What follows belongs to an exercise in optimizing a design on an open flow for small area and a short achievable clock period; a production flow would make more cautious choices.
Where RTL was checked, it was by simulation tests only, not by an equivalence proof against the original.
Some runs may be left out. An edit can pass the tests and still lose a function that they never use.
The RTL of runs 2, 3 and 11 to 16 was laid out without a check of its function.
No activity file was given, so power comes from the tool's default toggle rates.

==> design/flow/design.v <==
module register
#(parameter WIDTH=8)
(
    input                clk,
    input                load,
    input  [WIDTH-1: 0]  load_data,
    output [WIDTH-1: 0]  data
);
reg [WIDTH-1: 0]  d;
always @(posedge clk) begin
        if(load == 1'b1) begin
            d <= load_data;
        end
        else begin
            d <= d;
        end
    end
assign data = d;
endmodule
module mux (in1, in0, sel, out);
	input	[7:0]	in1;
	input	[7:0]	in0;
	input	sel;
	output	[7:0]	out;
	reg		[7:0]	out;
	always @(*) begin
		case (sel)
			1'b0:	out = in0;
			1'b1:	out = in1;
		endcase
	end
endmodule
module mux_8to1 (in7,in6,in5,in4,in3, in2, in1, in0, sel, out);
	input	[7:0]	in7,in6,in5,in4,in3,in2,in1,in0;
	input	[2:0]	sel;
	output	[7:0]	out;
	reg		[7:0]	out;
	always @(*) begin
		case (sel)
			3'b000:	out = in0;
			3'b001:	out = in1;
			3'b010:	out = in2;
			3'b011:	out = in3;
			3'b100:	out = in4;
			3'b101:	out = in5;
			3'b110:	out = in6;
			3'b111:	out = in7;
		endcase
	end
endmodule
module function_unit(G,A,B,Cin,S0,S1,S2,N,Z);
input [7:0] A,B;
input Cin,S0,S1,S2;
output [7:0] G;
output N,Z;
reg N,Z;
reg [7:0] G;
always @(*)begin
	case({S2,S1,S0,Cin})
	4'b0000:
		G=A;
	4'b0001:
		begin
		G=A+1;
		end
	4'b0010:
		begin
		G=A+B;
		end
	4'b0011:
		begin
		G=A+B+1;
		end
	4'b0100:
		begin
		G=A+~B;
		end
	4'b0101:
		begin
		G=A+~B+1;
		end
	4'b0110:
		begin
		G=A-1;
		end
	4'b0111:
		G=A;
	4'b1000:
		G=A&B;	
	4'b1001:
		G=A|B;
	4'b1010:
		G=A^B;
	4'b1011:
		G=~A;
	4'b1100:
		G=B;
   4'b1101:
		G={1'b0, B[7:1]};
   4'b1110:
		G={B[6:0], 1'b0};
   4'b1111:
		G=8'h00;
	endcase
	if(G[7]==1)
	N=1;
	else
	N=0;
	if(G==8'b00000000)
	Z=1;
	else
	Z=0;
end
endmodule
module datapath(AA,BA,DA,FS,CI,DI,LE,MD,MB,clk,BusD,Address_out,Data_out,N,Z,Bus_A,R0d,R1d,R2d,R3d,R4d,R5d,R6d,R7d);
input [2:0]AA,BA,DA;
input [3:0]FS;
input [7:0]CI,DI;
input LE,MD,MB,clk;
output[7:0]BusD,Data_out,R0d,R1d,R2d,R3d,R4d,R5d,R6d,R7d;
output[7:0]Address_out,Bus_A;
output N,Z;
reg [7:0]R0E,R1E,R2E,R3E,R4E,R5E,R6E,R7E;
wire[7:0]BusD,F,A,B_data,B,G,R0d,R1d,R2d,R3d,R4d,R5d,R6d,R7d,Bus_A;
wire[7:0]Address_out;
wire N,Z;
mux muxD(
	.in1(DI),
	.in0(F),
	.sel(MD),
	.out(BusD)
);
always @(*) begin
if(LE==1)begin
case(DA)
3'b000:
	begin
	R0E=1;
	R1E=0;
	R2E=0;
	R3E=0;
	R4E=0;
	R5E=0;
	R6E=0;
	R7E=0;
	end
3'b001:
	begin
	R0E=0;
	R1E=1;
	R2E=0;
	R3E=0;
	R4E=0;
	R5E=0;
	R6E=0;
	R7E=0;
	end
3'b010:
	begin
	R0E=0;
	R1E=0;
	R2E=1;
	R3E=0;
	R4E=0;
	R5E=0;
	R6E=0;
	R7E=0;
	end
3'b011:
	begin
	R0E=0;
	R1E=0;
	R2E=0;
	R3E=1;
	R4E=0;
	R5E=0;
	R6E=0;
	R7E=0;
	end
3'b100:
	begin
	R0E=0;
	R1E=0;
	R2E=0;
	R3E=0;
	R4E=1;
	R5E=0;
	R6E=0;
	R7E=0;
	end
3'b101:
	begin
	R0E=0;
	R1E=0;
	R2E=0;
	R3E=0;
	R4E=0;
	R5E=1;
	R6E=0;
	R7E=0;
	end
3'b110:
	begin
	R0E=0;
	R1E=0;
	R2E=0;
	R3E=0;
	R4E=0;
	R5E=0;
	R6E=1;
	R7E=0;
	end
3'b111:
	begin
	R0E=0;
	R1E=0;
	R2E=0;
	R3E=0;
	R4E=0;
	R5E=0;
	R6E=0;
	R7E=1;
	end
endcase
end
else begin
R0E=0;
R1E=0;
R2E=0;
R3E=0;
R4E=0;
R5E=0;
R6E=0;
R7E=0;
end
end
register R0(
	.clk(clk),
   .load(R0E),
   .load_data(BusD),
   .data(R0d)
);
register R1(
	.clk(clk),
   .load(R1E),
   .load_data(BusD),
   .data(R1d)
);
register R2(
	.clk(clk),
   .load(R2E),
   .load_data(BusD),
   .data(R2d)
);
register R3(
	.clk(clk),
   .load(R3E),
   .load_data(BusD),
   .data(R3d)
);
register R4(
	.clk(clk),
   .load(R4E),
   .load_data(BusD),
   .data(R4d)
);
register R5(
	.clk(clk),
   .load(R5E),
   .load_data(BusD),
   .data(R5d)
);
register R6(
	.clk(clk),
   .load(R6E),
   .load_data(BusD),
   .data(R6d)
);
register R7(
	.clk(clk),
   .load(R7E),
   .load_data(BusD),
   .data(R7d)
);
mux_8to1 MUXA(
	.in7(R7d),
	.in6(R6d),
	.in5(R5d),
	.in4(R4d),
	.in3(R3d),
	.in2(R2d),
	.in1(R1d),
	.in0(R0d),
	.sel(AA),
	.out(A)
);
assign Address_out=A;
assign Bus_A=A;
mux_8to1 MUXB(
	.in7(R7d),
	.in6(R6d),
	.in5(R5d),
	.in4(R4d),
	.in3(R3d),
	.in2(R2d),
	.in1(R1d),
	.in0(R0d),
	.sel(BA),
	.out(B_data)
);
mux muxB(
	.in1(CI),
	.in0(B_data),
	.sel(MB),
	.out(B)
);
assign Data_out=B;
function_unit FU(
	.A(A),
	.B(B),
	.Cin(FS[0]),
	.S0(FS[1]),
	.S1(FS[2]),
	.S2(FS[3]),
	.G(F),
	.N(N),
	.Z(Z)
);
endmodule
module instruction_decoder(IR,DA,AA,BA,FS,MB,MD,RW,MW,PL,JB,BC);
input [15:0]IR;
output[2:0]DA,AA,BA;
output[3:0]FS;
output MB,MD,RW,MW,PL,JB,BC;
reg	[2:0]DA,AA,BA;
reg	[3:0]FS;
reg	MB,MD,RW,MW,PL,JB,BC;
always @(*) begin
DA=IR[8:6];
AA=IR[5:3];
BA=IR[2:0];
MB=IR[15];
MD=IR[13];
RW=~IR[14];
JB=IR[13];
BC=IR[9];
MW=IR[14]&~IR[15];
PL=IR[14]&IR[15];
FS[3:1]=IR[12:10];
FS[0]=~PL&IR[9];
end
endmodule
module branch_control(PL,JB,BC,N,Z,IR,Bus_A,PC,clk,rst,CI);
input PL,JB,BC,N,Z,clk,rst;
input [15:0] IR;
input [7:0] Bus_A;
output [7:0] PC,CI;
reg [7:0] PC,M1,A_out,constant,CI;
reg S1,S2;
always @(*) begin
	constant={2'b00,IR[8:6],IR[2:0]};
	CI={5'b00000,IR[2:0]};
	if(PL==1&JB==1)
		begin 
		S1=0;
		S2=1;
		end
	else	if(PL==1&BC==0&Z==1)
		begin 
		S1=1;
		S2=0;
		end
	else if(PL==1&BC==1&N==1)
		begin
		S1=1;
		S2=0;
		end
	else
		begin
		S1=0;
		S2=0;
		end
end
always @(*) begin
case({S1,S2})
	2'b00:
		begin
		M1=8'b00000001;
		A_out=M1+PC;
		end
	2'b01:
		begin
		M1=8'b00000001;
		A_out=Bus_A;
		end
	2'b10:
		begin
		M1=constant;
		A_out=M1+PC;
		end
	default:
		begin
		M1=constant;
		A_out=Bus_A;
		end
endcase
end
always @(posedge clk) begin
	if(rst)
		PC<=8'b00000000;
	else
		PC<=A_out;
end
endmodule
module cpu8(clk,rst,IR,Data_in,PC,MW_out,Address,Data_out,R0d,R1d,R2d,R3d,R4d,R5d,R6d,R7d);
input clk,rst;
input [15:0] IR;
input [7:0] Data_in;
output [7:0] PC;
output MW_out;
output [7:0] Address,Data_out,R0d,R1d,R2d,R3d,R4d,R5d,R6d,R7d;
wire [2:0] DA,AA,BA;
wire [3:0] FS;
wire PL,JB,BC,N,Z,MB,MD,RW,MW;
wire [7:0] Bus_A,BusD,CI;
branch_control branch(
.PL(PL),
.JB(JB),
.BC(BC),
.N(N),
.Z(Z),
.IR(IR),
.Bus_A(Bus_A),
.PC(PC),
.clk(clk),
.rst(rst),
.CI(CI)
);
instruction_decoder ID(
.IR(IR),
.DA(DA),
.AA(AA),
.BA(BA),
.FS(FS),
.MB(MB),
.MD(MD),
.RW(RW),
.MW(MW),
.PL(PL),
.JB(JB),
.BC(BC)
);
assign MW_out = MW & ~rst;
datapath datapath(
.AA(AA),
.BA(BA),
.DA(DA),
.FS(FS),
.CI(CI),
.DI(Data_in),
.LE(RW & ~rst),
.MD(MD),
.MB(MB),
.clk(clk),
.BusD(BusD),
.Bus_A(Bus_A),
.Address_out(Address),
.Data_out(Data_out),
.N(N),
.Z(Z),
.R0d(R0d),
.R1d(R1d),
.R2d(R2d),
.R3d(R3d),
.R4d(R4d),
.R5d(R5d),
.R6d(R6d),
.R7d(R7d)
);
endmodule
==> design/flow/run.sh <==
#!/bin/bash
# synth_recipe.tcl (not shown) runs the flow's synth.tcl, then flattens the netlist and writes it again
# the make line also repeats each setting of config.mk as NAME=value (left out here)
make -C /OpenROAD-flow-scripts/flow DESIGN_CONFIG=/design/flow/config.mk WORK_HOME=/design/flow/orfs CLKGATE_MAP_FILE= SYNTH_SCRIPT=/design/flow/synth_recipe.tcl finish
==> design/flow/config.mk <==
export PLATFORM = sky130hd
export DESIGN_NAME = cpu8
export DESIGN_NICKNAME = cpu8
export VERILOG_FILES = /design/flow/design.v
export SDC_FILE = /design/flow/constraint.sdc
export NUM_CORES = 4
export LEC_CHECK = 0
export CAP_MARGIN = 20
export CORE_MARGIN = 2
export CORE_UTILIZATION = 40
export SLEW_MARGIN = 20
==> design/flow/constraint.sdc <==
create_clock -name core_clock -period 7.0 [get_ports {clk}]
set_input_delay 1.4000 -clock core_clock [delete_from_list [all_inputs] [get_ports {clk}]]
set_output_delay 1.4000 -clock core_clock [all_outputs]
set_load 0.01 [all_outputs]
Figure 1. Met4 routing (run 1).
Supply wires on this layer in grey.
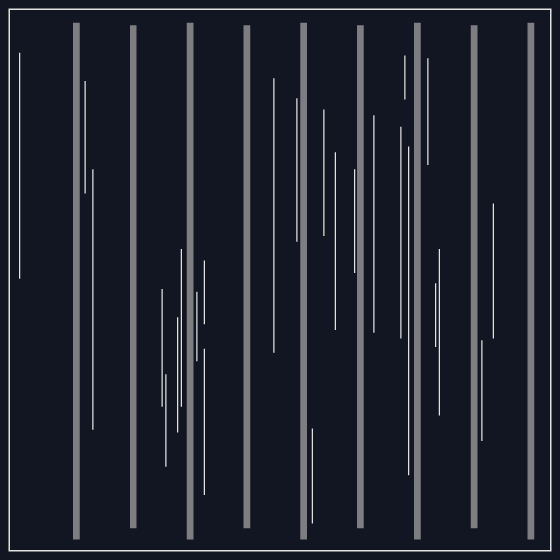
longest straight run: 78.2 um
main direction: vertical
final WL: 24.67 mm
Vias: 6691

Figure 2. Metal 3 (run 1).
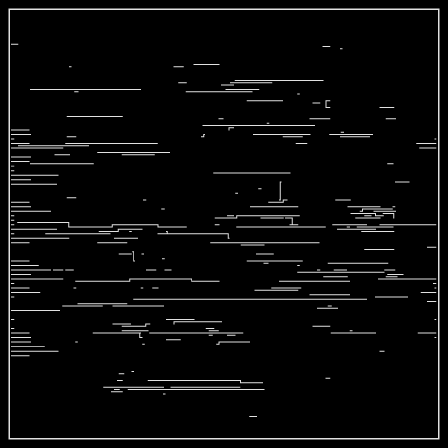
longest straight run: 70.2 um
wire length on this layer: 1680 um
share of all routed wire: 6.8%
met3 Usage GRT: 3.992%

==> impl_metrics.csv, run 1 <==
group,metric,value,unit
synth,ys_seq_area_share,33.31,%
synth,synth.mux.area_fraction,9.229,%
floorplan,rows,45,
worst_setup_path,r2r_start,"datapath.R7.d[0]",
timing,tightest_slew,1099,ps
worst_setup_path,cp-startpoint,"IR[1]",
cts,cts_resized,18,
timing,finalCritPeriodShare,96.85,%
min_path,min_to,"branch.PC[7]",
worst_setup_path,required,7220,ps
floorplan,taps,211,
detailed_routing,first_iter_violations,698,
worst_setup_path,rr_worst_depth,30,
layout,layout.nonclk_buf_share,25.97,%
cts,cts_tree,"yes",
timing,holdWs,607.9,ps
cts,clk_latency,350,ps
global_routing,antenna_found_initial,0,
layout,mostFrequentLayoutCell,"buf_4",
outcome,status,"complete, no violations",
layout,diodes,0,
synth,syn_nets,759,
pwr,power-per-cell-area,165.7,mW/mm^2
detailed_routing,ant_nets,0,
floorplan,die_w,129.0,um
layout,nMultiInputCombCells,530,
detailed_routing,routedWlPerCell,21.57,um
synth,yosys-top-cells-count,"64 x edfxtp_1, 52 x nor2_1, 44 x nand2_1",
cts,cts_buffer_depth,2,
layout,area_growth,46.07,%
layout,multiInputGateArea,0.003979,mm^2
synth,syn_area,0.006250,mm^2
pwr,powerComb,583,uW
timing,drv_slew,0,
place,gp_congestion,0.9379,
global_routing,grt_pass1_wl,37.11,mm
synth,synth-xor-area-share,2.523,%
detailed_routing,wl_met1,10.64,mm
timing,setup_slack,220.7,ps
worst_setup_path,critPathKind,"in2reg",
pwr,combPwrFrac,38.5,%
layout,layout-drive-gt1-share,26.80,%
timing,clock_skew,11.52,ps
pwr,power,1513,uW
worst_setup_path,max_stage_delay,410,ps
layout,flops_and_latches,72,
layout,largestClassByArea,"multi-input gates",
min_path,min_path_type,"reg2reg",
flow_run,maxCapViolCount,0,
synth,syn_avg_cell_area,9.044,um^2
pwr,p_switching,505.4,uW
synth,synth_top_area_share,30.75,%
detailed_routing,vias_per_cell,5.849,
cts,h-tree-depth,3,
global_routing,gr-total-overflow,0,
floorplan,die_area,0.01664,mm^2
pwr,ir_worst_vdd,0.1417,mV
layout,nClkBuffers,10,
timing,period_needed,6779,ps
global_routing,grt_pass1_vias,6597,
layout,final_cell_area,0.009129,mm^2
global_routing,grt_util_met1,39.05,%
synth,synth-seq-cells,72,
worst_setup_path,crit_family,"compound AO/OA/AOI/OAI gates",
detailed_routing,wl_met2,11.48,mm
floorplan,die_h,129.0,um
cts,cts_buffers,9,
layout,multi_input_area_share,43.59,%
synth,synth_top_family_by_area,"compound AO/OA/AOI/OAI gates",
cts,hold_buffers,0,
layout,signal_buffers,273,
floorplan,coreArea,0.01526,mm^2
synth,synthArstFlopShare,0,%
layout,nets,996,
pwr,p_leak,0.003737,uW
detailed_routing,top_layer,"met4",
timing,hold_viol_final,0,
worst_setup_path,path_max_fanout,3,
synth,synth_cells,691,
synth,netlist_top_cells_area,"edfxtp_1 31%, ha_1 7.6%, mux2i_1 4.5%",
worst_setup_path,crit_cells,31,
layout,inv_count,42,
layout,register_area,0.002082,mm^2
place,portBuffers,114,
pwr,power-top-group,"combinational logic",
worst_setup_path,cp_slowest_cell,"a2111o_1",
synth,yosys_most_used_dff,"edfxtp_1",
synth,yosysTopAreaCell,"edfxtp_1",
Figure 3. Zoomed window (run 1).
Region (77, 12) to (117, 52) um. Cells in grey, sequential cells in the stronger grey; small squares are vias.
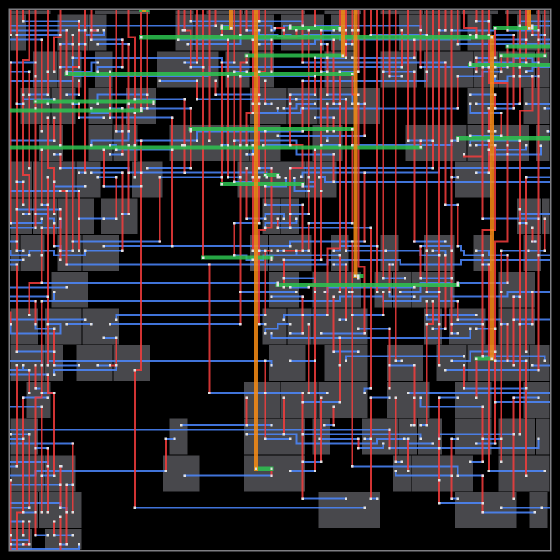
legend:
  met3:
    colour: green
  met2:
    colour: red
  met4:
    colour: orange
  met1:
    colour: blue
sequential cells in the window: 0
cells with their middle in the window: 122
most frequent: buf_4 (22), a21oi_1 (10), ha_1 (10)

==> run 2, diff against run 1 <==
==> design/flow/design.v (replaced) <==
module cpu8(clk,rst,IR,Data_in,PC,MW_out,Address,Data_out,R0d,R1d,R2d,R3d,R4d,R5d,R6d,R7d);
input clk,rst;
input [15:0] IR;
input [7:0] Data_in;
output [7:0] PC;
output MW_out;
output [7:0] Address,Data_out,R0d,R1d,R2d,R3d,R4d,R5d,R6d,R7d;
reg [7:0] PC;
reg [7:0] R0d,R1d,R2d,R3d,R4d,R5d,R6d,R7d;
wire [2:0] DA = IR[8:6];
wire [2:0] AA = IR[5:3];
wire [2:0] BA = IR[2:0];
wire MB = IR[15];
wire MD = IR[13];
wire RW = ~IR[14];
wire MW = IR[14] & ~IR[15];
wire PL = IR[14] & IR[15];
wire JB = IR[13];
wire BC = IR[9];
wire [3:0] FS = {IR[12:10], ~PL & IR[9]};
reg [7:0] A, Bd;
always @(*) begin
	case (AA)
	3'd0: A = R0d; 3'd1: A = R1d; 3'd2: A = R2d; 3'd3: A = R3d;
	3'd4: A = R4d; 3'd5: A = R5d; 3'd6: A = R6d; default: A = R7d;
	endcase
	case (BA)
	3'd0: Bd = R0d; 3'd1: Bd = R1d; 3'd2: Bd = R2d; 3'd3: Bd = R3d;
	3'd4: Bd = R4d; 3'd5: Bd = R5d; 3'd6: Bd = R6d; default: Bd = R7d;
	endcase
end
wire [7:0] B = MB ? {5'b00000, IR[2:0]} : Bd;
wire [7:0] X = FS[2] ? (FS[1] ? 8'hFF : ~B) : (FS[1] ? B : 8'h00);
wire [8:0] S9 = {A, 1'b1} + {X, FS[0]};
wire [7:0] S = S9[8:1];
reg [7:0] L;
always @(*) begin
	case (FS[2:0])
	3'd0: L = A & B;
	3'd1: L = A | B;
	3'd2: L = A ^ B;
	3'd3: L = ~A;
	3'd4: L = B;
	3'd5: L = {1'b0, B[7:1]};
	3'd6: L = {B[6:0], 1'b0};
	default: L = 8'h00;
	endcase
end
wire [7:0] G = FS[3] ? L : S;
wire Z = ~|G;
wire N = G[7];
wire [7:0] BusD = MD ? Data_in : G;
wire WE = RW & ~rst;
always @(posedge clk) begin
	if (WE && DA == 3'd0) R0d <= BusD;
	if (WE && DA == 3'd1) R1d <= BusD;
	if (WE && DA == 3'd2) R2d <= BusD;
	if (WE && DA == 3'd3) R3d <= BusD;
	if (WE && DA == 3'd4) R4d <= BusD;
	if (WE && DA == 3'd5) R5d <= BusD;
	if (WE && DA == 3'd6) R6d <= BusD;
	if (WE && DA == 3'd7) R7d <= BusD;
end
assign MW_out = MW & ~rst;
assign Address = A;
assign Data_out = B;
wire jump = PL & JB;
wire branch = PL & ((~BC & Z) | (BC & N));
wire [7:0] PC_inc = PC + 8'd1;
wire [7:0] PC_br = PC + {2'b00, IR[8:6], IR[2:0]};
always @(posedge clk) begin
	if (rst) PC <= 8'd0;
	else if (jump) PC <= A;
	else if (branch) PC <= PC_br;
	else PC <= PC_inc;
end
endmodule
==> run 2 against run 1 <==
Against the previous run:
- design area decreased by 17%
- worst setup slack better by 140 ps
- critical endpoint is now PC[6]
- still clean
- sequential power is essentially flat
- flip-flop and latch count unchanged
- hold slack got worse by 20 ps
- fmax up 2.1%
- global-route usage grew 0.85 points
- count of clock-buffer cells in the layout unchanged
- sequential share of layout area up 4.6 points
- largest power group is now sequential cells
- register-to-register slack improved by 570 ps
- wire length is 12% lower
==> impl_metrics.csv, run 2 <==
group,metric,value,unit
floorplan,die_w,120.8,um
cts,cts_buffer_depth,2,
cts,clk_latency,340,ps
pwr,power-top-group,"sequential cells",
place,gp_congestion,0.9827,
pwr,power-per-cell-area,181.7,mW/mm^2
min_path,min_path_type,"reg2reg",
layout,mostFrequentLayoutCell,"clkdlybuf4s50_1",
synth,synthArstFlopShare,0,%
worst_setup_path,cp-startpoint,"IR[2]",
synth,ys_seq_area_share,38.14,%
global_routing,grtUsageMet3,4.340,%
synth,yosysTopAreaCell,"edfxtp_1",
detailed_routing,top_layer,"met4",
layout,largestClassByArea,"multi-input gates",
layout,nets,796,
layout,area_growth,39.38,%
synth,syn_avg_cell_area,9.679,um^2
outcome,status,"complete, no violations",
layout,nMultiInputCombCells,423,
cts,h-tree-depth,3,
pwr,p_leak,0.003030,uW
min_path,min_to,"PC[7]",
worst_setup_path,crit_family,"compound AO/OA/AOI/OAI gates",
timing,period_needed,6640,ps
timing,setup_slack,359.6,ps
worst_setup_path,rr_worst_depth,27,
worst_setup_path,crit_cells,27,
synth,synth_cells,564,
global_routing,gr-total-overflow,0,
floorplan,die_area,0.01460,mm^2
layout,nClkBuffers,10,
cts,cts_buffers,9,
layout,multiInputGateArea,0.003107,mm^2
cts,cts_tree,"yes",
timing,finalCritPeriodShare,94.86,%
cts,hold_buffers,0,
timing,drv_slew,0,
layout,register_area,0.002082,mm^2
timing,tightest_slew,1154,ps
worst_setup_path,cp_slowest_cell,"clkdlybuf4s50_1",
synth,synth.mux.area_fraction,9.397,%
synth,synth_top_family_by_area,"compound AO/OA/AOI/OAI gates",
pwr,power,1383,uW
pwr,combPwrFrac,32.4,%
timing,holdWs,587.9,ps
place,portBuffers,114,
detailed_routing,first_iter_violations,379,
worst_setup_path,max_stage_delay,510,ps
Figure 4. Placed cells, one colour a class (run 2).
Fill, decap, tap and diode cells in grey.
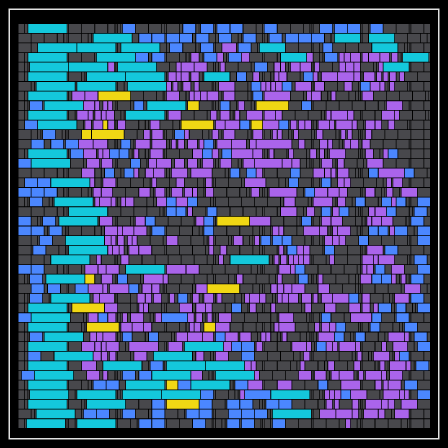
legend:
  all other logic:
    colour: purple
    cells: 460
    share_of_their_area: 44%
  clock drivers and dummy loads:
    colour: yellow
    cells: 16
    share_of_their_area: 3.8%
  other buffers and delay cells:
    colour: blue
    cells: 196
    share_of_their_area: 24%
  flip-flops:
    colour: cyan
    cells: 72
    share_of_their_area: 28%
row count: 42
post-route cell area: 0.007609 mm^2

Figure 5. Met4 routing (run 2).
Supply wires on this layer in grey.
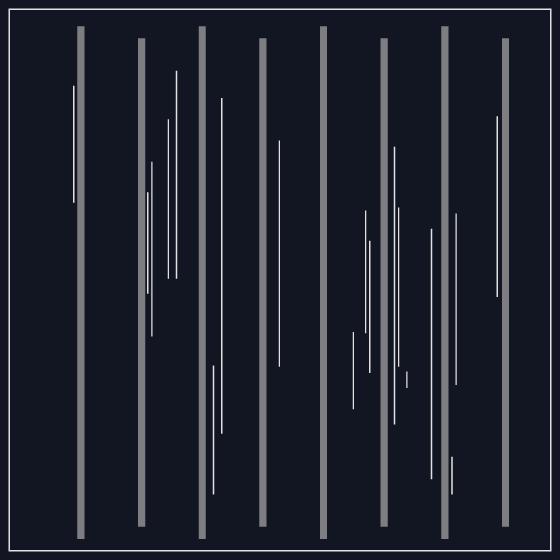
share of all routed wire: 2.9%
nets with wire on the layer: 17
wire length on this layer: 639 um
longest straight run: 74.8 um
main direction: vertical
final WL: 21.70 mm
Vias: 5396

Figure 6. Metal 3 (run 2).
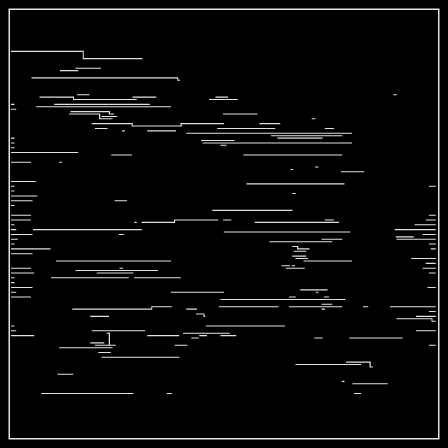

==> run 3, diff against run 2 <==
==> design/flow/flow/run.sh (new file) <==
#!/bin/bash
set -o pipefail
export BUFFER_PORTS_ARGS="-buffer_cell sky130_fd_sc_hd__buf_2"
bash standard.sh finish > standard.log 2>&1
==> design/flow/standard.sh (new file) <==
#!/bin/bash
# synth_recipe.tcl (not shown) runs the flow's synth.tcl, then flattens the netlist and writes it again
# the make line also repeats each setting of config.mk as NAME=value (left out here)
make -C /OpenROAD-flow-scripts/flow DESIGN_CONFIG=/design/flow/config.mk WORK_HOME=/design/flow/orfs CLKGATE_MAP_FILE= SYNTH_SCRIPT=/design/flow/synth_recipe.tcl "${@:-finish}"
removed: design/flow/run.sh
Figure 7. Metal 3 (run 3).
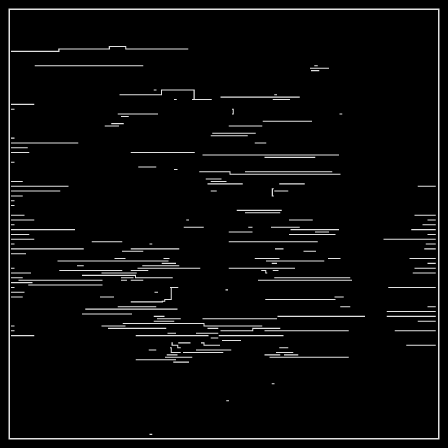
wire length on this layer: 1520 um
nets with wire on the layer: 140
main direction: horizontal
met3 Usage GRT: 4.575%
final WL: 19.23 mm
Vias: 5203

Figure 8. Met4 routing (run 3).
Supply wires on this layer in grey.
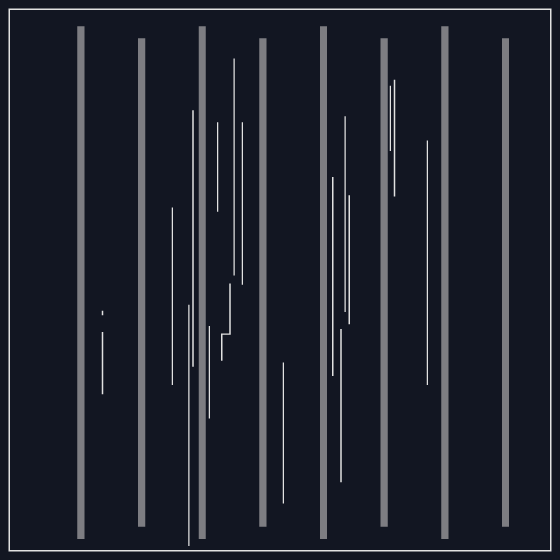
main direction: vertical
longest straight run: 57.1 um
wire length on this layer: 584 um
share of all routed wire: 3.0%

==> run 3 against run 2 <==
Against the previous run:
- still clean
- synthesized cell count stayed put
- die area unchanged
- register-to-register slack worse by 240 ps
- critical endpoint is now PC[7]
- first-iteration DRC count up 29%
==> impl_metrics.csv, run 3 <==
group,metric,value,unit
global_routing,grt_util_met1,35.22,%
cts,cts_tree,"yes",
layout,inv_count,37,
detailed_routing,wl_met2,9.086,mm
worst_setup_path,crit_family,"compound AO/OA/AOI/OAI gates",
timing,hold_viol_final,0,
layout,area_growth,20.81,%
synth,syn_avg_cell_area,9.679,um^2
layout,largestClassByArea,"multi-input gates",
layout,nets,744,
pwr,combPwrFrac,28.1,%
place,gp_congestion,1.006,
worst_setup_path,cp-startpoint,"IR[1]",
synth,syn_area,0.005459,mm^2
worst_setup_path,cp_slowest_cell,"a221o_1",
layout,layout.nonclk_buf_share,12.10,%
detailed_routing,wl_met1,8.032,mm
pwr,power-top-group,"sequential cells",
layout,final_cell_area,0.006595,mm^2
cts,h-tree-depth,3,
outcome,status,"complete, no violations",
timing,period_needed,6651,ps
floorplan,taps,176,
floorplan,die_h,120.8,um
pwr,power-per-cell-area,194.7,mW/mm^2
worst_setup_path,crit_cells,23,
layout,flops_and_latches,72,
timing,clock_skew,9.560,ps
layout,nMultiInputCombCells,423,
cts,clk_latency,340,ps
worst_setup_path,max_stage_delay,450,ps
synth,yosys_most_used_dff,"edfxtp_1",
synth,synth-xor-area-share,1.444,%
layout,nClkBuffers,10,
timing,drv_slew,0,
layout,register_area,0.002082,mm^2
detailed_routing,first_iter_violations,488,
floorplan,coreArea,0.01330,mm^2
floorplan,die_area,0.01460,mm^2
pwr,power,1284,uW
min_path,min_to,"PC[7]",
place,portBuffers,114,
timing,finalCritPeriodShare,95.02,%
pwr,powerComb,361,uW
layout,mostFrequentLayoutCell,"buf_2",
min_path,min_path_type,"reg2reg",
layout,multi_input_area_share,46.73,%
layout,signal_buffers,144,
worst_setup_path,r2r_start,"R1d[0]",
layout,layout-drive-gt1-share,30.20,%
synth,synth_top_family_by_area,"compound AO/OA/AOI/OAI gates",
==> run 4, diff against run 3 <==
--- a/design/flow/design.v
+++ b/design/flow/design.v
@@ -49,4 +49,2 @@
 wire [7:0] G = FS[3] ? L : S;
-wire Z = ~|G;
-wire N = G[7];
 wire [7:0] BusD = MD ? Data_in : G;
@@ -66,5 +64,36 @@
 assign Data_out = B;
+wire [2:0] f = IR[12:10];
+wire [2:0] K = IR[2:0];
+wire hz = ~|A[7:3];
+wire h1 = (A[7:3] == 5'b00001);
+wire ho = &A[7:3];
+wire t0 = ~|A[6:3];
+wire t1 = &A[6:3];
+wire [3:0] lp = {1'b0, A[2:0]} + {1'b0, K};
+wire Zp = (lp[2:0] == 3'd0) & (lp[3] ? ho : hz);
+wire Np = A[7] ^ (lp[3] & t1);
+wire [2:0] Km = f[0] ? 3'd0 : K;
+wire [3:0] lm = {1'b0, A[2:0]} + {1'b0, ~Km};
+wire Zm = (lm[2:0] == 3'd0) & (lm[3] ? hz : h1);
+wire Nm = A[7] ^ (~lm[3] & t0);
+reg Zb, Nb;
+always @(*) begin
+	case (f)
+	3'd0: begin Zb = hz & (A[2:0] == 3'd0); Nb = A[7]; end
+	3'd1: begin Zb = Zp; Nb = Np; end
+	3'd2, 3'd3: begin Zb = Zm; Nb = Nm; end
+	3'd4: begin Zb = ((A[2:0] & K) == 3'd0); Nb = 1'b0; end
+	3'd5: begin Zb = hz & (A[2:0] == K); Nb = A[7]; end
+	default: begin Zb = (K == 3'd0); Nb = 1'b0; end
+	endcase
+end
 wire jump = PL & JB;
-wire branch = PL & ((~BC & Z) | (BC & N));
-wire [7:0] PC_inc = PC + 8'd1;
+wire branch = PL & ~JB & (BC ? Nb : Zb);
+wire [7:0] ic;
+assign ic[0] = 1'b1;
+genvar gi;
+generate for (gi = 1; gi < 8; gi = gi + 1) begin : inc
+	assign ic[gi] = ic[gi-1] & PC[gi-1];
+end endgenerate
+wire [7:0] PC_inc = PC ^ ic;
 wire [7:0] PC_br = PC + {2'b00, IR[8:6], IR[2:0]};
Figure 9. Metal 3 (run 4).
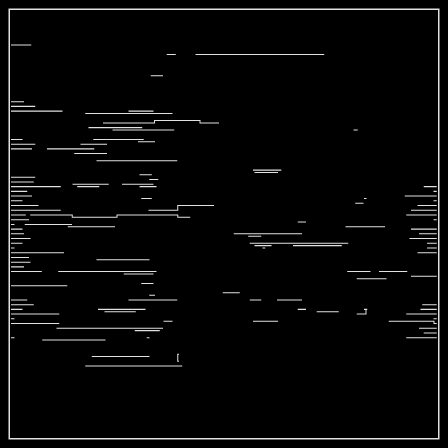
wire length on this layer: 1050 um
share of all routed wire: 5.9%
main direction: horizontal
nets with wire on the layer: 111
final WL: 17.78 mm
Vias: 5061
met3 Usage GRT: 4.197%

==> run 4 against run 3 <==
Against the previous run:
- synthesized cell count increased by 3.2%
- die area up 4.2%
- clock skew decreased by 3.8 ps
- register-to-register slack better by 1200 ps
- combinational power fell by 5%
- wire length fell by 7.5%
- sequential share of layout area is 0.53 points lower
- critical path type unchanged
- via count fell by 2.7%
- global-route usage decreased by 3.1 points
- highest routed layer is now met4
- critical endpoint is now R7d[7]
- flip-flop and latch count stayed put
- still clean on timing, DRC and antenna
==> impl_metrics.csv, run 4 <==
group,metric,value,unit
outcome,status,"complete, no violations",
flow_run,maxCapViolCount,0,
worst_setup_path,crit_family,"compound AO/OA/AOI/OAI gates",
layout,multi_input_area_share,49.49,%
pwr,combPwrFrac,25.0,%
layout,largestClassByArea,"multi-input gates",
worst_setup_path,path_max_fanout,43,
global_routing,grt_pass1_wl,26.82,mm
pwr,ir_worst_vdd,0.1262,mV
floorplan,die_h,123.3,um
cts,hold_buffers,0,
synth,ys_seq_area_share,36.56,%
detailed_routing,wl_met1,8.201,mm
pwr,p_leak,0.002831,uW
worst_setup_path,critPathKind,"in2reg",
detailed_routing,ant_nets,0,
pwr,power-per-cell-area,204.9,mW/mm^2
synth,synth.mux.area_fraction,9.734,%
synth,syn_nets,655,
cts,clk_latency,330,ps
worst_setup_path,r2r_start,"R3d[1]",
layout,mostFrequentLayoutCell,"buf_2",
layout,flops_and_latches,72,
floorplan,die_area,0.01521,mm^2
timing,hold_viol_final,0,
worst_setup_path,cp-startpoint,"IR[0]",
layout,diodes,0,
global_routing,grt_pass1_vias,4765,
worst_setup_path,rr_worst_depth,18,
timing,holdWs,632.0,ps
pwr,p_switching,398.4,uW
detailed_routing,top_layer,"met4",
synth,synth_top_area_share,33.75,%
cts,cts_buffers,9,
layout,nets,749,
detailed_routing,vias_per_cell,5.878,
timing,tightest_slew,1090,ps
layout,inv_count,32,
cts,cts_tree,"yes",
layout,nClkBuffers,9,
synth,synth-seq-cells,72,
synth,syn_area,0.005694,mm^2
place,gp_congestion,0.8608,
worst_setup_path,max_stage_delay,780,ps
synth,yosys_most_used_dff,"edfxtp_1",
global_routing,gr-total-overflow,0,
synth,synth_top_family_by_area,"compound AO/OA/AOI/OAI gates",
pwr,power-top-group,"the clock network",
timing,clock_skew,5.729,ps
detailed_routing,first_iter_violations,451,
floorplan,taps,180,
global_routing,grt_util_met1,33.35,%
cts,h-tree-depth,3,
timing,drv_slew,0,
pwr,power,1375,uW
Figure 10. Placed cells, one colour a class (run 4).
Fill, decap, tap and diode cells in grey.
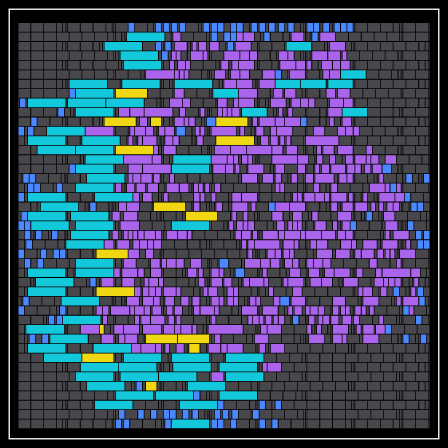
legend:
  all other logic:
    colour: purple
    cells: 473
    share_of_their_area: 53%
  other buffers and delay cells:
    colour: blue
    cells: 120
    share_of_their_area: 9.5%
  clock drivers and dummy loads:
    colour: yellow
    cells: 16
    share_of_their_area: 5.3%
  flip-flops:
    colour: cyan
    cells: 72
    share_of_their_area: 32%
row count: 43
Util after Layout: 48.32%
core area: 0.01388 mm^2
post-route cell area: 0.006708 mm^2
Seq/total area: 31.04%

Figure 11. Zoomed window (run 4).
Region (72, 11) to (112, 51) um. Cells in grey, sequential cells in the stronger grey; small squares are vias.
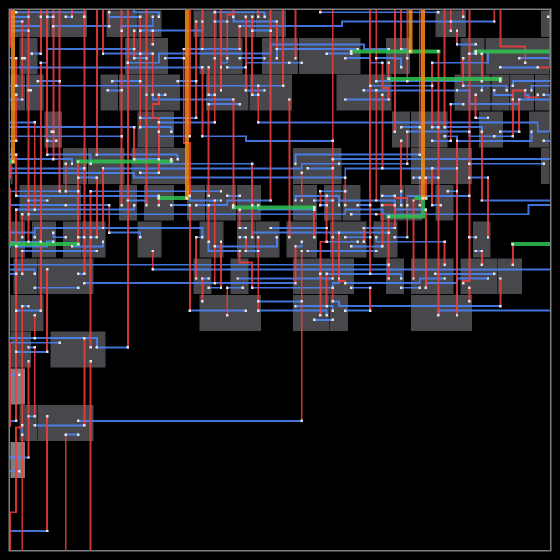

==> run 5, diff against run 4 <==
--- a/design/flow/config.mk
+++ b/design/flow/config.mk
@@ -10,2 +10,3 @@
 export CORE_UTILIZATION = 40
+export SETUP_SLACK_MARGIN = 3
 export SLEW_MARGIN = 20
Figure 12. Zoomed window (run 5).
Region (72, 11) to (112, 51) um. Cells in grey, sequential cells in the stronger grey; small squares are vias.
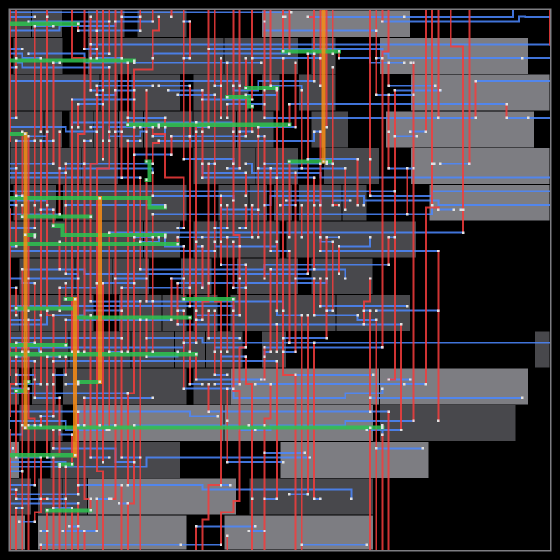
legend:
  met2:
    colour: red
  met4:
    colour: orange
  met3:
    colour: green
  met1:
    colour: blue
cells with their middle in the window: 82
netlist names of flops here include: R4d (3), R6d (3), R1d (2)
most frequent: edfxtp_1 (14), buf_4 (6), nor2_1 (4)
sequential cells in the window: 14

==> run 5 against run 4 <==
Against the previous run:
- global-route usage is 4.0 points higher
- clock power shrank 11%
- critical path type is now in2out
- via count grew 12%
- still clean on timing, DRC and antenna
- highest routed layer unchanged
- wire length up 21%
==> impl_metrics.csv, run 5 <==
group,metric,value,unit
worst_setup_path,rr_worst_depth,19,
synth,synth.mux.area_fraction,9.734,%
pwr,power,1478,uW
timing,holdWs,618.7,ps
flow_run,maxCapViolCount,0,
worst_setup_path,path_max_fanout,5,
cts,hold_buffers,0,
timing,hold_viol_final,0,
detailed_routing,wl_met2,10.27,mm
synth,synth_top_family_by_area,"compound AO/OA/AOI/OAI gates",
worst_setup_path,max_stage_delay,500,ps
layout,layout.nonclk_buf_share,19.69,%
layout,nets,833,
worst_setup_path,r2r_start,"R2d[0]",
cts,h-tree-depth,3,
layout,signal_buffers,202,
layout,multiInputGateArea,0.003960,mm^2
synth,synth-xor-area-share,2.461,%
synth,synth_top_area_share,33.75,%
timing,tightest_slew,1123,ps
floorplan,die_w,123.3,um
cts,cts_resized,117,
min_path,min_path_type,"reg2reg",
layout,mostFrequentLayoutCell,"buf_2",
cts,clk_latency,340,ps
detailed_routing,first_iter_violations,615,
pwr,power-per-cell-area,176.7,mW/mm^2
pwr,ir_worst_vdd,0.1527,mV
layout,seq_share,24.88,%
synth,yosys-top-cells-count,"64 x edfxtp_1, 55 x nor2_1, 43 x ha_1",
floorplan,coreArea,0.01388,mm^2
worst_setup_path,critPathKind,"in2out",
place,gp_congestion,0.8835,
floorplan,die_area,0.01521,mm^2
global_routing,grt_pass1_vias,5159,
timing,setup_slack,2654,ps
pwr,power-top-group,"combinational logic",
layout,diodes,0,
cts,cts_tree,"yes",
worst_setup_path,required,5600,ps
global_routing,gr-total-overflow,0,
synth,yosys_most_used_dff,"edfxtp_1",
detailed_routing,routedWlPerCell,22.67,um
cts,cts_buffers,9,
layout,nClkBuffers,9,
synth,ys_seq_area_share,36.56,%
synth,syn_area,0.005694,mm^2
layout,layout-drive-gt1-share,47.06,%
timing,drv_slew,0,
worst_setup_path,crit_family,"buffers and inverters",
layout,largestClassByArea,"multi-input gates",
layout,final_cell_area,0.008367,mm^2
synth,synth-seq-cells,72,
outcome,status,"complete, no violations",
synth,syn_avg_cell_area,9.784,um^2
layout,area_growth,46.93,%
synth,yosysTopAreaCell,"edfxtp_1",
Figure 13. Metal 3 (run 5).
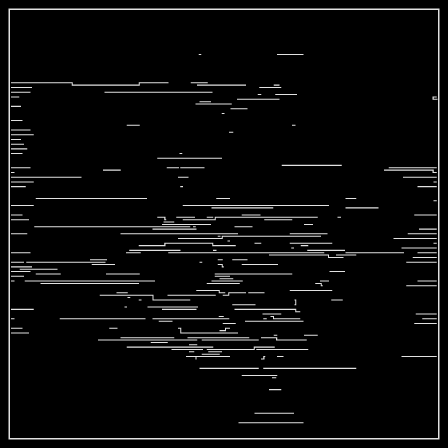
share of all routed wire: 8.0%
wire length on this layer: 1710 um
met3 Usage GRT: 3.690%
final WL: 21.43 mm

==> run 6, diff against run 5 <==
--- a/design/flow/config.mk
+++ b/design/flow/config.mk
@@ -10,3 +10,3 @@
 export CORE_UTILIZATION = 40
-export SETUP_SLACK_MARGIN = 3
+export SETUP_SLACK_MARGIN = 2
 export SLEW_MARGIN = 20
Figure 14. Metal 3 (run 6).
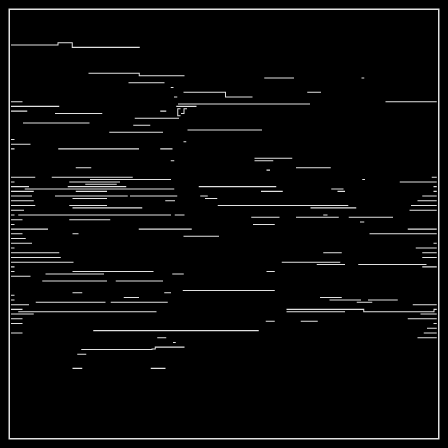
main direction: horizontal
longest straight run: 47.4 um
nets with wire on the layer: 126
final WL: 17.85 mm
met3 Usage GRT: 4.659%
Vias: 5109

==> run 6 against run 5 <==
Against the previous run:
- still clean on timing, DRC and antenna
- hold slack worse by 34 ps
- core utilization is 12 points lower
- first-iteration DRC count is 23% lower
- critical path type is now in2reg
==> impl_metrics.csv, run 6 <==
group,metric,value,unit
synth,netlist_top_cells_area,"edfxtp_1 34%, ha_1 9.4%, mux2_2 3.8%",
detailed_routing,wl_met2,7.940,mm
detailed_routing,routedWlPerCell,20.78,um
timing,holdWs,584.3,ps
synth,yosysUniqueCellTypes,79,
pwr,p_switching,392.1,uW
synth,synthArstFlopShare,0,%
global_routing,grt_pass1_wl,27.40,mm
pwr,combPwrFrac,27.0,%
timing,setup_slack,2192,ps
place,dp_hpwl,13.24,mm
cts,cts_tree,"yes",
synth,synth_cells,582,
worst_setup_path,cp-startpoint,"IR[5]",
worst_setup_path,cp_slowest_cell,"fa_1",
floorplan,coreArea,0.01388,mm^2
detailed_routing,ant_nets,0,
pwr,ir_worst_vdd,0.1314,mV
floorplan,taps,180,
synth,yosys_most_used_dff,"edfxtp_1",
layout,signal_buffers,119,
layout,inv_count,32,
synth,synth.mux.area_fraction,9.734,%
detailed_routing,top_layer,"met4",
pwr,power-top-group,"sequential cells",
layout,nMultiInputCombCells,441,
cts,cts_setup_buffers,0,
layout,layout.nonclk_buf_share,9.419,%
worst_setup_path,cp-end-kind,"flop",
global_routing,gr-total-overflow,0,
timing,tightest_slew,1069,ps
pwr,power,1296,uW
pwr,sequentialPower,502,uW
cts,cts_resized,5,
worst_setup_path,max_stage_delay,420,ps
global_routing,antenna_found_initial,0,
timing,finalCritPeriodShare,68.69,%
place,place_inst,843,
layout,nets,748,
cts,cts_buffers,9,
synth,yosys-top-cells-count,"64 x edfxtp_1, 55 x nor2_1, 43 x ha_1",
cts,cts_buffer_depth,2,
layout,layout-drive-gt1-share,28.28,%
global_routing,grt_pass1_vias,4703,
place,dp_slack,1239,ps
worst_setup_path,critPathKind,"in2reg",
place,placed_area,0.006351,mm^2
synth,syn_nets,655,
timing,slew_headroom,28.48,%
timing,tns,0,ps
global_routing,grt-busiest-layer,"met2",
synth,synth-seq-cells,72,
synth,yosysTopAreaCell,"edfxtp_1",
global_routing,grt.total_usage,24.04,%
pwr,powerComb,350,uW
layout,mostFrequentLayoutCell,"buf_2",
worst_setup_path,cp.arrival,5060,ps
synth,synth_top_family_by_area,"compound AO/OA/AOI/OAI gates",
place,gp_congestion,0.8984,
synth,synth-xor-area-share,2.461,%
detailed_routing,wl_met1,8.154,mm
place,portBuffers,114,
timing,drv_slew,0,
detailed_routing,first_iter_violations,473,
timing,clock_skew,7.280,ps
min_path,min_path_type,"reg2reg",
layout,nClkBuffers,11,
synth,ys_seq_area_share,36.56,%
cts,hold_buffers,0,
pwr,p_leak,0.002808,uW
outcome,status,"complete, no violations",
synth,synth_top_area_share,33.75,%
flow_run,maxCapViolCount,0,
synth,syn_area,0.005694,mm^2
timing,hold_viol_final,0,
worst_setup_path,crit_cells,14,
floorplan,die_h,123.3,um
worst_setup_path,path_max_fanout,31,
layout,diodes,0,
min_path,min_to,"PC[7]",
layout,multiInputGateArea,0.003353,mm^2
layout,flops_and_latches,72,
layout,largestClassByArea,"multi-input gates",
layout,multi_input_area_share,50.08,%
layout,area_growth,17.58,%
cts,clk_latency,340,ps
floorplan,rows,43,
worst_setup_path,r2r_start,"R3d[0]",
worst_setup_path,rr_worst_depth,15,
layout,register_area,0.002082,mm^2
synth,syn_avg_cell_area,9.784,um^2
worst_setup_path,required,7250,ps
floorplan,die_area,0.01521,mm^2
layout,finalNonFillerCells,859,
detailed_routing,vias_per_cell,5.948,
timing,period_needed,4808,ps
pwr,power-per-cell-area,193.5,mW/mm^2
cts,h-tree-depth,3,
cts,clock_sinks,72,
worst_setup_path,crit_family,"compound AO/OA/AOI/OAI gates",
floorplan,die_w,123.3,um
global_routing,grt_util_met1,35.47,%
Figure 15. Placed cells, one colour a class (run 6).
Fill, decap, tap and diode cells in grey.
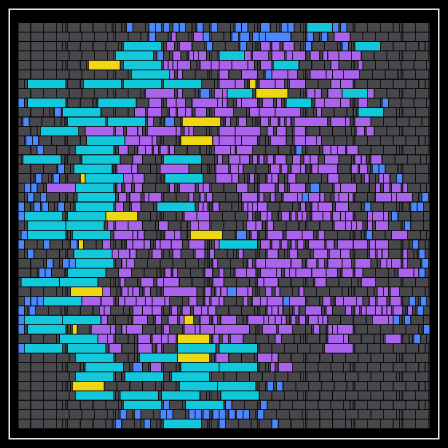
legend:
  flip-flops:
    colour: cyan
    cells: 72
    share_of_their_area: 32%
  all other logic:
    colour: purple
    cells: 473
    share_of_their_area: 54%
  other buffers and delay cells:
    colour: blue
    cells: 119
    share_of_their_area: 9.7%
  clock drivers and dummy loads:
    colour: yellow
    cells: 15
    share_of_their_area: 4.3%
Util after Layout: 48.23%
post-route cell area: 0.006695 mm^2
Seq/total area: 31.10%

Figure 16. Zoomed window (run 6).
Region (72, 11) to (112, 51) um. Cells in grey, sequential cells in the stronger grey; small squares are vias.
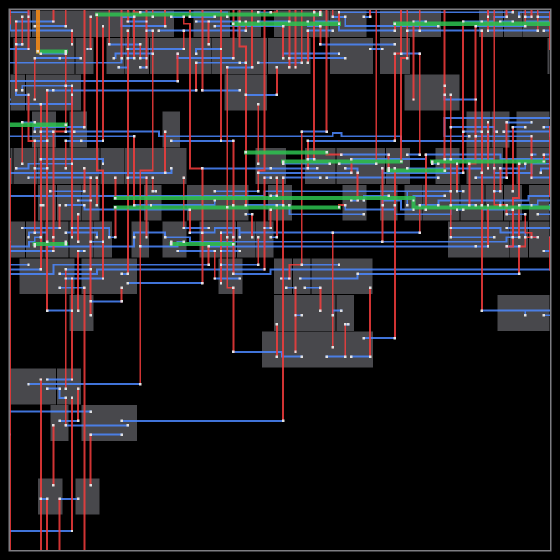

==> run 7, diff against run 6 <==
--- a/design/flow/config.mk
+++ b/design/flow/config.mk
@@ -9,3 +9,3 @@
 export CORE_MARGIN = 2
-export CORE_UTILIZATION = 40
+export CORE_UTILIZATION = 60
 export SETUP_SLACK_MARGIN = 2
Figure 17. Zoomed window (run 7).
Region (56, 5) to (96, 45) um. Cells in grey, sequential cells in the stronger grey; small squares are vias.
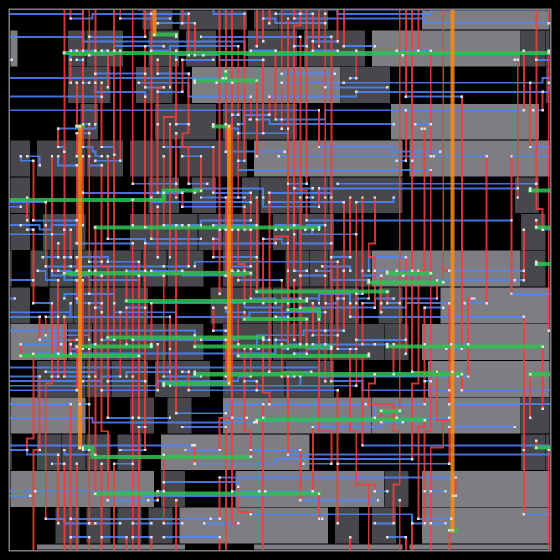
legend:
  met4:
    colour: orange
  met2:
    colour: red
  met1:
    colour: blue
  met3:
    colour: green
sequential cells in the window: 19
most frequent: edfxtp_1 (19), buf_2 (19), o21ai_0 (6)
cells with their middle in the window: 107
netlist names of flops here include: R6d (4), R1d (3), R2d (3)

Figure 18. Placed cells, one colour a class (run 7).
Fill, decap, tap and diode cells in grey.
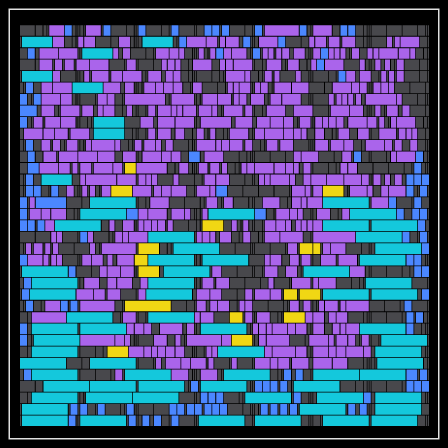
legend:
  clock drivers and dummy loads:
    colour: yellow
    cells: 16
    share_of_their_area: 3.2%
  all other logic:
    colour: purple
    cells: 473
    share_of_their_area: 54%
  flip-flops:
    colour: cyan
    cells: 72
    share_of_their_area: 33%
  other buffers and delay cells:
    colour: blue
    cells: 118
    share_of_their_area: 9.8%
post-route cell area: 0.006550 mm^2
Util after Layout: 70.89%
core area: 0.009240 mm^2

==> run 7 against run 6 <==
Against the previous run:
- still clean on timing, DRC and antenna
- via count rose by 0.39%
- core utilization rose by 23 points
- fmax rose by 0.37%
- worst setup slack improved by 18 ps
- sequential power barely moved
- non-clock buffer count fell by 1
- total power fell by 8.1%
- flip-flop and latch count did not move
- register-to-register slack barely moved
- final cell count fell by 5.9%
- hold slack improved by 33 ps
- critical endpoint unchanged
- largest power group unchanged
==> impl_metrics.csv, run 7 <==
group,metric,value,unit
outcome,status,"complete, no violations",
synth,syn_area,0.005694,mm^2
pwr,powerComb,344,uW
min_path,min_path_type,"reg2reg",
detailed_routing,vias,5129,
synth,yosys_most_used_dff,"edfxtp_1",
layout,area_growth,15.03,%
min_path,min_to,"PC[7]",
layout,multiInputGateArea,0.003356,mm^2
timing,clock_skew,14.41,ps
synth,synthArstFlopShare,0,%
global_routing,gr-total-overflow,0,
floorplan,die_w,101.4,um
pwr,sequentialPower,501,uW
layout,layout.nonclk_buf_share,9.570,%
synth,yosysTopAreaCell,"edfxtp_1",
floorplan,die_h,101.4,um
floorplan,die_area,0.01029,mm^2
global_routing,grt_pass1_vias,4604,
worst_setup_path,cp-end-kind,"flop",
worst_setup_path,r2r_start,"R2d[0]",
layout,multi_input_area_share,51.23,%
detailed_routing,wl_met1,7.007,mm
place,dp_slack,1209,ps
cts,cts_buffer_depth,2,
layout,nets,747,
worst_setup_path,crit_family,"compound AO/OA/AOI/OAI gates",
timing,period_needed,4791,ps
timing,drv_slew,0,
timing,hold_viol_final,0,
layout,flops_and_latches,72,
cts,cts_resized,6,
synth,yosys-top-cells-count,"64 x edfxtp_1, 55 x nor2_1, 43 x ha_1",
layout,signal_buffers,118,
layout,layout-drive-gt1-share,29.01,%
synth,synth.mux.area_fraction,9.734,%
detailed_routing,top_layer,"met4",
pwr,ir_worst_vdd,0.1115,mV
worst_setup_path,crit_cells,14,
pwr,p_leak,0.002772,uW
pwr,power-top-group,"sequential cells",
layout,largestClassByArea,"multi-input gates",
layout,register_area,0.002082,mm^2
pwr,p_switching,393.8,uW
cts,cts_setup_buffers,0,
place,dp_hpwl,12.02,mm
global_routing,grtUsageMet3,5.590,%
detailed_routing,routedWlPerCell,20.55,um
worst_setup_path,cp_slowest_cell,"fa_1",
timing,setup_slack,2209,ps
timing,slew_headroom,22.72,%
synth,syn_avg_cell_area,9.784,um^2
place,portBuffers,114,
timing,tns,0,ps
cts,cts_tree,"yes",
global_routing,antenna_found_initial,0,
synth,synth_cells,582,
floorplan,rows,35,
synth,synth-seq-cells,72,
global_routing,grt-busiest-layer,"met2",
cts,clk_latency,360,ps
timing,finalCritPeriodShare,68.44,%
synth,synth-xor-area-share,2.461,%
detailed_routing,vias_per_cell,6.348,
flow_run,maxCapViolCount,0,
worst_setup_path,critPathKind,"in2reg",
synth,netlist_top_cells_area,"edfxtp_1 34%, ha_1 9.4%, mux2_2 3.8%",
detailed_routing,first_iter_violations,489,
worst_setup_path,max_stage_delay,410,ps
place,gp_congestion,0.9934,
layout,seq_share,31.79,%
synth,yosysUniqueCellTypes,79,
synth,syn_nets,655,
detailed_routing,finalWirelength,16.61,mm
global_routing,grt_util_met1,45.70,%
worst_setup_path,cp-startpoint,"IR[5]",
worst_setup_path,required,7280,ps
==> run 8, diff against run 7 <==
==> design/flow/flow/run.sh (replaced) <==
#!/bin/bash
set -o pipefail
export BUFFER_PORTS_ARGS="-buffer_cell sky130_fd_sc_hd__buf_2"
export SETUP_MOVE_SEQUENCE="unbuffer,sizeup,swap"
bash standard.sh finish > standard.log 2>&1
--- a/design/flow/config.mk
+++ b/design/flow/config.mk
@@ -9,4 +9,4 @@
 export CORE_MARGIN = 2
-export CORE_UTILIZATION = 60
-export SETUP_SLACK_MARGIN = 2
+export CORE_UTILIZATION = 40
+export SETUP_SLACK_MARGIN = 3
 export SLEW_MARGIN = 20
Figure 19. Placed cells, one colour a class (run 8).
Fill, decap, tap and diode cells in grey.
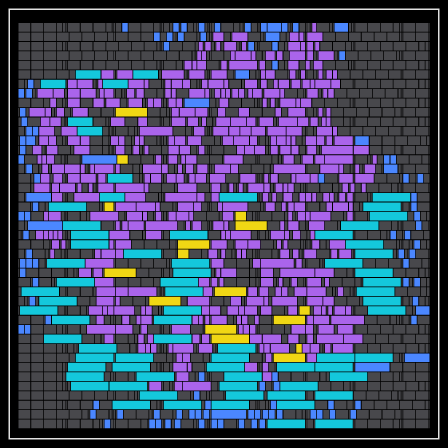
legend:
  other buffers and delay cells:
    colour: blue
    cells: 115
    share_of_their_area: 11%
  all other logic:
    colour: purple
    cells: 473
    share_of_their_area: 55%
  clock drivers and dummy loads:
    colour: yellow
    cells: 16
    share_of_their_area: 4.3%
  flip-flops:
    colour: cyan
    cells: 72
    share_of_their_area: 30%
core area: 0.01388 mm^2
Seq/total area: 28.69%
Util after Layout: 52.27%
post-route cell area: 0.007256 mm^2

==> run 8 against run 7 <==
Against the previous run:
- still clean on timing, DRC and antenna
- non-clock buffer count decreased by 3
- total power increased by 14%
- die area increased by 48%
- sequential power about the same
- clock skew decreased by 1.9 ps
- via count decreased by 1.8%
- fmax increased by 9.1%
- final cell count increased by 5.9%
- global-route usage decreased by 8.0 points
- sequential share of layout area decreased by 3.1 points
- design area increased by 11%
- clock power increased by 34%
- critical path type unchanged
- critical endpoint is now R6d[7]
- largest cell class unchanged
- largest power group unchanged
==> impl_metrics.csv, run 8 <==
group,metric,value,unit
outcome,status,"complete, no violations",
detailed_routing,wl_met1,7.946,mm
global_routing,grt_util_met1,34.24,%
cts,cts_tree,"yes",
cts,clock_sinks,72,
layout,multiInputGateArea,0.003745,mm^2
layout,nMultiInputCombCells,441,
layout,flops_and_latches,72,
global_routing,grtUsageMet3,3.690,%
synth,ys_seq_area_share,36.56,%
layout,largestClassByArea,"multi-input gates",
synth,synth_cells,582,
timing,finalCritPeriodShare,62.74,%
synth,yosysUniqueCellTypes,79,
layout,inv_count,32,
timing,clock_skew,12.49,ps
place,dp_slack,1502,ps
place,dp_hpwl,13.21,mm
timing,holdWs,632.0,ps
layout,finalNonFillerCells,856,
place,place_inst,840,
floorplan,rows,43,
cts,cts_buffers,9,
layout,diodes,0,
worst_setup_path,cp-startpoint,"IR[0]",
pwr,combPwrFrac,29.2,%
layout,mostFrequentLayoutCell,"buf_2",
synth,syn_nets,655,
detailed_routing,wl_met2,8.731,mm
layout,layout-drive-gt1-share,36.54,%
cts,cts_resized,84,
layout,nClkBuffers,9,
pwr,sequentialPower,502,uW
layout,register_area,0.002082,mm^2
synth,synth-seq-cells,72,
pwr,p_leak,0.002970,uW
worst_setup_path,required,7120,ps
global_routing,grt_pass1_wl,27.50,mm
floorplan,taps,180,
detailed_routing,ant_nets,0,
synth,syn_avg_cell_area,9.784,um^2
synth,netlist_top_cells_area,"edfxtp_1 34%, ha_1 9.4%, mux2_2 3.8%",
place,placed_area,0.006511,mm^2
detailed_routing,first_iter_violations,348,
pwr,p_switching,423.0,uW
worst_setup_path,rr_worst_depth,15,
worst_setup_path,r2r_start,"R2d[0]",
min_path,min_to,"PC[7]",
pwr,power-top-group,"sequential cells",
pwr,ir_worst_vdd,0.1095,mV
pwr,power,1363,uW
layout,signal_buffers,115,
layout,layout.nonclk_buf_share,10.43,%
worst_setup_path,cp-end-kind,"flop",
synth,synthArstFlopShare,0,%
detailed_routing,routedWlPerCell,21.18,um
layout,area_growth,27.42,%
detailed_routing,vias_per_cell,5.887,
synth,synth_top_family_by_area,"compound AO/OA/AOI/OAI gates",
synth,syn_area,0.005694,mm^2
pwr,powerComb,398,uW
synth,synth.mux.area_fraction,9.734,%
floorplan,die_w,123.3,um
min_path,min_path_type,"reg2reg",
worst_setup_path,critPathKind,"in2reg",
global_routing,antenna_found_initial,1,
synth,synth_top_area_share,33.75,%
global_routing,gr-total-overflow,0,
worst_setup_path,max_stage_delay,500,ps
timing,tns,0,ps
timing,slew_headroom,24.49,%
Figure 20. Met4 routing (run 8).
Supply wires on this layer in grey.
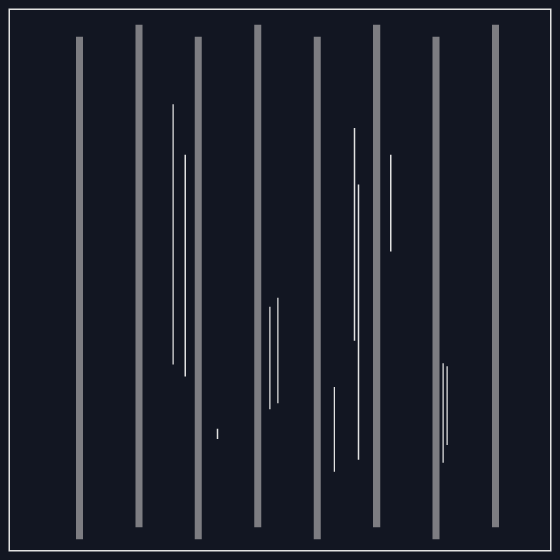
nets with wire on the layer: 10
wire length on this layer: 350 um
Vias: 5039
final WL: 18.13 mm

==> run 9, diff against run 8 <==
--- a/design/flow/config.mk
+++ b/design/flow/config.mk
@@ -10,3 +10,3 @@
 export CORE_UTILIZATION = 40
-export SETUP_SLACK_MARGIN = 3
+export SETUP_SLACK_MARGIN = 4
 export SLEW_MARGIN = 20
Figure 21. Met4 routing (run 9).
Supply wires on this layer in grey.
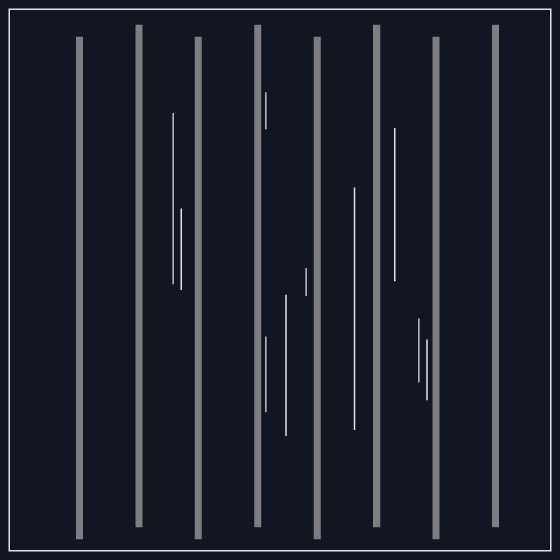
share of all routed wire: 1.3%
wire length on this layer: 238 um
longest straight run: 55.1 um
nets with wire on the layer: 8
main direction: vertical
final WL: 18.30 mm
Vias: 5083

Figure 22. Metal 3 (run 9).
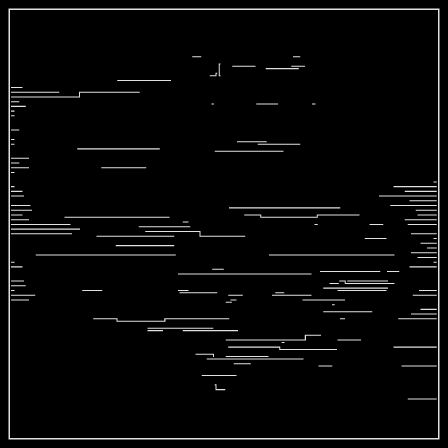
wire length on this layer: 1160 um
main direction: horizontal
nets with wire on the layer: 107
share of all routed wire: 6.4%
met3 Usage GRT: 5.166%

==> run 9 against run 8 <==
Against the previous run:
- count of clock-buffer cells in the layout is the same
- design area rose by 1.5%
- flip-flop and latch count unchanged
- final cell count up 0.23%
- synthesized area unchanged
- critical path type unchanged
- largest power group unchanged
==> impl_metrics.csv, run 9 <==
group,metric,value,unit
synth,synth_cells,582,
worst_setup_path,cp.arrival,4650,ps
floorplan,die_h,123.3,um
global_routing,grt-busiest-layer,"met2",
detailed_routing,top_layer,"met4",
global_routing,gr-total-overflow,0,
layout,layout.nonclk_buf_share,10.94,%
layout,finalNonFillerCells,858,
timing,setup_slack,2613,ps
synth,yosys-top-cells-count,"64 x edfxtp_1, 55 x nor2_1, 43 x ha_1",
global_routing,grt_pass1_wl,27.95,mm
pwr,power-per-cell-area,180.5,mW/mm^2
global_routing,grt_util_met1,34.17,%
worst_setup_path,cp-startpoint,"IR[5]",
detailed_routing,vias_per_cell,5.924,
layout,largestClassByArea,"multi-input gates",
pwr,powerComb,408,uW
worst_setup_path,cp-end-kind,"flop",
cts,clk_latency,350,ps
synth,synth-xor-area-share,2.461,%
worst_setup_path,crit_family,"compound AO/OA/AOI/OAI gates",
floorplan,coreArea,0.01388,mm^2
layout,multiInputGateArea,0.003827,mm^2
layout,signal_buffers,117,
pwr,ir_worst_vdd,0.1294,mV
outcome,status,"complete, no violations",
floorplan,die_w,123.3,um
synth,yosys_most_used_dff,"edfxtp_1",
pwr,sequentialPower,502,uW
min_path,min_to,"PC[7]",
detailed_routing,ant_nets,0,
floorplan,die_area,0.01521,mm^2
timing,tns,0,ps
synth,syn_area,0.005694,mm^2
layout,register_area,0.002082,mm^2
min_path,min_path_type,"reg2reg",
timing,tightest_slew,1151,ps
synth,synth_top_area_share,33.75,%
worst_setup_path,critPathKind,"in2reg",
cts,h-tree-depth,3,
synth,yosysTopAreaCell,"edfxtp_1",
layout,diodes,0,
flow_run,maxCapViolCount,0,
synth,synthArstFlopShare,0,%
detailed_routing,first_iter_violations,449,
synth,synth-seq-cells,72,
cts,clock_sinks,72,
layout,mostFrequentLayoutCell,"buf_2",
==> run 10, diff against run 9 <==
==> design/flow/flow/run.sh (replaced) <==
#!/bin/bash
set -o pipefail
export BUFFER_PORTS_ARGS="-buffer_cell sky130_fd_sc_hd__buf_2"
bash standard.sh finish > standard.log 2>&1
--- a/design/flow/config.mk
+++ b/design/flow/config.mk
@@ -10,3 +10,3 @@
 export CORE_UTILIZATION = 40
-export SETUP_SLACK_MARGIN = 4
+export SETUP_SLACK_MARGIN = 2.5
 export SLEW_MARGIN = 20
==> run 10 against run 9 <==
Against the previous run:
- first-iteration DRC count rose by 2.0%
- wire length rose by 1.4%
- worst setup slack got worse by 18 ps
- clock power rose by 11%
- final cell count rose by 1.2%
- still clean on timing, DRC and antenna
- via count rose by 2.5%
- core utilization fell by 2.7 points
- combinational power fell by 6.9%
- non-clock buffer count rose by 9
- clock skew rose by 2.2 ps
- design area fell by 5.1%
- count of clock-buffer cells in the layout did not move
==> impl_metrics.csv, run 10 <==
group,metric,value,unit
outcome,status,"complete, no violations",
worst_setup_path,r2r_start,"R2d[0]",
cts,hold_buffers,0,
worst_setup_path,rr_worst_depth,15,
synth,synth-xor-area-share,2.461,%
worst_setup_path,critPathKind,"in2reg",
global_routing,gr-total-overflow,0,
worst_setup_path,cp.arrival,4480,ps
floorplan,rows,43,
pwr,ir_worst_vdd,0.1302,mV
cts,h-tree-depth,3,
layout,multi_input_area_share,50.07,%
global_routing,grt_pass1_vias,4710,
pwr,p_switching,423.1,uW
synth,netlist_top_cells_area,"edfxtp_1 34%, ha_1 9.4%, mux2_2 3.8%",
pwr,combPwrFrac,28.2,%
cts,cts_resized,28,
pwr,p_leak,0.002895,uW
worst_setup_path,path_max_fanout,22,
synth,synthArstFlopShare,0,%
layout,register_area,0.002082,mm^2
floorplan,start_util,41.02,%
floorplan,die_h,123.3,um
cts,clk_latency,350,ps
timing,setup_slack,2595,ps
place,dp_slack,1448,ps
timing,clock_skew,10.26,ps
detailed_routing,wl_met1,8.510,mm
layout,nClkBuffers,9,
place,gp_congestion,0.8736,
cts,cts_tree,"yes",
cts,cts_setup_buffers,5,
global_routing,grt.total_usage,23.91,%
timing,drv_slew,0,
pwr,power-per-cell-area,192.6,mW/mm^2
detailed_routing,vias_per_cell,6.002,
layout,layout.nonclk_buf_share,10.65,%
min_path,min_to,"PC[7]",
timing,period_needed,4405,ps
floorplan,taps,180,
layout,inv_count,33,
layout,nMultiInputCombCells,441,
cts,cts_buffers,9,
place,place_inst,841,
global_routing,grt_pass1_wl,27.09,mm
pwr,power-top-group,"sequential cells",
global_routing,grt-busiest-layer,"met2",
synth,ys_seq_area_share,36.56,%
cts,clock_sinks,72,
layout,flops_and_latches,72,
detailed_routing,first_iter_violations,458,
min_path,min_path_type,"reg2reg",
layout,area_growth,22.74,%
synth,synth_top_family_by_area,"compound AO/OA/AOI/OAI gates",
floorplan,coreArea,0.01388,mm^2
synth,yosysTopAreaCell,"edfxtp_1",
synth,synth.mux.area_fraction,9.734,%
timing,tightest_slew,1061,ps
layout,multiInputGateArea,0.003500,mm^2
timing,holdWs,596.6,ps
floorplan,die_area,0.01521,mm^2
layout,mostFrequentLayoutCell,"buf_2",
detailed_routing,top_layer,"met4",
layout,largestClassByArea,"multi-input gates",
flow_run,maxCapViolCount,0,
synth,synth_cells,582,
worst_setup_path,required,7080,ps
layout,diodes,0,
layout,layout-drive-gt1-share,32.27,%
timing,tns,0,ps
synth,yosysUniqueCellTypes,79,
synth,syn_area,0.005694,mm^2
detailed_routing,wl_met2,8.533,mm
worst_setup_path,max_stage_delay,510,ps
synth,syn_avg_cell_area,9.784,um^2
global_routing,antenna_found_initial,0,
synth,syn_nets,655,
floorplan,die_w,123.3,um
synth,yosys-top-cells-count,"64 x edfxtp_1, 55 x nor2_1, 43 x ha_1",
timing,slew_headroom,29.03,%
layout,final_util,50.35,%
layout,nets,756,
layout,finalNonFillerCells,868,
worst_setup_path,cp-end-kind,"flop",
worst_setup_path,cp-startpoint,"IR[0]",
worst_setup_path,crit_cells,18,
timing,finalCritPeriodShare,62.93,%
worst_setup_path,crit_family,"compound AO/OA/AOI/OAI gates",
Figure 23. Metal 3 (run 10).
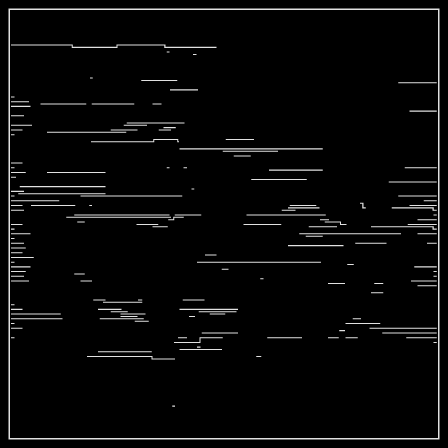
wire length on this layer: 1190 um
share of all routed wire: 6.4%
longest straight run: 40.9 um
nets with wire on the layer: 120
main direction: horizontal
Vias: 5210
met3 Usage GRT: 4.105%
final WL: 18.55 mm

Figure 24. Placed cells, one colour a class (run 10).
Fill, decap, tap and diode cells in grey.
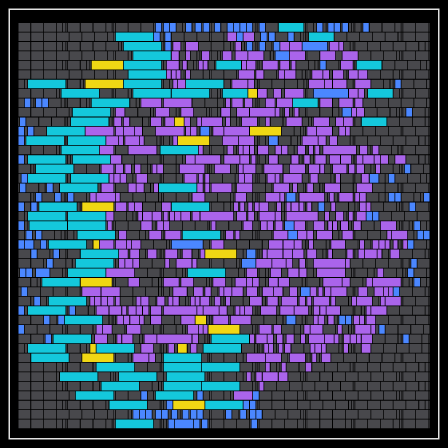
legend:
  other buffers and delay cells:
    colour: blue
    cells: 126
    share_of_their_area: 11%
  all other logic:
    colour: purple
    cells: 474
    share_of_their_area: 54%
  clock drivers and dummy loads:
    colour: yellow
    cells: 16
    share_of_their_area: 4.4%
  flip-flops:
    colour: cyan
    cells: 72
    share_of_their_area: 31%
post-route cell area: 0.006989 mm^2
Seq/total area: 29.79%

==> run 11, diff against run 10 <==
--- a/design/flow/design.v
+++ b/design/flow/design.v
@@ -35,15 +35,17 @@
 wire [7:0] S = S9[8:1];
-reg [7:0] L;
+reg [3:0] tt;
 always @(*) begin
-	case (FS[2:0])
-	3'd0: L = A & B;
-	3'd1: L = A | B;
-	3'd2: L = A ^ B;
-	3'd3: L = ~A;
-	3'd4: L = B;
-	3'd5: L = {1'b0, B[7:1]};
-	3'd6: L = {B[6:0], 1'b0};
-	default: L = 8'h00;
+	case (FS[1:0])
+	2'd0: tt = 4'b1000;    
+	2'd1: tt = 4'b1110;    
+	2'd2: tt = 4'b0110;    
+	default: tt = 4'b0011;  
 	endcase
 end
+wire [7:0] Bs = FS[1] ? (FS[0] ? 8'h00 : {B[6:0], 1'b0}) : (FS[0] ? {1'b0, B[7:1]} : B);
+wire [7:0] L;
+genvar gl;
+generate for (gl = 0; gl < 8; gl = gl + 1) begin : lu
+	assign L[gl] = FS[2] ? Bs[gl] : tt[{A[gl], B[gl]}];
+end endgenerate
 wire [7:0] G = FS[3] ? L : S;
@@ -99,8 +101,7 @@
 wire [7:0] PC_br = PC + {2'b00, IR[8:6], IR[2:0]};
-always @(posedge clk) begin
-	if (rst) PC <= 8'd0;
-	else if (jump) PC <= A;
-	else if (branch) PC <= PC_br;
-	else PC <= PC_inc;
-end
+wire sj = ~rst & jump;
+wire sb = ~rst & branch;
+wire si = ~rst & ~jump & ~branch;
+always @(posedge clk)
+	PC <= ({8{sj}} & A) | ({8{sb}} & PC_br) | ({8{si}} & PC_inc);
 endmodule
Figure 25. Placed cells, one colour a class (run 11).
Fill, decap, tap and diode cells in grey.
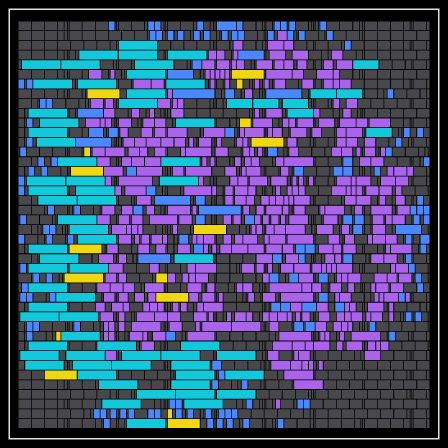
legend:
  all other logic:
    colour: purple
    cells: 423
    share_of_their_area: 50%
  other buffers and delay cells:
    colour: blue
    cells: 156
    share_of_their_area: 16%
  flip-flops:
    colour: cyan
    cells: 72
    share_of_their_area: 30%
  clock drivers and dummy loads:
    colour: yellow
    cells: 16
    share_of_their_area: 4.2%
row count: 42
post-route cell area: 0.007199 mm^2
Util after Layout: 54.58%
Seq/total area: 28.92%
core area: 0.01319 mm^2

==> run 11 against run 10 <==
Against the previous run:
- still clean
- non-clock buffer count is 30 higher
- clock power decreased by 3%
- critical path depth is 1 lower
- clock skew is 2.8 ps lower
- wire length is essentially flat
- sequential share of layout area is 0.87 points lower
- flip-flop and latch count stayed put
- total power up 2.4%
- combinational power grew 12%
- via count is 4.7% lower
- final cell count fell by 2.9%
- core utilization grew 4.2 points
- critical endpoint is now R3d[7]
==> impl_metrics.csv, run 11 <==
group,metric,value,unit
layout,multi_input_area_share,47.24,%
layout,nets,721,
layout,signal_buffers,156,
timing,tns,0,ps
place,gp_congestion,0.9178,
detailed_routing,ant_nets,0,
global_routing,antenna_found_initial,0,
global_routing,grt_util_met1,34.77,%
pwr,p_switching,418.6,uW
floorplan,die_area,0.01441,mm^2
synth,yosys-top-cells-count,"64 x edfxtp_1, 47 x mux2i_1, 36 x nor2_1",
synth,ys_seq_area_share,38.65,%
global_routing,grt_pass1_wl,28.21,mm
floorplan,die_w,120.0,um
synth,synth_cells,521,
synth,syn_area,0.005386,mm^2
synth,synth_top_family_by_area,"compound AO/OA/AOI/OAI gates",
pwr,power-per-cell-area,191.4,mW/mm^2
min_path,min_to,"PC[0]",
floorplan,die_h,120.0,um
cts,cts_buffers,9,
layout,inv_count,27,
detailed_routing,routedWlPerCell,22.00,um
outcome,status,"complete, no violations",
synth,netlist_top_cells_area,"edfxtp_1 36%, mux2i_1 8.7%, ha_1 6.7%",
cts,cts_tree,"yes",
worst_setup_path,critPathKind,"in2reg",
worst_setup_path,path_max_fanout,8,
layout,layout-drive-gt1-share,38.68,%
detailed_routing,vias_per_cell,5.891,
worst_setup_path,required,7090,ps
cts,cts_buffer_depth,2,
pwr,ir_worst_vdd,0.1582,mV
place,place_inst,787,
layout,area_growth,33.66,%
layout,register_area,0.002082,mm^2
timing,clock_skew,7.489,ps
flow_run,maxCapViolCount,0,
timing,hold_viol_final,0,
place,portBuffers,114,
place,dp_hpwl,13.09,mm
worst_setup_path,r2r_start,"R1d[1]",
global_routing,grt_pass1_vias,5005,
global_routing,grt-busiest-layer,"met2",
cts,h-tree-depth,3,
layout,largestClassByArea,"multi-input gates",
pwr,combPwrFrac,30.8,%
layout,diodes,0,
synth,yosys_most_used_dff,"edfxtp_1",
global_routing,gr-total-overflow,0,
timing,tightest_slew,1177,ps
worst_setup_path,cp.arrival,4690,ps
detailed_routing,wl_met2,8.825,mm
worst_setup_path,cp_slowest_cell,"or3b_4",
worst_setup_path,crit_family,"compound AO/OA/AOI/OAI gates",
synth,syn_nets,580,
detailed_routing,first_iter_violations,374,
layout,mostFrequentLayoutCell,"buf_2",
timing,setup_slack,2405,ps
place,placed_area,0.006223,mm^2
worst_setup_path,cp-end-kind,"flop",
timing,holdWs,610.9,ps
layout,finalNonFillerCells,843,
layout,multiInputGateArea,0.003401,mm^2
layout,nMultiInputCombCells,396,
synth,yosysTopAreaCell,"edfxtp_1",
Figure 26. Metal 3 (run 11).
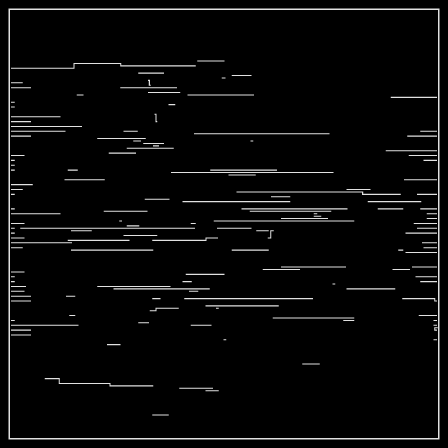
wire length on this layer: 1280 um
main direction: horizontal
longest straight run: 48.8 um
share of all routed wire: 6.9%
nets with wire on the layer: 118
final WL: 18.55 mm
met3 Usage GRT: 4.515%
Vias: 4966

==> run 12, diff against run 11 <==
--- a/design/flow/design.v
+++ b/design/flow/design.v
@@ -35,17 +35,15 @@
 wire [7:0] S = S9[8:1];
-reg [3:0] tt;
+reg [7:0] L;
 always @(*) begin
-	case (FS[1:0])
-	2'd0: tt = 4'b1000;    
-	2'd1: tt = 4'b1110;    
-	2'd2: tt = 4'b0110;    
-	default: tt = 4'b0011;  
+	case (FS[2:0])
+	3'd0: L = A & B;
+	3'd1: L = A | B;
+	3'd2: L = A ^ B;
+	3'd3: L = ~A;
+	3'd4: L = B;
+	3'd5: L = {1'b0, B[7:1]};
+	3'd6: L = {B[6:0], 1'b0};
+	default: L = 8'h00;
 	endcase
 end
-wire [7:0] Bs = FS[1] ? (FS[0] ? 8'h00 : {B[6:0], 1'b0}) : (FS[0] ? {1'b0, B[7:1]} : B);
-wire [7:0] L;
-genvar gl;
-generate for (gl = 0; gl < 8; gl = gl + 1) begin : lu
-	assign L[gl] = FS[2] ? Bs[gl] : tt[{A[gl], B[gl]}];
-end endgenerate
 wire [7:0] G = FS[3] ? L : S;
@@ -68,14 +66,26 @@
 wire [2:0] K = IR[2:0];
-wire hz = ~|A[7:3];
+wire hz = ~|A[7:3];                  
+wire ho = &A[7:3];                   
 wire h1 = (A[7:3] == 5'b00001);
-wire ho = &A[7:3];
 wire t0 = ~|A[6:3];
 wire t1 = &A[6:3];
-wire [3:0] lp = {1'b0, A[2:0]} + {1'b0, K};
-wire Zp = (lp[2:0] == 3'd0) & (lp[3] ? ho : hz);
-wire Np = A[7] ^ (lp[3] & t1);
-wire [2:0] Km = f[0] ? 3'd0 : K;
-wire [3:0] lm = {1'b0, A[2:0]} + {1'b0, ~Km};
-wire Zm = (lm[2:0] == 3'd0) & (lm[3] ? hz : h1);
-wire Nm = A[7] ^ (~lm[3] & t0);
+wire kz = (K == 3'd0);
+wire [2:0] negK = 3'd0 - K;          
+wire [2:0] Km = f[0] ? 3'd0 : K;     
+wire [2:0] Km1 = Km + 3'd1;
+wire km7 = (Km == 3'd7);
+reg [2:0] tlo;
+reg sz, so, s1;
+always @(*) begin
+	tlo = 3'd0; sz = 1'b1; so = 1'b0; s1 = 1'b0;
+	case (f)
+	3'd1: begin tlo = negK; sz = kz; so = ~kz; end
+	3'd2, 3'd3: begin tlo = Km1; sz = ~km7; s1 = km7; end
+	3'd5: tlo = K;
+	default: ;
+	endcase
+end
+wire Zc = (A[2:0] == tlo) & ((sz & hz) | (so & ho) | (s1 & h1));
+wire c3p = ~kz & (A[2:0] >= negK);   
+wire c3m = ~km7 & (A[2:0] >= Km1);   
 reg Zb, Nb;
@@ -83,8 +93,7 @@
 	case (f)
-	3'd0: begin Zb = hz & (A[2:0] == 3'd0); Nb = A[7]; end
-	3'd1: begin Zb = Zp; Nb = Np; end
-	3'd2, 3'd3: begin Zb = Zm; Nb = Nm; end
+	3'd0, 3'd5: begin Zb = Zc; Nb = A[7]; end
+	3'd1: begin Zb = Zc; Nb = A[7] ^ (c3p & t1); end
+	3'd2, 3'd3: begin Zb = Zc; Nb = A[7] ^ (~c3m & t0); end
 	3'd4: begin Zb = ((A[2:0] & K) == 3'd0); Nb = 1'b0; end
-	3'd5: begin Zb = hz & (A[2:0] == K); Nb = A[7]; end
-	default: begin Zb = (K == 3'd0); Nb = 1'b0; end
+	default: begin Zb = kz; Nb = 1'b0; end
 	endcase
@@ -101,7 +110,8 @@
 wire [7:0] PC_br = PC + {2'b00, IR[8:6], IR[2:0]};
-wire sj = ~rst & jump;
-wire sb = ~rst & branch;
-wire si = ~rst & ~jump & ~branch;
-always @(posedge clk)
-	PC <= ({8{sj}} & A) | ({8{sb}} & PC_br) | ({8{si}} & PC_inc);
+always @(posedge clk) begin
+	if (rst) PC <= 8'd0;
+	else if (jump) PC <= A;
+	else if (branch) PC <= PC_br;
+	else PC <= PC_inc;
+end
 endmodule
--- a/design/flow/config.mk
+++ b/design/flow/config.mk
@@ -7,2 +7,3 @@
 export LEC_CHECK = 0
+export ABC_AREA = 1
 export CAP_MARGIN = 20
@@ -10,3 +11,3 @@
 export CORE_UTILIZATION = 40
-export SETUP_SLACK_MARGIN = 2.5
+export SETUP_SLACK_MARGIN = 2
 export SLEW_MARGIN = 20
Figure 27. Met4 routing (run 12).
Supply wires on this layer in grey.
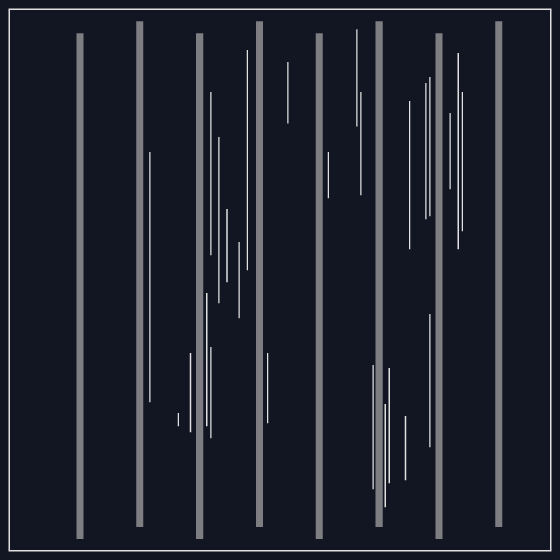
main direction: vertical
share of all routed wire: 3.2%
longest straight run: 56.4 um
Vias: 5897
final WL: 21.08 mm

Figure 28. Placed cells, one colour a class (run 12).
Fill, decap, tap and diode cells in grey.
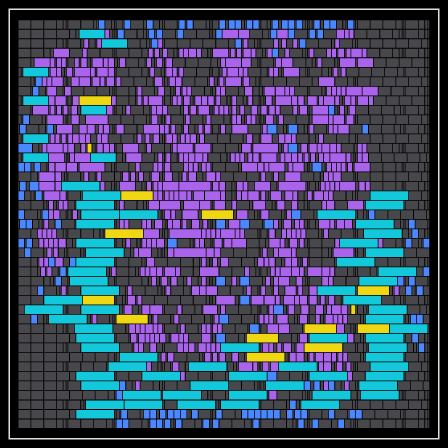
legend:
  other buffers and delay cells:
    colour: blue
    cells: 130
    share_of_their_area: 10%
  flip-flops:
    colour: cyan
    cells: 72
    share_of_their_area: 31%
  all other logic:
    colour: purple
    cells: 640
    share_of_their_area: 54%
  clock drivers and dummy loads:
    colour: yellow
    cells: 14
    share_of_their_area: 4.8%
post-route cell area: 0.006925 mm^2
row count: 43

==> run 12 against run 11 <==
Against the previous run:
- still clean
- synthesized cell count rose by 40%
- worst setup slack got worse by 180 ps
- synthesized area rose by 4.2%
- count of clock-buffer cells in the layout fell by 2
- global-route usage rose by 2.2 points
- design area fell by 3.8%
- hold slack improved by 15 ps
- largest power group is now the clock network
==> impl_metrics.csv, run 12 <==
group,metric,value,unit
outcome,status,"complete, no violations",
global_routing,grt-busiest-layer,"met2",
layout,seq_share,30.06,%
place,dp_hpwl,16.28,mm
detailed_routing,ant_nets,0,
worst_setup_path,cp.arrival,4830,ps
cts,cts_resized,12,
synth,synth-xor-area-share,1.404,%
detailed_routing,wl_met1,9.164,mm
global_routing,grtUsageMet3,5.948,%
detailed_routing,first_iter_violations,643,
worst_setup_path,crit_family,"simple AND/OR/NAND/NOR gates",
cts,cts_buffer_depth,2,
worst_setup_path,critPathKind,"in2reg",
pwr,powerComb,371,uW
cts,hold_buffers,0,
place,place_inst,1006,
pwr,power-per-cell-area,199.3,mW/mm^2
layout,inv_count,101,
synth,yosys_most_used_dff,"edfxtp_1",
layout,nClkBuffers,9,
timing,finalCritPeriodShare,68.17,%
detailed_routing,wl_met2,9.465,mm
cts,clk_latency,340,ps
worst_setup_path,cp-startpoint,"IR[4]",
floorplan,start_util,40.76,%
worst_setup_path,cp-end-kind,"flop",
synth,syn_nets,806,
layout,multiInputGateArea,0.003201,mm^2
synth,synth-seq-cells,72,
floorplan,coreArea,0.01377,mm^2
floorplan,die_h,122.5,um
layout,finalNonFillerCells,1036,
global_routing,antenna_found_initial,0,
synth,synth_cells,731,
layout,diodes,0,
layout,area_growth,23.36,%
layout,nMultiInputCombCells,539,
pwr,combPwrFrac,26.9,%
floorplan,die_w,122.5,um
worst_setup_path,crit_cells,22,
timing,clock_skew,6.671,ps
pwr,ir_worst_vdd,0.1218,mV
synth,synth_top_area_share,34.23,%
layout,mostFrequentLayoutCell,"nand2_1",
timing,setup_slack,2228,ps
timing,period_needed,4772,ps
pwr,sequentialPower,500,uW
place,gp_congestion,1.008,
cts,cts_tree,"yes",
global_routing,grt_pass1_wl,31.11,mm
layout,largestClassByArea,"multi-input gates",
layout,nets,928,
worst_setup_path,path_max_fanout,15,
worst_setup_path,cp_slowest_cell,"buf_2",
worst_setup_path,rr_worst_depth,20,
worst_setup_path,max_stage_delay,340,ps
synth,synthArstFlopShare,0,%
min_path,min_path_type,"reg2reg",
synth,synth.mux.area_fraction,0,%
layout,signal_buffers,130,
place,dp_slack,1158,ps
floorplan,die_area,0.01500,mm^2
detailed_routing,routedWlPerCell,20.35,um
flow_run,maxCapViolCount,0,
synth,ys_seq_area_share,37.08,%
synth,syn_avg_cell_area,7.680,um^2
worst_setup_path,r2r_start,"R5d[0]",
layout,layout.nonclk_buf_share,10.14,%
synth,syn_area,0.005614,mm^2
timing,slew_headroom,26.25,%
timing,tightest_slew,1102,ps
==> run 13, diff against run 12 <==
--- a/design/flow/config.mk
+++ b/design/flow/config.mk
@@ -7,3 +7,2 @@
 export LEC_CHECK = 0
-export ABC_AREA = 1
 export CAP_MARGIN = 20
==> run 13 against run 12 <==
Against the previous run:
- still clean on timing, DRC and antenna
- clock skew fell by 0.74 ps
- first-iteration DRC count down 37%
- die area fell by 1.4%
- critical path depth decreased by 12
- design area fell by 0.69%
- hold slack got worse by 97 ps
- sequential power about the same
- combinational power about the same
- core utilization rose by 1.0 points
- critical path type is now in2out
- critical endpoint is now Data_out[5]
- highest routed layer unchanged
==> impl_metrics.csv, run 13 <==
group,metric,value,unit
cts,cts_buffers,9,
synth,syn_avg_cell_area,10.06,um^2
flow_run,maxCapViolCount,0,
timing,period_needed,5228,ps
layout,signal_buffers,135,
worst_setup_path,cp-startpoint,"IR[1]",
layout,nets,739,
timing,clock_skew,5.933,ps
min_path,min_path_type,"reg2reg",
synth,synth-seq-cells,72,
cts,cts_setup_buffers,12,
detailed_routing,routedWlPerCell,21.81,um
floorplan,taps,176,
synth,synth-xor-area-share,2.690,%
floorplan,coreArea,0.01340,mm^2
pwr,power-top-group,"the clock network",
layout,diodes,0,
pwr,p_switching,405.3,uW
pwr,sequentialPower,502,uW
synth,synth.mux.area_fraction,11.64,%
min_path,min_to,"PC[0]",
worst_setup_path,cp-end-kind,"output pin",
worst_setup_path,crit_cells,10,
floorplan,die_h,121.6,um
layout,inv_count,36,
global_routing,antenna_found_initial,0,
timing,finalCritPeriodShare,74.68,%
layout,layout.nonclk_buf_share,11.44,%
pwr,power,1403,uW
timing,holdWs,529.5,ps
outcome,status,"complete, no violations",
global_routing,grt_util_met1,32.34,%
synth,yosysTopAreaCell,"edfxtp_1",
synth,synth_cells,550,
synth,synthArstFlopShare,0,%
pwr,power-per-cell-area,204.0,mW/mm^2
synth,ys_seq_area_share,37.62,%
cts,hold_buffers,0,
floorplan,start_util,41.30,%
synth,synth_top_area_share,34.73,%
layout,area_growth,24.28,%
timing,hold_viol_final,0,
place,placed_area,0.006292,mm^2
layout,largestClassByArea,"multi-input gates",
timing,slew_headroom,23.48,%
Figure 29. Placed cells, one colour a class (run 13).
Fill, decap, tap and diode cells in grey.
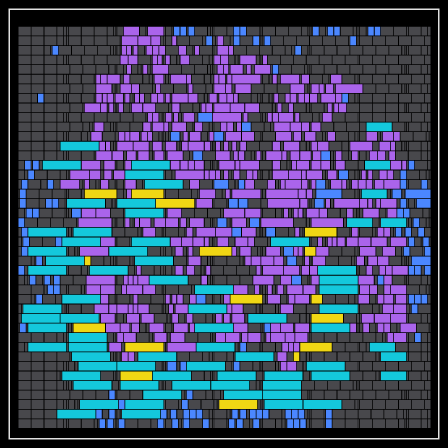
legend:
  all other logic:
    colour: purple
    cells: 446
    share_of_their_area: 52%
  flip-flops:
    colour: cyan
    cells: 72
    share_of_their_area: 31%
  other buffers and delay cells:
    colour: blue
    cells: 135
    share_of_their_area: 12%
  clock drivers and dummy loads:
    colour: yellow
    cells: 16
    share_of_their_area: 5.1%
Seq/total area: 30.27%
post-route cell area: 0.006878 mm^2
Util after Layout: 51.33%

Figure 30. Metal 3 (run 13).
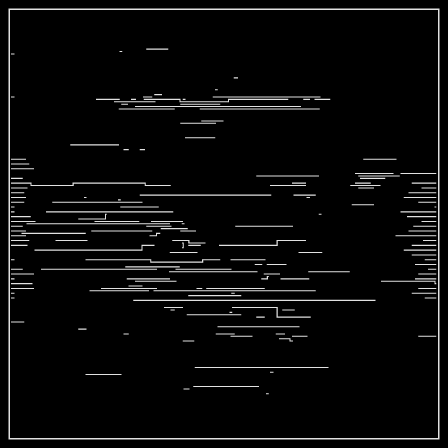
wire length on this layer: 1570 um
longest straight run: 68.5 um
nets with wire on the layer: 126
share of all routed wire: 8.5%
main direction: horizontal
final WL: 18.43 mm
Vias: 5079
met3 Usage GRT: 5.103%

Figure 31. Met4 routing (run 13).
Supply wires on this layer in grey.
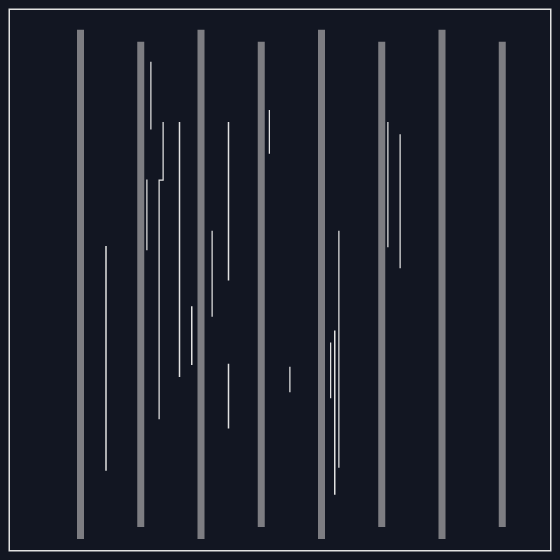

==> run 14, diff against run 13 <==
--- a/design/flow/design.v
+++ b/design/flow/design.v
@@ -72,20 +72,25 @@
 wire kz = (K == 3'd0);
-wire [2:0] negK = 3'd0 - K;          
-wire [2:0] Km = f[0] ? 3'd0 : K;     
-wire [2:0] Km1 = Km + 3'd1;
-wire km7 = (Km == 3'd7);
-reg [2:0] tlo;
-reg sz, so, s1;
-always @(*) begin
-	tlo = 3'd0; sz = 1'b1; so = 1'b0; s1 = 1'b0;
-	case (f)
-	3'd1: begin tlo = negK; sz = kz; so = ~kz; end
-	3'd2, 3'd3: begin tlo = Km1; sz = ~km7; s1 = km7; end
-	3'd5: tlo = K;
-	default: ;
-	endcase
-end
-wire Zc = (A[2:0] == tlo) & ((sz & hz) | (so & ho) | (s1 & h1));
-wire c3p = ~kz & (A[2:0] >= negK);   
-wire c3m = ~km7 & (A[2:0] >= Km1);   
+wire km7 = ~f[0] & (K == 3'd7);      
+wire [7:0] Ad, Kd, Kmd;              
+wire [7:0] Mz, Cp, Cm;               
+genvar gj;
+generate for (gj = 0; gj < 8; gj = gj + 1) begin : dec
+	assign Ad[gj] = (A[2:0] == gj);
+	assign Kd[gj] = (K == gj);
+	assign Kmd[gj] = f[0] ? (gj == 0) : Kd[gj];
+end endgenerate
+generate for (gj = 0; gj < 8; gj = gj + 1) begin : msk
+	assign Mz[gj] = (f == 3'd0) ? (gj == 0) :
+	                (f == 3'd1) ? Kd[(8 - gj) % 8] :
+	                (f == 3'd5) ? Kd[gj] :
+	                              Kmd[(gj + 7) % 8];
+	assign Cp[gj] = |(Kd >> (8 - gj)) ;
+	assign Cm[gj] = |(Kmd & ((8'd1 << gj) - 8'd1));
+end endgenerate
+wire Zlo = |(Ad & Mz);
+wire c3p = |(Ad & Cp);
+wire c3m = |(Ad & Cm);
+wire hsel = (f == 3'd1) ? (kz ? hz : ho) :
+            (f[2:1] == 2'b01) ? (km7 ? h1 : hz) : hz;
+wire Zc = Zlo & hsel;
 reg Zb, Nb;
Figure 32. Met4 routing (run 14).
Supply wires on this layer in grey.
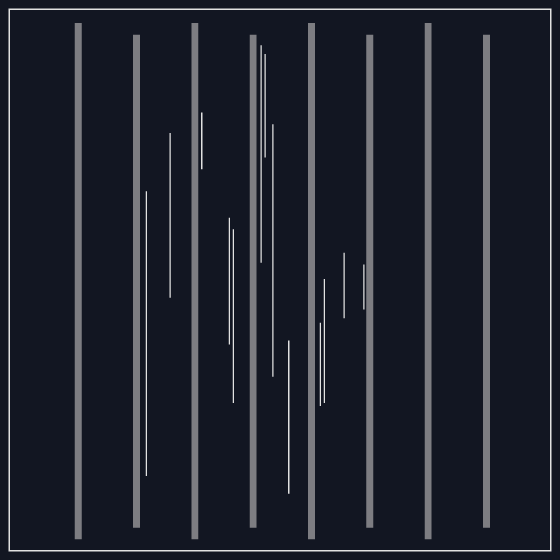
share of all routed wire: 2.2%
main direction: vertical
Vias: 5553
final WL: 19.49 mm

==> run 14 against run 13 <==
Against the previous run:
- first-iteration DRC count rose by 54%
- flip-flop and latch count is the same
- design area rose by 3.7%
- synthesized cell count up 11%
- core utilization shrank 2.1 points
- sequential power about the same
- register-to-register slack improved by 150 ps
- synthesized area rose by 7.0%
- critical endpoint unchanged
- largest power group unchanged
==> impl_metrics.csv, run 14 <==
group,metric,value,unit
outcome,status,"complete, no violations",
layout,nClkBuffers,9,
synth,synth_cells,613,
global_routing,antenna_found_initial,1,
pwr,powerComb,375,uW
synth,synth-xor-area-share,2.219,%
layout,nets,783,
timing,clock_skew,8.552,ps
pwr,sequentialPower,501,uW
layout,largestClassByArea,"multi-input gates",
timing,slew_headroom,34.57,%
global_routing,grt_pass1_vias,5442,
place,portBuffers,114,
cts,h-tree-depth,3,
worst_setup_path,crit_cells,7,
worst_setup_path,path_max_fanout,34,
global_routing,gr-total-overflow,0,
timing,hold_viol_final,0,
detailed_routing,top_layer,"met4",
pwr,power,1443,uW
cts,cts_setup_buffers,0,
worst_setup_path,r2r_start,"R5d[1]",
timing,setup_slack,2229,ps
cts,cts_resized,6,
place,place_inst,877,
layout,signal_buffers,135,
floorplan,die_h,125.7,um
floorplan,start_util,40.88,%
place,dp_slack,1255,ps
detailed_routing,first_iter_violations,621,
place,dp_hpwl,14.37,mm
worst_setup_path,crit_family,"compound AO/OA/AOI/OAI gates",
pwr,p_switching,416.2,uW
pwr,power-top-group,"the clock network",
layout,layout.nonclk_buf_share,10.95,%
synth,syn_area,0.005919,mm^2
synth,synth_top_area_share,32.47,%
cts,cts_tree,"yes",
floorplan,taps,184,
detailed_routing,routedWlPerCell,21.42,um
layout,mostFrequentLayoutCell,"buf_2",
place,gp_congestion,0.8991,
timing,holdWs,636.8,ps
cts,clock_sinks,72,
layout,register_area,0.002082,mm^2
cts,hold_buffers,0,
timing,period_needed,4771,ps
synth,synth_top_family_by_area,"compound AO/OA/AOI/OAI gates",
synth,yosys-top-cells-count,"66 x nor2_1, 64 x edfxtp_1, 46 x nand2_1",
synth,syn_avg_cell_area,9.656,um^2
cts,cts_buffers,9,
floorplan,die_w,125.7,um
worst_setup_path,cp-startpoint,"IR[1]",
min_path,min_to,"PC[7]",
place,placed_area,0.006550,mm^2
cts,clk_latency,340,ps
layout,multiInputGateArea,0.003540,mm^2
detailed_routing,wl_met1,8.331,mm
synth,synth.mux.area_fraction,10.72,%
synth,ys_seq_area_share,35.17,%
global_routing,grtUsageMet3,3.738,%
synth,yosysUniqueCellTypes,86,
pwr,combPwrFrac,26.0,%
detailed_routing,wl_met2,9.482,mm
pwr,p_leak,0.002884,uW
layout,layout-drive-gt1-share,29.93,%
timing,finalCritPeriodShare,68.16,%
flow_run,maxCapViolCount,0,
global_routing,grt-busiest-layer,"met2",
layout,multi_input_area_share,49.64,%
worst_setup_path,cp_slowest_cell,"o21ai_0",
timing,drv_slew,0,
layout,flops_and_latches,72,
layout,inv_count,30,
detailed_routing,vias_per_cell,6.102,
min_path,min_path_type,"reg2reg",
worst_setup_path,cp-end-kind,"output pin",
timing,tns,0,ps
layout,area_growth,20.46,%
Figure 33. Placed cells, one colour a class (run 14).
Fill, decap, tap and diode cells in grey.
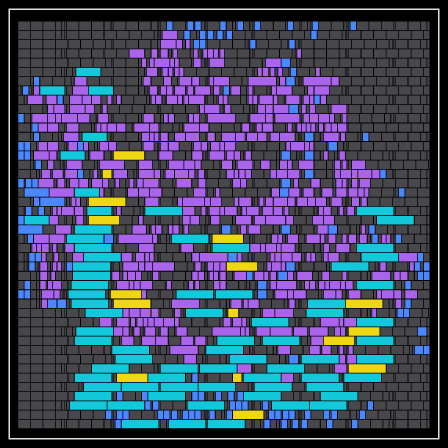
legend:
  all other logic:
    colour: purple
    cells: 502
    share_of_their_area: 53%
  clock drivers and dummy loads:
    colour: yellow
    cells: 16
    share_of_their_area: 5.4%
  flip-flops:
    colour: cyan
    cells: 72
    share_of_their_area: 30%
  other buffers and delay cells:
    colour: blue
    cells: 135
    share_of_their_area: 11%
core area: 0.01448 mm^2
Seq/total area: 29.20%
Util after Layout: 49.25%
post-route cell area: 0.007131 mm^2
row count: 44

## Run 15: files that changed since run 14, shown whole
==> design/flow/design.v <==
module cpu8(clk,rst,IR,Data_in,PC,MW_out,Address,Data_out,R0d,R1d,R2d,R3d,R4d,R5d,R6d,R7d);
input clk,rst;
input [15:0] IR;
input [7:0] Data_in;
output [7:0] PC;
output MW_out;
output [7:0] Address,Data_out,R0d,R1d,R2d,R3d,R4d,R5d,R6d,R7d;
reg [7:0] PC;
reg [7:0] R0d,R1d,R2d,R3d,R4d,R5d,R6d,R7d;
wire [2:0] DA = IR[8:6];
wire [2:0] AA = IR[5:3];
wire [2:0] BA = IR[2:0];
wire MB = IR[15];
wire MD = IR[13];
wire RW = ~IR[14];
wire MW = IR[14] & ~IR[15];
wire PL = IR[14] & IR[15];
wire JB = IR[13];
wire BC = IR[9];
wire [3:0] FS = {IR[12:10], ~PL & IR[9]};
reg [7:0] A, Bd;
always @(*) begin
	case (AA)
	3'd0: A = R0d; 3'd1: A = R1d; 3'd2: A = R2d; 3'd3: A = R3d;
	3'd4: A = R4d; 3'd5: A = R5d; 3'd6: A = R6d; default: A = R7d;
	endcase
	case (BA)
	3'd0: Bd = R0d; 3'd1: Bd = R1d; 3'd2: Bd = R2d; 3'd3: Bd = R3d;
	3'd4: Bd = R4d; 3'd5: Bd = R5d; 3'd6: Bd = R6d; default: Bd = R7d;
	endcase
end
wire [7:0] B = MB ? {5'b00000, IR[2:0]} : Bd;
wire [7:0] x1, x0;    
genvar gx;
generate for (gx = 0; gx < 8; gx = gx + 1) begin : xs
	if (gx < 3) begin : lo
		wire xk = IR[gx] ? FS[1] : FS[2];    
		assign x1[gx] = MB ? xk : FS[1];
		assign x0[gx] = MB ? xk : FS[2];
	end else begin : hi
		assign x1[gx] = MB ? FS[2] : FS[1];
		assign x0[gx] = FS[2];
	end
end endgenerate
wire [7:0] X = (Bd & x1) | (~Bd & x0);
wire ci = FS[0];
wire [7:0] g = A & X;
wire [7:0] t = A | X;
wire [7:0] G1, T1, G2, T2, G3;
assign G1[0] = g[0] | (t[0] & ci);
assign T1[0] = 1'b0;
generate for (gx = 1; gx < 8; gx = gx + 1) begin : k1
	assign G1[gx] = g[gx] | (t[gx] & g[gx-1]);
	assign T1[gx] = t[gx] & t[gx-1];
end endgenerate
assign G2[0] = G1[0];
assign T2[0] = 1'b0;
assign G2[1] = G1[1] | (T1[1] & ci);
assign T2[1] = 1'b0;
generate for (gx = 2; gx < 8; gx = gx + 1) begin : k2
	assign G2[gx] = G1[gx] | (T1[gx] & G1[gx-2]);
	assign T2[gx] = T1[gx] & T1[gx-2];
end endgenerate
assign G3[1:0] = G2[1:0];
assign G3[3:2] = G2[3:2] | (T2[3:2] & {2{ci}});
generate for (gx = 4; gx < 8; gx = gx + 1) begin : k3
	assign G3[gx] = G2[gx] | (T2[gx] & G2[gx-4]);
end endgenerate
wire [7:0] c = {G3[6:0], ci};          
wire [7:0] S = A ^ (X ^ c);
reg [3:0] tt;
always @(*) begin
	case (FS[1:0])
	2'd0: tt = 4'b1000;    
	2'd1: tt = 4'b1110;    
	2'd2: tt = 4'b0110;    
	default: tt = 4'b0011;  
	endcase
end
wire [7:0] Bs = FS[1] ? (FS[0] ? 8'h00 : {B[6:0], 1'b0}) : (FS[0] ? {1'b0, B[7:1]} : B);
wire [7:0] L;
generate for (gx = 0; gx < 8; gx = gx + 1) begin : lu
	assign L[gx] = FS[2] ? Bs[gx] : tt[{A[gx], B[gx]}];
end endgenerate
wire [7:0] G = FS[3] ? L : S;
wire [7:0] BusD = MD ? Data_in : G;
wire WE = RW & ~rst;
always @(posedge clk) begin
	if (WE && DA == 3'd0) R0d <= BusD;
	if (WE && DA == 3'd1) R1d <= BusD;
	if (WE && DA == 3'd2) R2d <= BusD;
	if (WE && DA == 3'd3) R3d <= BusD;
	if (WE && DA == 3'd4) R4d <= BusD;
	if (WE && DA == 3'd5) R5d <= BusD;
	if (WE && DA == 3'd6) R6d <= BusD;
	if (WE && DA == 3'd7) R7d <= BusD;
end
assign MW_out = MW & ~rst;
assign Address = A;
assign Data_out = B;
wire [2:0] f = IR[12:10];
wire [2:0] K = IR[2:0];
wire hz = ~|A[7:3];
wire h1 = (A[7:3] == 5'b00001);
wire ho = &A[7:3];
wire t0 = ~|A[6:3];
wire t1 = &A[6:3];
wire [3:0] lp = {1'b0, A[2:0]} + {1'b0, K};
wire Zp = (lp[2:0] == 3'd0) & (lp[3] ? ho : hz);
wire Np = A[7] ^ (lp[3] & t1);
wire [2:0] Km = f[0] ? 3'd0 : K;
wire [3:0] lm = {1'b0, A[2:0]} + {1'b0, ~Km};
wire Zm = (lm[2:0] == 3'd0) & (lm[3] ? hz : h1);
wire Nm = A[7] ^ (~lm[3] & t0);
reg Zb, Nb;
always @(*) begin
	case (f)
	3'd0: begin Zb = hz & (A[2:0] == 3'd0); Nb = A[7]; end
	3'd1: begin Zb = Zp; Nb = Np; end
	3'd2, 3'd3: begin Zb = Zm; Nb = Nm; end
	3'd4: begin Zb = ((A[2:0] & K) == 3'd0); Nb = 1'b0; end
	3'd5: begin Zb = hz & (A[2:0] == K); Nb = A[7]; end
	default: begin Zb = (K == 3'd0); Nb = 1'b0; end
	endcase
end
wire jump = PL & JB;
wire branch = PL & ~JB & (BC ? Nb : Zb);
wire [7:0] ic;
assign ic[0] = 1'b1;
genvar gi;
generate for (gi = 1; gi < 8; gi = gi + 1) begin : inc
	assign ic[gi] = ic[gi-1] & PC[gi-1];
end endgenerate
wire [7:0] PC_inc = PC ^ ic;
wire [7:0] PC_br = PC + {2'b00, IR[8:6], IR[2:0]};
wire sj = ~rst & jump;
wire sb = ~rst & branch;
wire si = ~rst & ~jump & ~branch;
always @(posedge clk)
	PC <= ({8{sj}} & A) | ({8{sb}} & PC_br) | ({8{si}} & PC_inc);
endmodule
==> design/flow/config.mk <==
export PLATFORM = sky130hd
export DESIGN_NAME = cpu8
export DESIGN_NICKNAME = cpu8
export VERILOG_FILES = /design/flow/design.v
export SDC_FILE = /design/flow/constraint.sdc
export NUM_CORES = 4
export LEC_CHECK = 0
export CAP_MARGIN = 20
export CORE_MARGIN = 2
export CORE_UTILIZATION = 40
export SETUP_SLACK_MARGIN = 2.5
export SLEW_MARGIN = 20
Figure 34. Placed cells, one colour a class (run 15).
Fill, decap, tap and diode cells in grey.
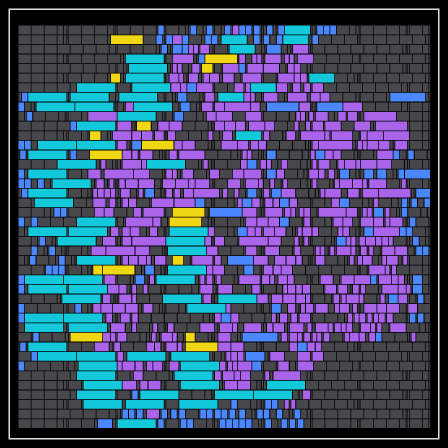
legend:
  other buffers and delay cells:
    colour: blue
    cells: 155
    share_of_their_area: 15%
  flip-flops:
    colour: cyan
    cells: 72
    share_of_their_area: 30%
  clock drivers and dummy loads:
    colour: yellow
    cells: 16
    share_of_their_area: 4.1%
  all other logic:
    colour: purple
    cells: 469
    share_of_their_area: 51%
post-route cell area: 0.007177 mm^2
Seq/total area: 29.01%
Util after Layout: 53.77%
core area: 0.01335 mm^2
row count: 42

Figure 35. Met4 routing (run 15).
Supply wires on this layer in grey.
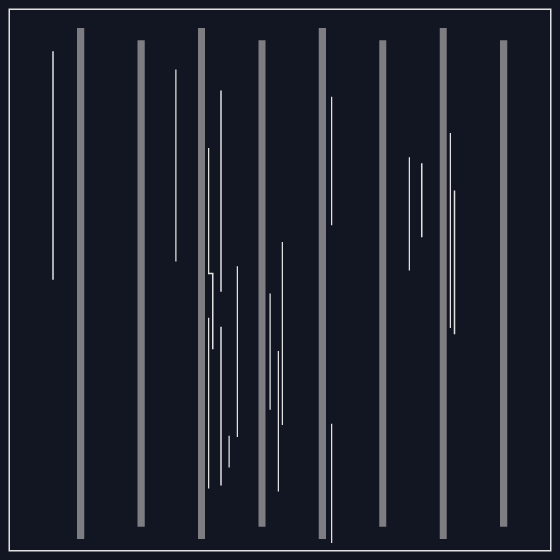
wire length on this layer: 573 um
nets with wire on the layer: 16
Vias: 5474
final WL: 19.48 mm

==> run 15 against run 14 <==
Against the previous run:
- still clean on timing, DRC and antenna
- critical path depth rose by 11
- synthesized area is 7.1% lower
- combinational power up 4%
- die area is 6.9% lower
- hold slack worse by 20 ps
- fmax grew 3.7%
- global-route usage grew 1.1 points
- via count decreased by 1.4%
- critical endpoint is now PC[7]
==> impl_metrics.csv, run 15 <==
group,metric,value,unit
outcome,status,"complete, no violations",
global_routing,gr-total-overflow,0,
detailed_routing,vias_per_cell,6.164,
floorplan,taps,176,
worst_setup_path,crit_family,"simple AND/OR/NAND/NOR gates",
cts,h-tree-depth,3,
pwr,p_switching,429.8,uW
layout,nets,761,
timing,period_needed,4600,ps
worst_setup_path,cp_slowest_cell,"fa_1",
cts,cts_buffers,9,
floorplan,start_util,41.21,%
synth,synth-seq-cells,72,
timing,setup_slack,2400,ps
min_path,min_path_type,"reg2reg",
layout,layout.nonclk_buf_share,14.24,%
layout,nMultiInputCombCells,444,
cts,clock_sinks,72,
timing,clock_skew,6.293,ps
worst_setup_path,r2r_start,"R3d[0]",
min_path,min_to,"PC[7]",
layout,mostFrequentLayoutCell,"buf_2",
global_routing,grt_pass1_wl,28.59,mm
detailed_routing,wl_met1,8.255,mm
timing,finalCritPeriodShare,65.71,%
pwr,power,1326,uW
detailed_routing,ant_nets,0,
layout,multiInputGateArea,0.003461,mm^2
layout,flops_and_latches,72,
pwr,power-per-cell-area,184.8,mW/mm^2
synth,syn_avg_cell_area,9.533,um^2
layout,nClkBuffers,9,
worst_setup_path,cp.arrival,4820,ps
timing,hold_viol_final,0,
worst_setup_path,critPathKind,"in2reg",
synth,yosysUniqueCellTypes,83,
global_routing,grt.total_usage,25.65,%
timing,tightest_slew,971.0,ps
place,portBuffers,114,
global_routing,grt-busiest-layer,"met2",
synth,yosysTopAreaCell,"edfxtp_1",
cts,hold_buffers,0,
cts,cts_resized,39,
place,dp_hpwl,13.55,mm
place,placed_area,0.006260,mm^2
timing,drv_slew,0,
synth,synth_top_family_by_area,"compound AO/OA/AOI/OAI gates",
pwr,power-top-group,"sequential cells",
detailed_routing,routedWlPerCell,21.94,um
layout,multi_input_area_share,48.22,%
worst_setup_path,cp-end-kind,"flop",
synth,synth_cells,577,
pwr,combPwrFrac,29.5,%
layout,layout-drive-gt1-share,33.43,%
floorplan,die_w,121.3,um
cts,cts_buffer_depth,2,
layout,signal_buffers,155,
synth,synth.mux.area_fraction,8.758,%
synth,yosys-top-cells-count,"64 x edfxtp_1, 59 x nand2_1, 40 x nor2_1",
global_routing,grt_pass1_vias,4993,
cts,cts_tree,"yes",
global_routing,grt_util_met1,35.47,%
detailed_routing,top_layer,"met4",
layout,finalNonFillerCells,888,
synth,ys_seq_area_share,37.85,%
layout,inv_count,25,
synth,yosys_most_used_dff,"edfxtp_1",
layout,register_area,0.002082,mm^2
## Run 16: large edit since run 15, in outline
design/flow/design.v: 141 -> 238 lines; modules unchanged: 0
  cpu8: edited, 141 -> 238 lines
Figure 36. Met4 routing (run 16).
Supply wires on this layer in grey.
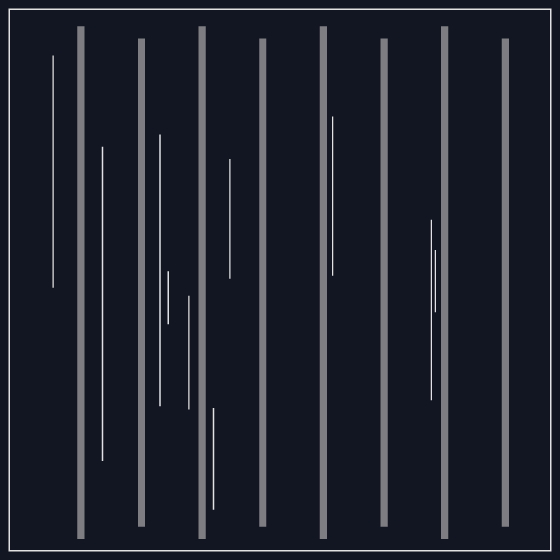
wire length on this layer: 357 um
nets with wire on the layer: 8
main direction: vertical
final WL: 18.85 mm
Vias: 5189

Figure 37. Zoomed window (run 16).
Region (71, 10) to (111, 50) um. Cells in grey, sequential cells in the stronger grey; small squares are vias.
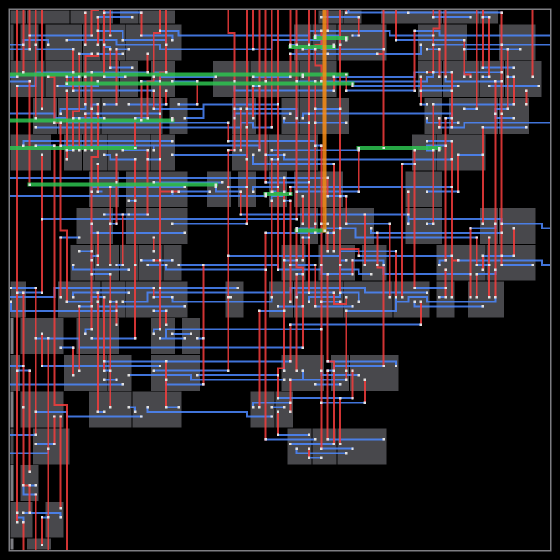
legend:
  met3:
    colour: green
  met2:
    colour: red
  met4:
    colour: orange
  met1:
    colour: blue
cells with their middle in the window: 96
most frequent: mux2i_1 (17), nand2_1 (14), buf_4 (9)
sequential cells in the window: 0

==> run 16 against run 15 <==
Against the previous run:
- still clean
- worst setup slack improved by 150 ps
- hold slack got worse by 75 ps
- clock power rose by 4.8%
- count of clock-buffer cells in the layout rose by 1
==> impl_metrics.csv, run 16 <==
group,metric,value,unit
floorplan,start_util,41.09,%
timing,hold_viol_final,0,
layout,layout-drive-gt1-share,35.12,%
timing,period_needed,4447,ps
timing,holdWs,542.3,ps
cts,cts_buffer_depth,2,
detailed_routing,wl_met2,8.981,mm
global_routing,grt_util_met1,35.22,%
worst_setup_path,critPathKind,"in2out",
synth,synth-xor-area-share,2.886,%
floorplan,coreArea,0.01330,mm^2
worst_setup_path,path_max_fanout,12,
layout,multiInputGateArea,0.003353,mm^2
cts,hold_buffers,0,
layout,nMultiInputCombCells,425,
global_routing,grt_pass1_wl,28.11,mm
pwr,p_switching,415.0,uW
global_routing,grt-busiest-layer,"met2",
cts,cts_buffers,9,
layout,final_cell_area,0.007020,mm^2
layout,finalNonFillerCells,868,
cts,h-tree-depth,3,
synth,yosysUniqueCellTypes,70,
global_routing,gr-total-overflow,0,
timing,drv_slew,0,
outcome,status,"complete, no violations",
floorplan,rows,42,
layout,mostFrequentLayoutCell,"buf_2",
synth,syn_avg_cell_area,9.807,um^2
layout,nClkBuffers,10,
pwr,power,1348,uW
min_path,min_to,"PC[0]",
worst_setup_path,worstSetupEndpoint,"Data_out[6]",
pwr,ir_worst_vdd,0.1689,mV
place,gp_congestion,0.8777,
timing,tns,0,ps
layout,nFillCells,1195,
cts,clock_sinks,72,
layout,register_area,0.002082,mm^2
global_routing,grtUsageMet3,3.665,%
layout,layout.nonclk_buf_share,13.85,%
pwr,powerComb,388,uW
global_routing,grt_pass1_vias,4923,
place,placed_area,0.006176,mm^2
place,place_inst,809,
layout,largestClassByArea,"multi-input gates",
detailed_routing,ant_nets,0,
layout,final_util,52.80,%
timing,clock_skew,8.501,ps
detailed_routing,first_iter_violations,512,
synth,syn_nets,616,
synth,synth.mux.area_fraction,10.83,%
synth,synth_cells,557,
synth,yosysTopAreaCell,"edfxtp_1",
worst_setup_path,crit_chain,"buf_12 > inv_8 > ha_4 > buf_4 > a222oi_1 > nand2_1 > a222oi_1 > nor2_2 > buf_2",
layout,area_growth,28.52,%
detailed_routing,wl_met1,8.105,mm
worst_setup_path,cp_slowest_cell,"a222oi_1",
floorplan,die_w,120.9,um
cts,cts_setup_buffers,16,
layout,clk_share,4.224,%
pwr,power-top-group,"sequential cells",
synth,synthArstFlopShare,0,%
worst_setup_path,cp-end-kind,"output pin",
place,dp_hpwl,13.03,mm
synth,yosys-top-cells-count,"64 x edfxtp_1, 43 x a21oi_1, 43 x nand2_1, 43 x nor2_1, 31 x ha_1",
synth,yosys_most_used_dff,"edfxtp_1",
floorplan,taps,176,
timing,setup_slack,2553,ps
worst_setup_path,max_stage_delay,420,ps
detailed_routing,routedWlPerCell,21.71,um
place,dp_slack,1472,ps
global_routing,grt.total_usage,25.38,%
min_path,min_path_type,"reg2reg",
layout,inv_count,21,
place,portBuffers,114,
synth,synth-seq-cells,72,
worst_setup_path,r2r_start,"R6d[1]",
worst_setup_path,cp-startpoint,"IR[1]",
pwr,sequentialPower,501,uW
cts,cts_resized,30,
synth,syn_area,0.005463,mm^2
layout,nets,746,
min_path,hp-start,"PC[0]",
layout,multi_input_area_share,47.76,%
detailed_routing,vias_per_cell,5.978,
floorplan,die_h,120.9,um
pwr,power-per-cell-area,192.0,mW/mm^2
detailed_routing,top_layer,"met4",
pwr,p_leak,0.002918,uW
timing,finalCritPeriodShare,63.53,%
worst_setup_path,required,5600,ps
timing,slew_headroom,25.50,%
layout,seq_share,29.66,%
flow_run,maxCapViolCount,0,
timing,tightest_slew,1111,ps
floorplan,die_area,0.01461,mm^2
cts,clk_latency,340,ps
cts,cts_tree,"yes",
layout,flops_and_latches,72,
synth,synth_top_area_share,35.18,%
layout,signal_buffers,158,
global_routing,antenna_found_initial,0,
layout,diodes,0,
synth,ys_seq_area_share,38.11,%
synth,netlist_top_cells_area,"edfxtp_1 35%, ha_1 7.1%, mux2i_1 5.1%",
worst_setup_path,crit_family,"compound AO/OA/AOI/OAI gates",

==> layout pictures side by side <==
Metal 3.
picture 1
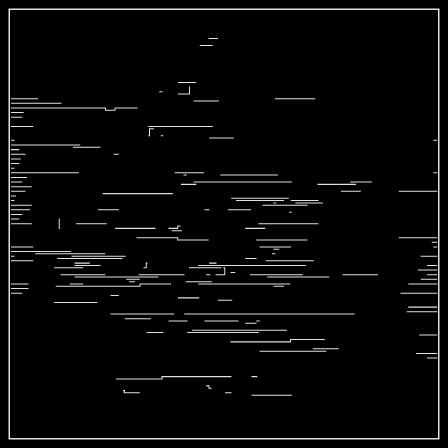
picture 2
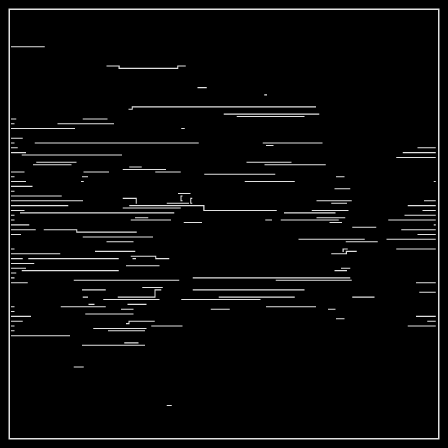
picture 3
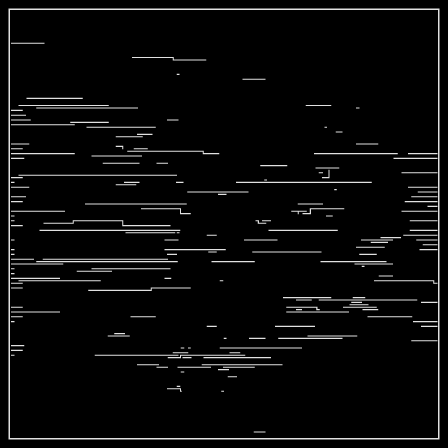
picture 4
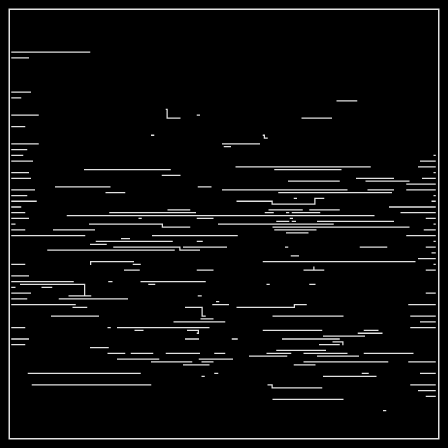
picture 5
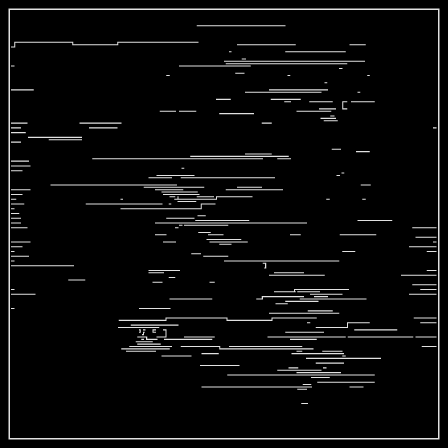
run 7 -> picture 4
run 16 -> picture 2
run 14 -> picture 1
run 12 -> picture 5
run 15 -> picture 3


## Gallery

Zoomed window.
(a)
Region (70, 10) to (110, 50) um. Cells in grey, sequential cells in the stronger grey; small squares are vias.
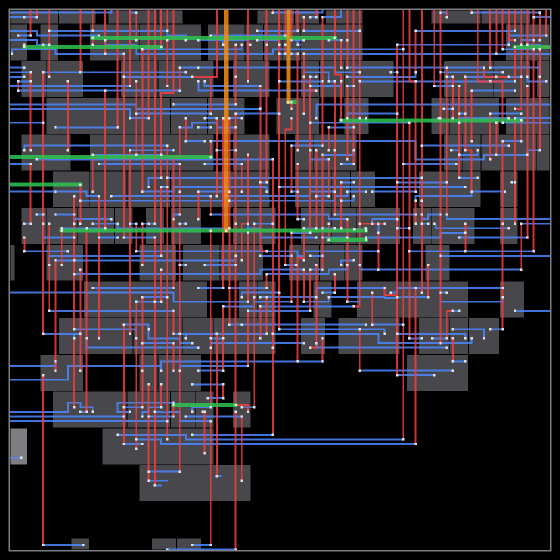
(b)
Region (71, 10) to (111, 50) um. Cells in grey, sequential cells in the stronger grey; small squares are vias.
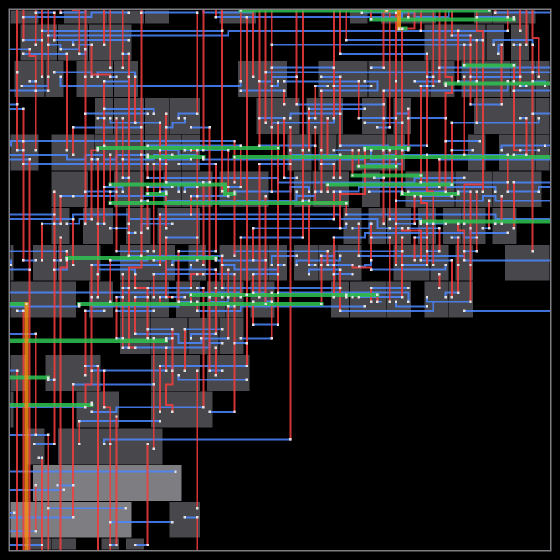
(c)
Region (71, 10) to (111, 50) um. Cells in grey, sequential cells in the stronger grey; small squares are vias.
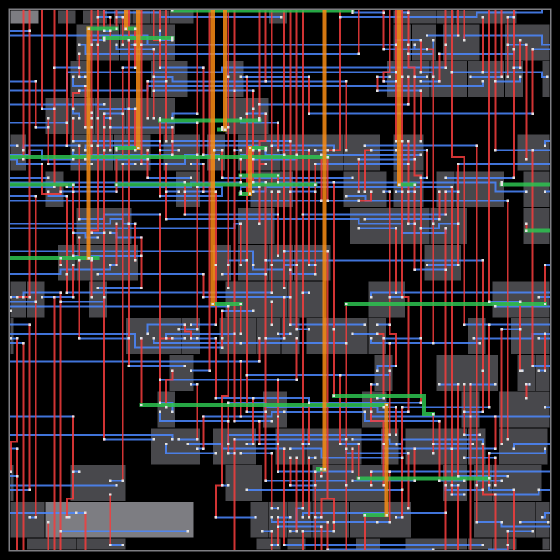
(d)
Region (72, 11) to (112, 51) um. Cells in grey, sequential cells in the stronger grey; small squares are vias.
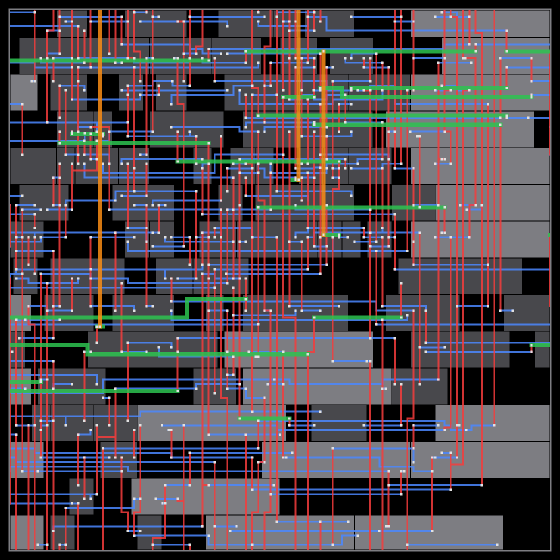
(e)
Region (71, 10) to (111, 50) um. Cells in grey, sequential cells in the stronger grey; small squares are vias.
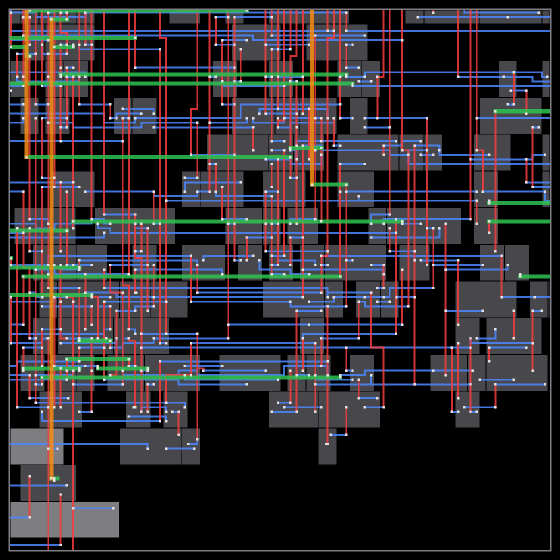
(f)
Region (72, 11) to (112, 51) um. Cells in grey, sequential cells in the stronger grey; small squares are vias.
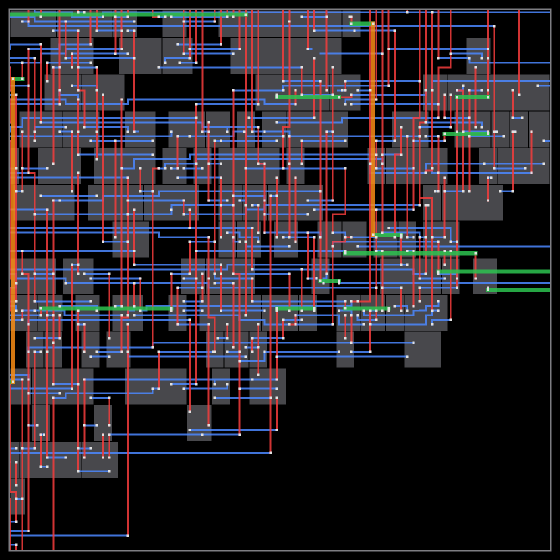
(b) is run 15.
(d) is run 9.
(c) is run 2.
(a) is run 11.
(f) is run 10.
(e) is run 3.

Key to (f):
legend:
  met2:
    colour: red
  met3:
    colour: green
  met1:
    colour: blue
  met4:
    colour: orange
sequential cells in the window: 0
most frequent: ha_1 (13), nand2_1 (11), o21ai_0 (10)
cells with their middle in the window: 96

-- static timing again, ports no longer ideal --
In the flow no input, the clock included, has a driving cell. The finished layouts below were timed again as built, in two steps.
Step 1 sets driving cells, clkbuf_16 on the clock port and buf_2 on the other inputs (assumed; they add their load-dependent delay and slew).
Step 2 also shifts input and output timing later by t, the mid clock arrival at the registers, as if the neighbouring blocks saw the same clock.
Slacks: no drivers / after step 1 / after step 2; pairs: no drivers / after step 1.
run | t (ns) | slack for setup (ns) | worst setup path at the end | slew at the worst register clock pin (ns)
run 1 | 0.388 | 0.221 / 0.230 / -0.157 | input to register | 0.07 / 0.07
run 2 | 0.380 | 0.360 / 0.375 / -0.005 | input to register | 0.06 / 0.06
run 3 | 0.375 | 0.349 / 0.357 / -0.018 | input to register | 0.06 / 0.06
run 4 | 0.370 | 1.184 / 1.191 / 0.821 | input to register | 0.06 / 0.06
run 5 | 0.385 | 2.654 / 2.442 / 2.209 | input to register | 0.06 / 0.06
run 6 | 0.377 | 2.192 / 2.195 / 1.821 | input to register | 0.06 / 0.06
run 7 | 0.386 | 2.209 / 2.215 / 1.829 | input to register | 0.09 / 0.09
run 8 | 0.375 | 2.608 / 2.582 / 2.207 | input to register | 0.06 / 0.06
run 9 | 0.383 | 2.613 / 2.563 / 2.180 | input to register | 0.06 / 0.06
run 10 | 0.386 | 2.595 / 2.415 / 2.063 | input to register | 0.06 / 0.06
run 11 | 0.381 | 2.405 / 2.298 / 1.917 | input to register | 0.06 / 0.06
run 12 | 0.379 | 2.228 / 2.236 / 1.858 | input to register | 0.06 / 0.06
run 13 | 0.370 | 1.772 / 1.708 / 1.448 | input to register | 0.06 / 0.06
run 14 | 0.378 | 2.229 / 2.167 / 1.934 | input to register | 0.06 / 0.06
run 15 | 0.376 | 2.400 / 2.350 / 1.974 | input to register | 0.06 / 0.06
run 16 | 0.375 | 2.553 / 2.487 / 2.175 | input to register | 0.06 / 0.06
Met with ideal ports but missed after step 2: setup timing in run 1, run 2 and run 3. The setup slack of run 10, which loses most, moves by -0.180 ns with the drivers and by -0.532 ns with both steps.
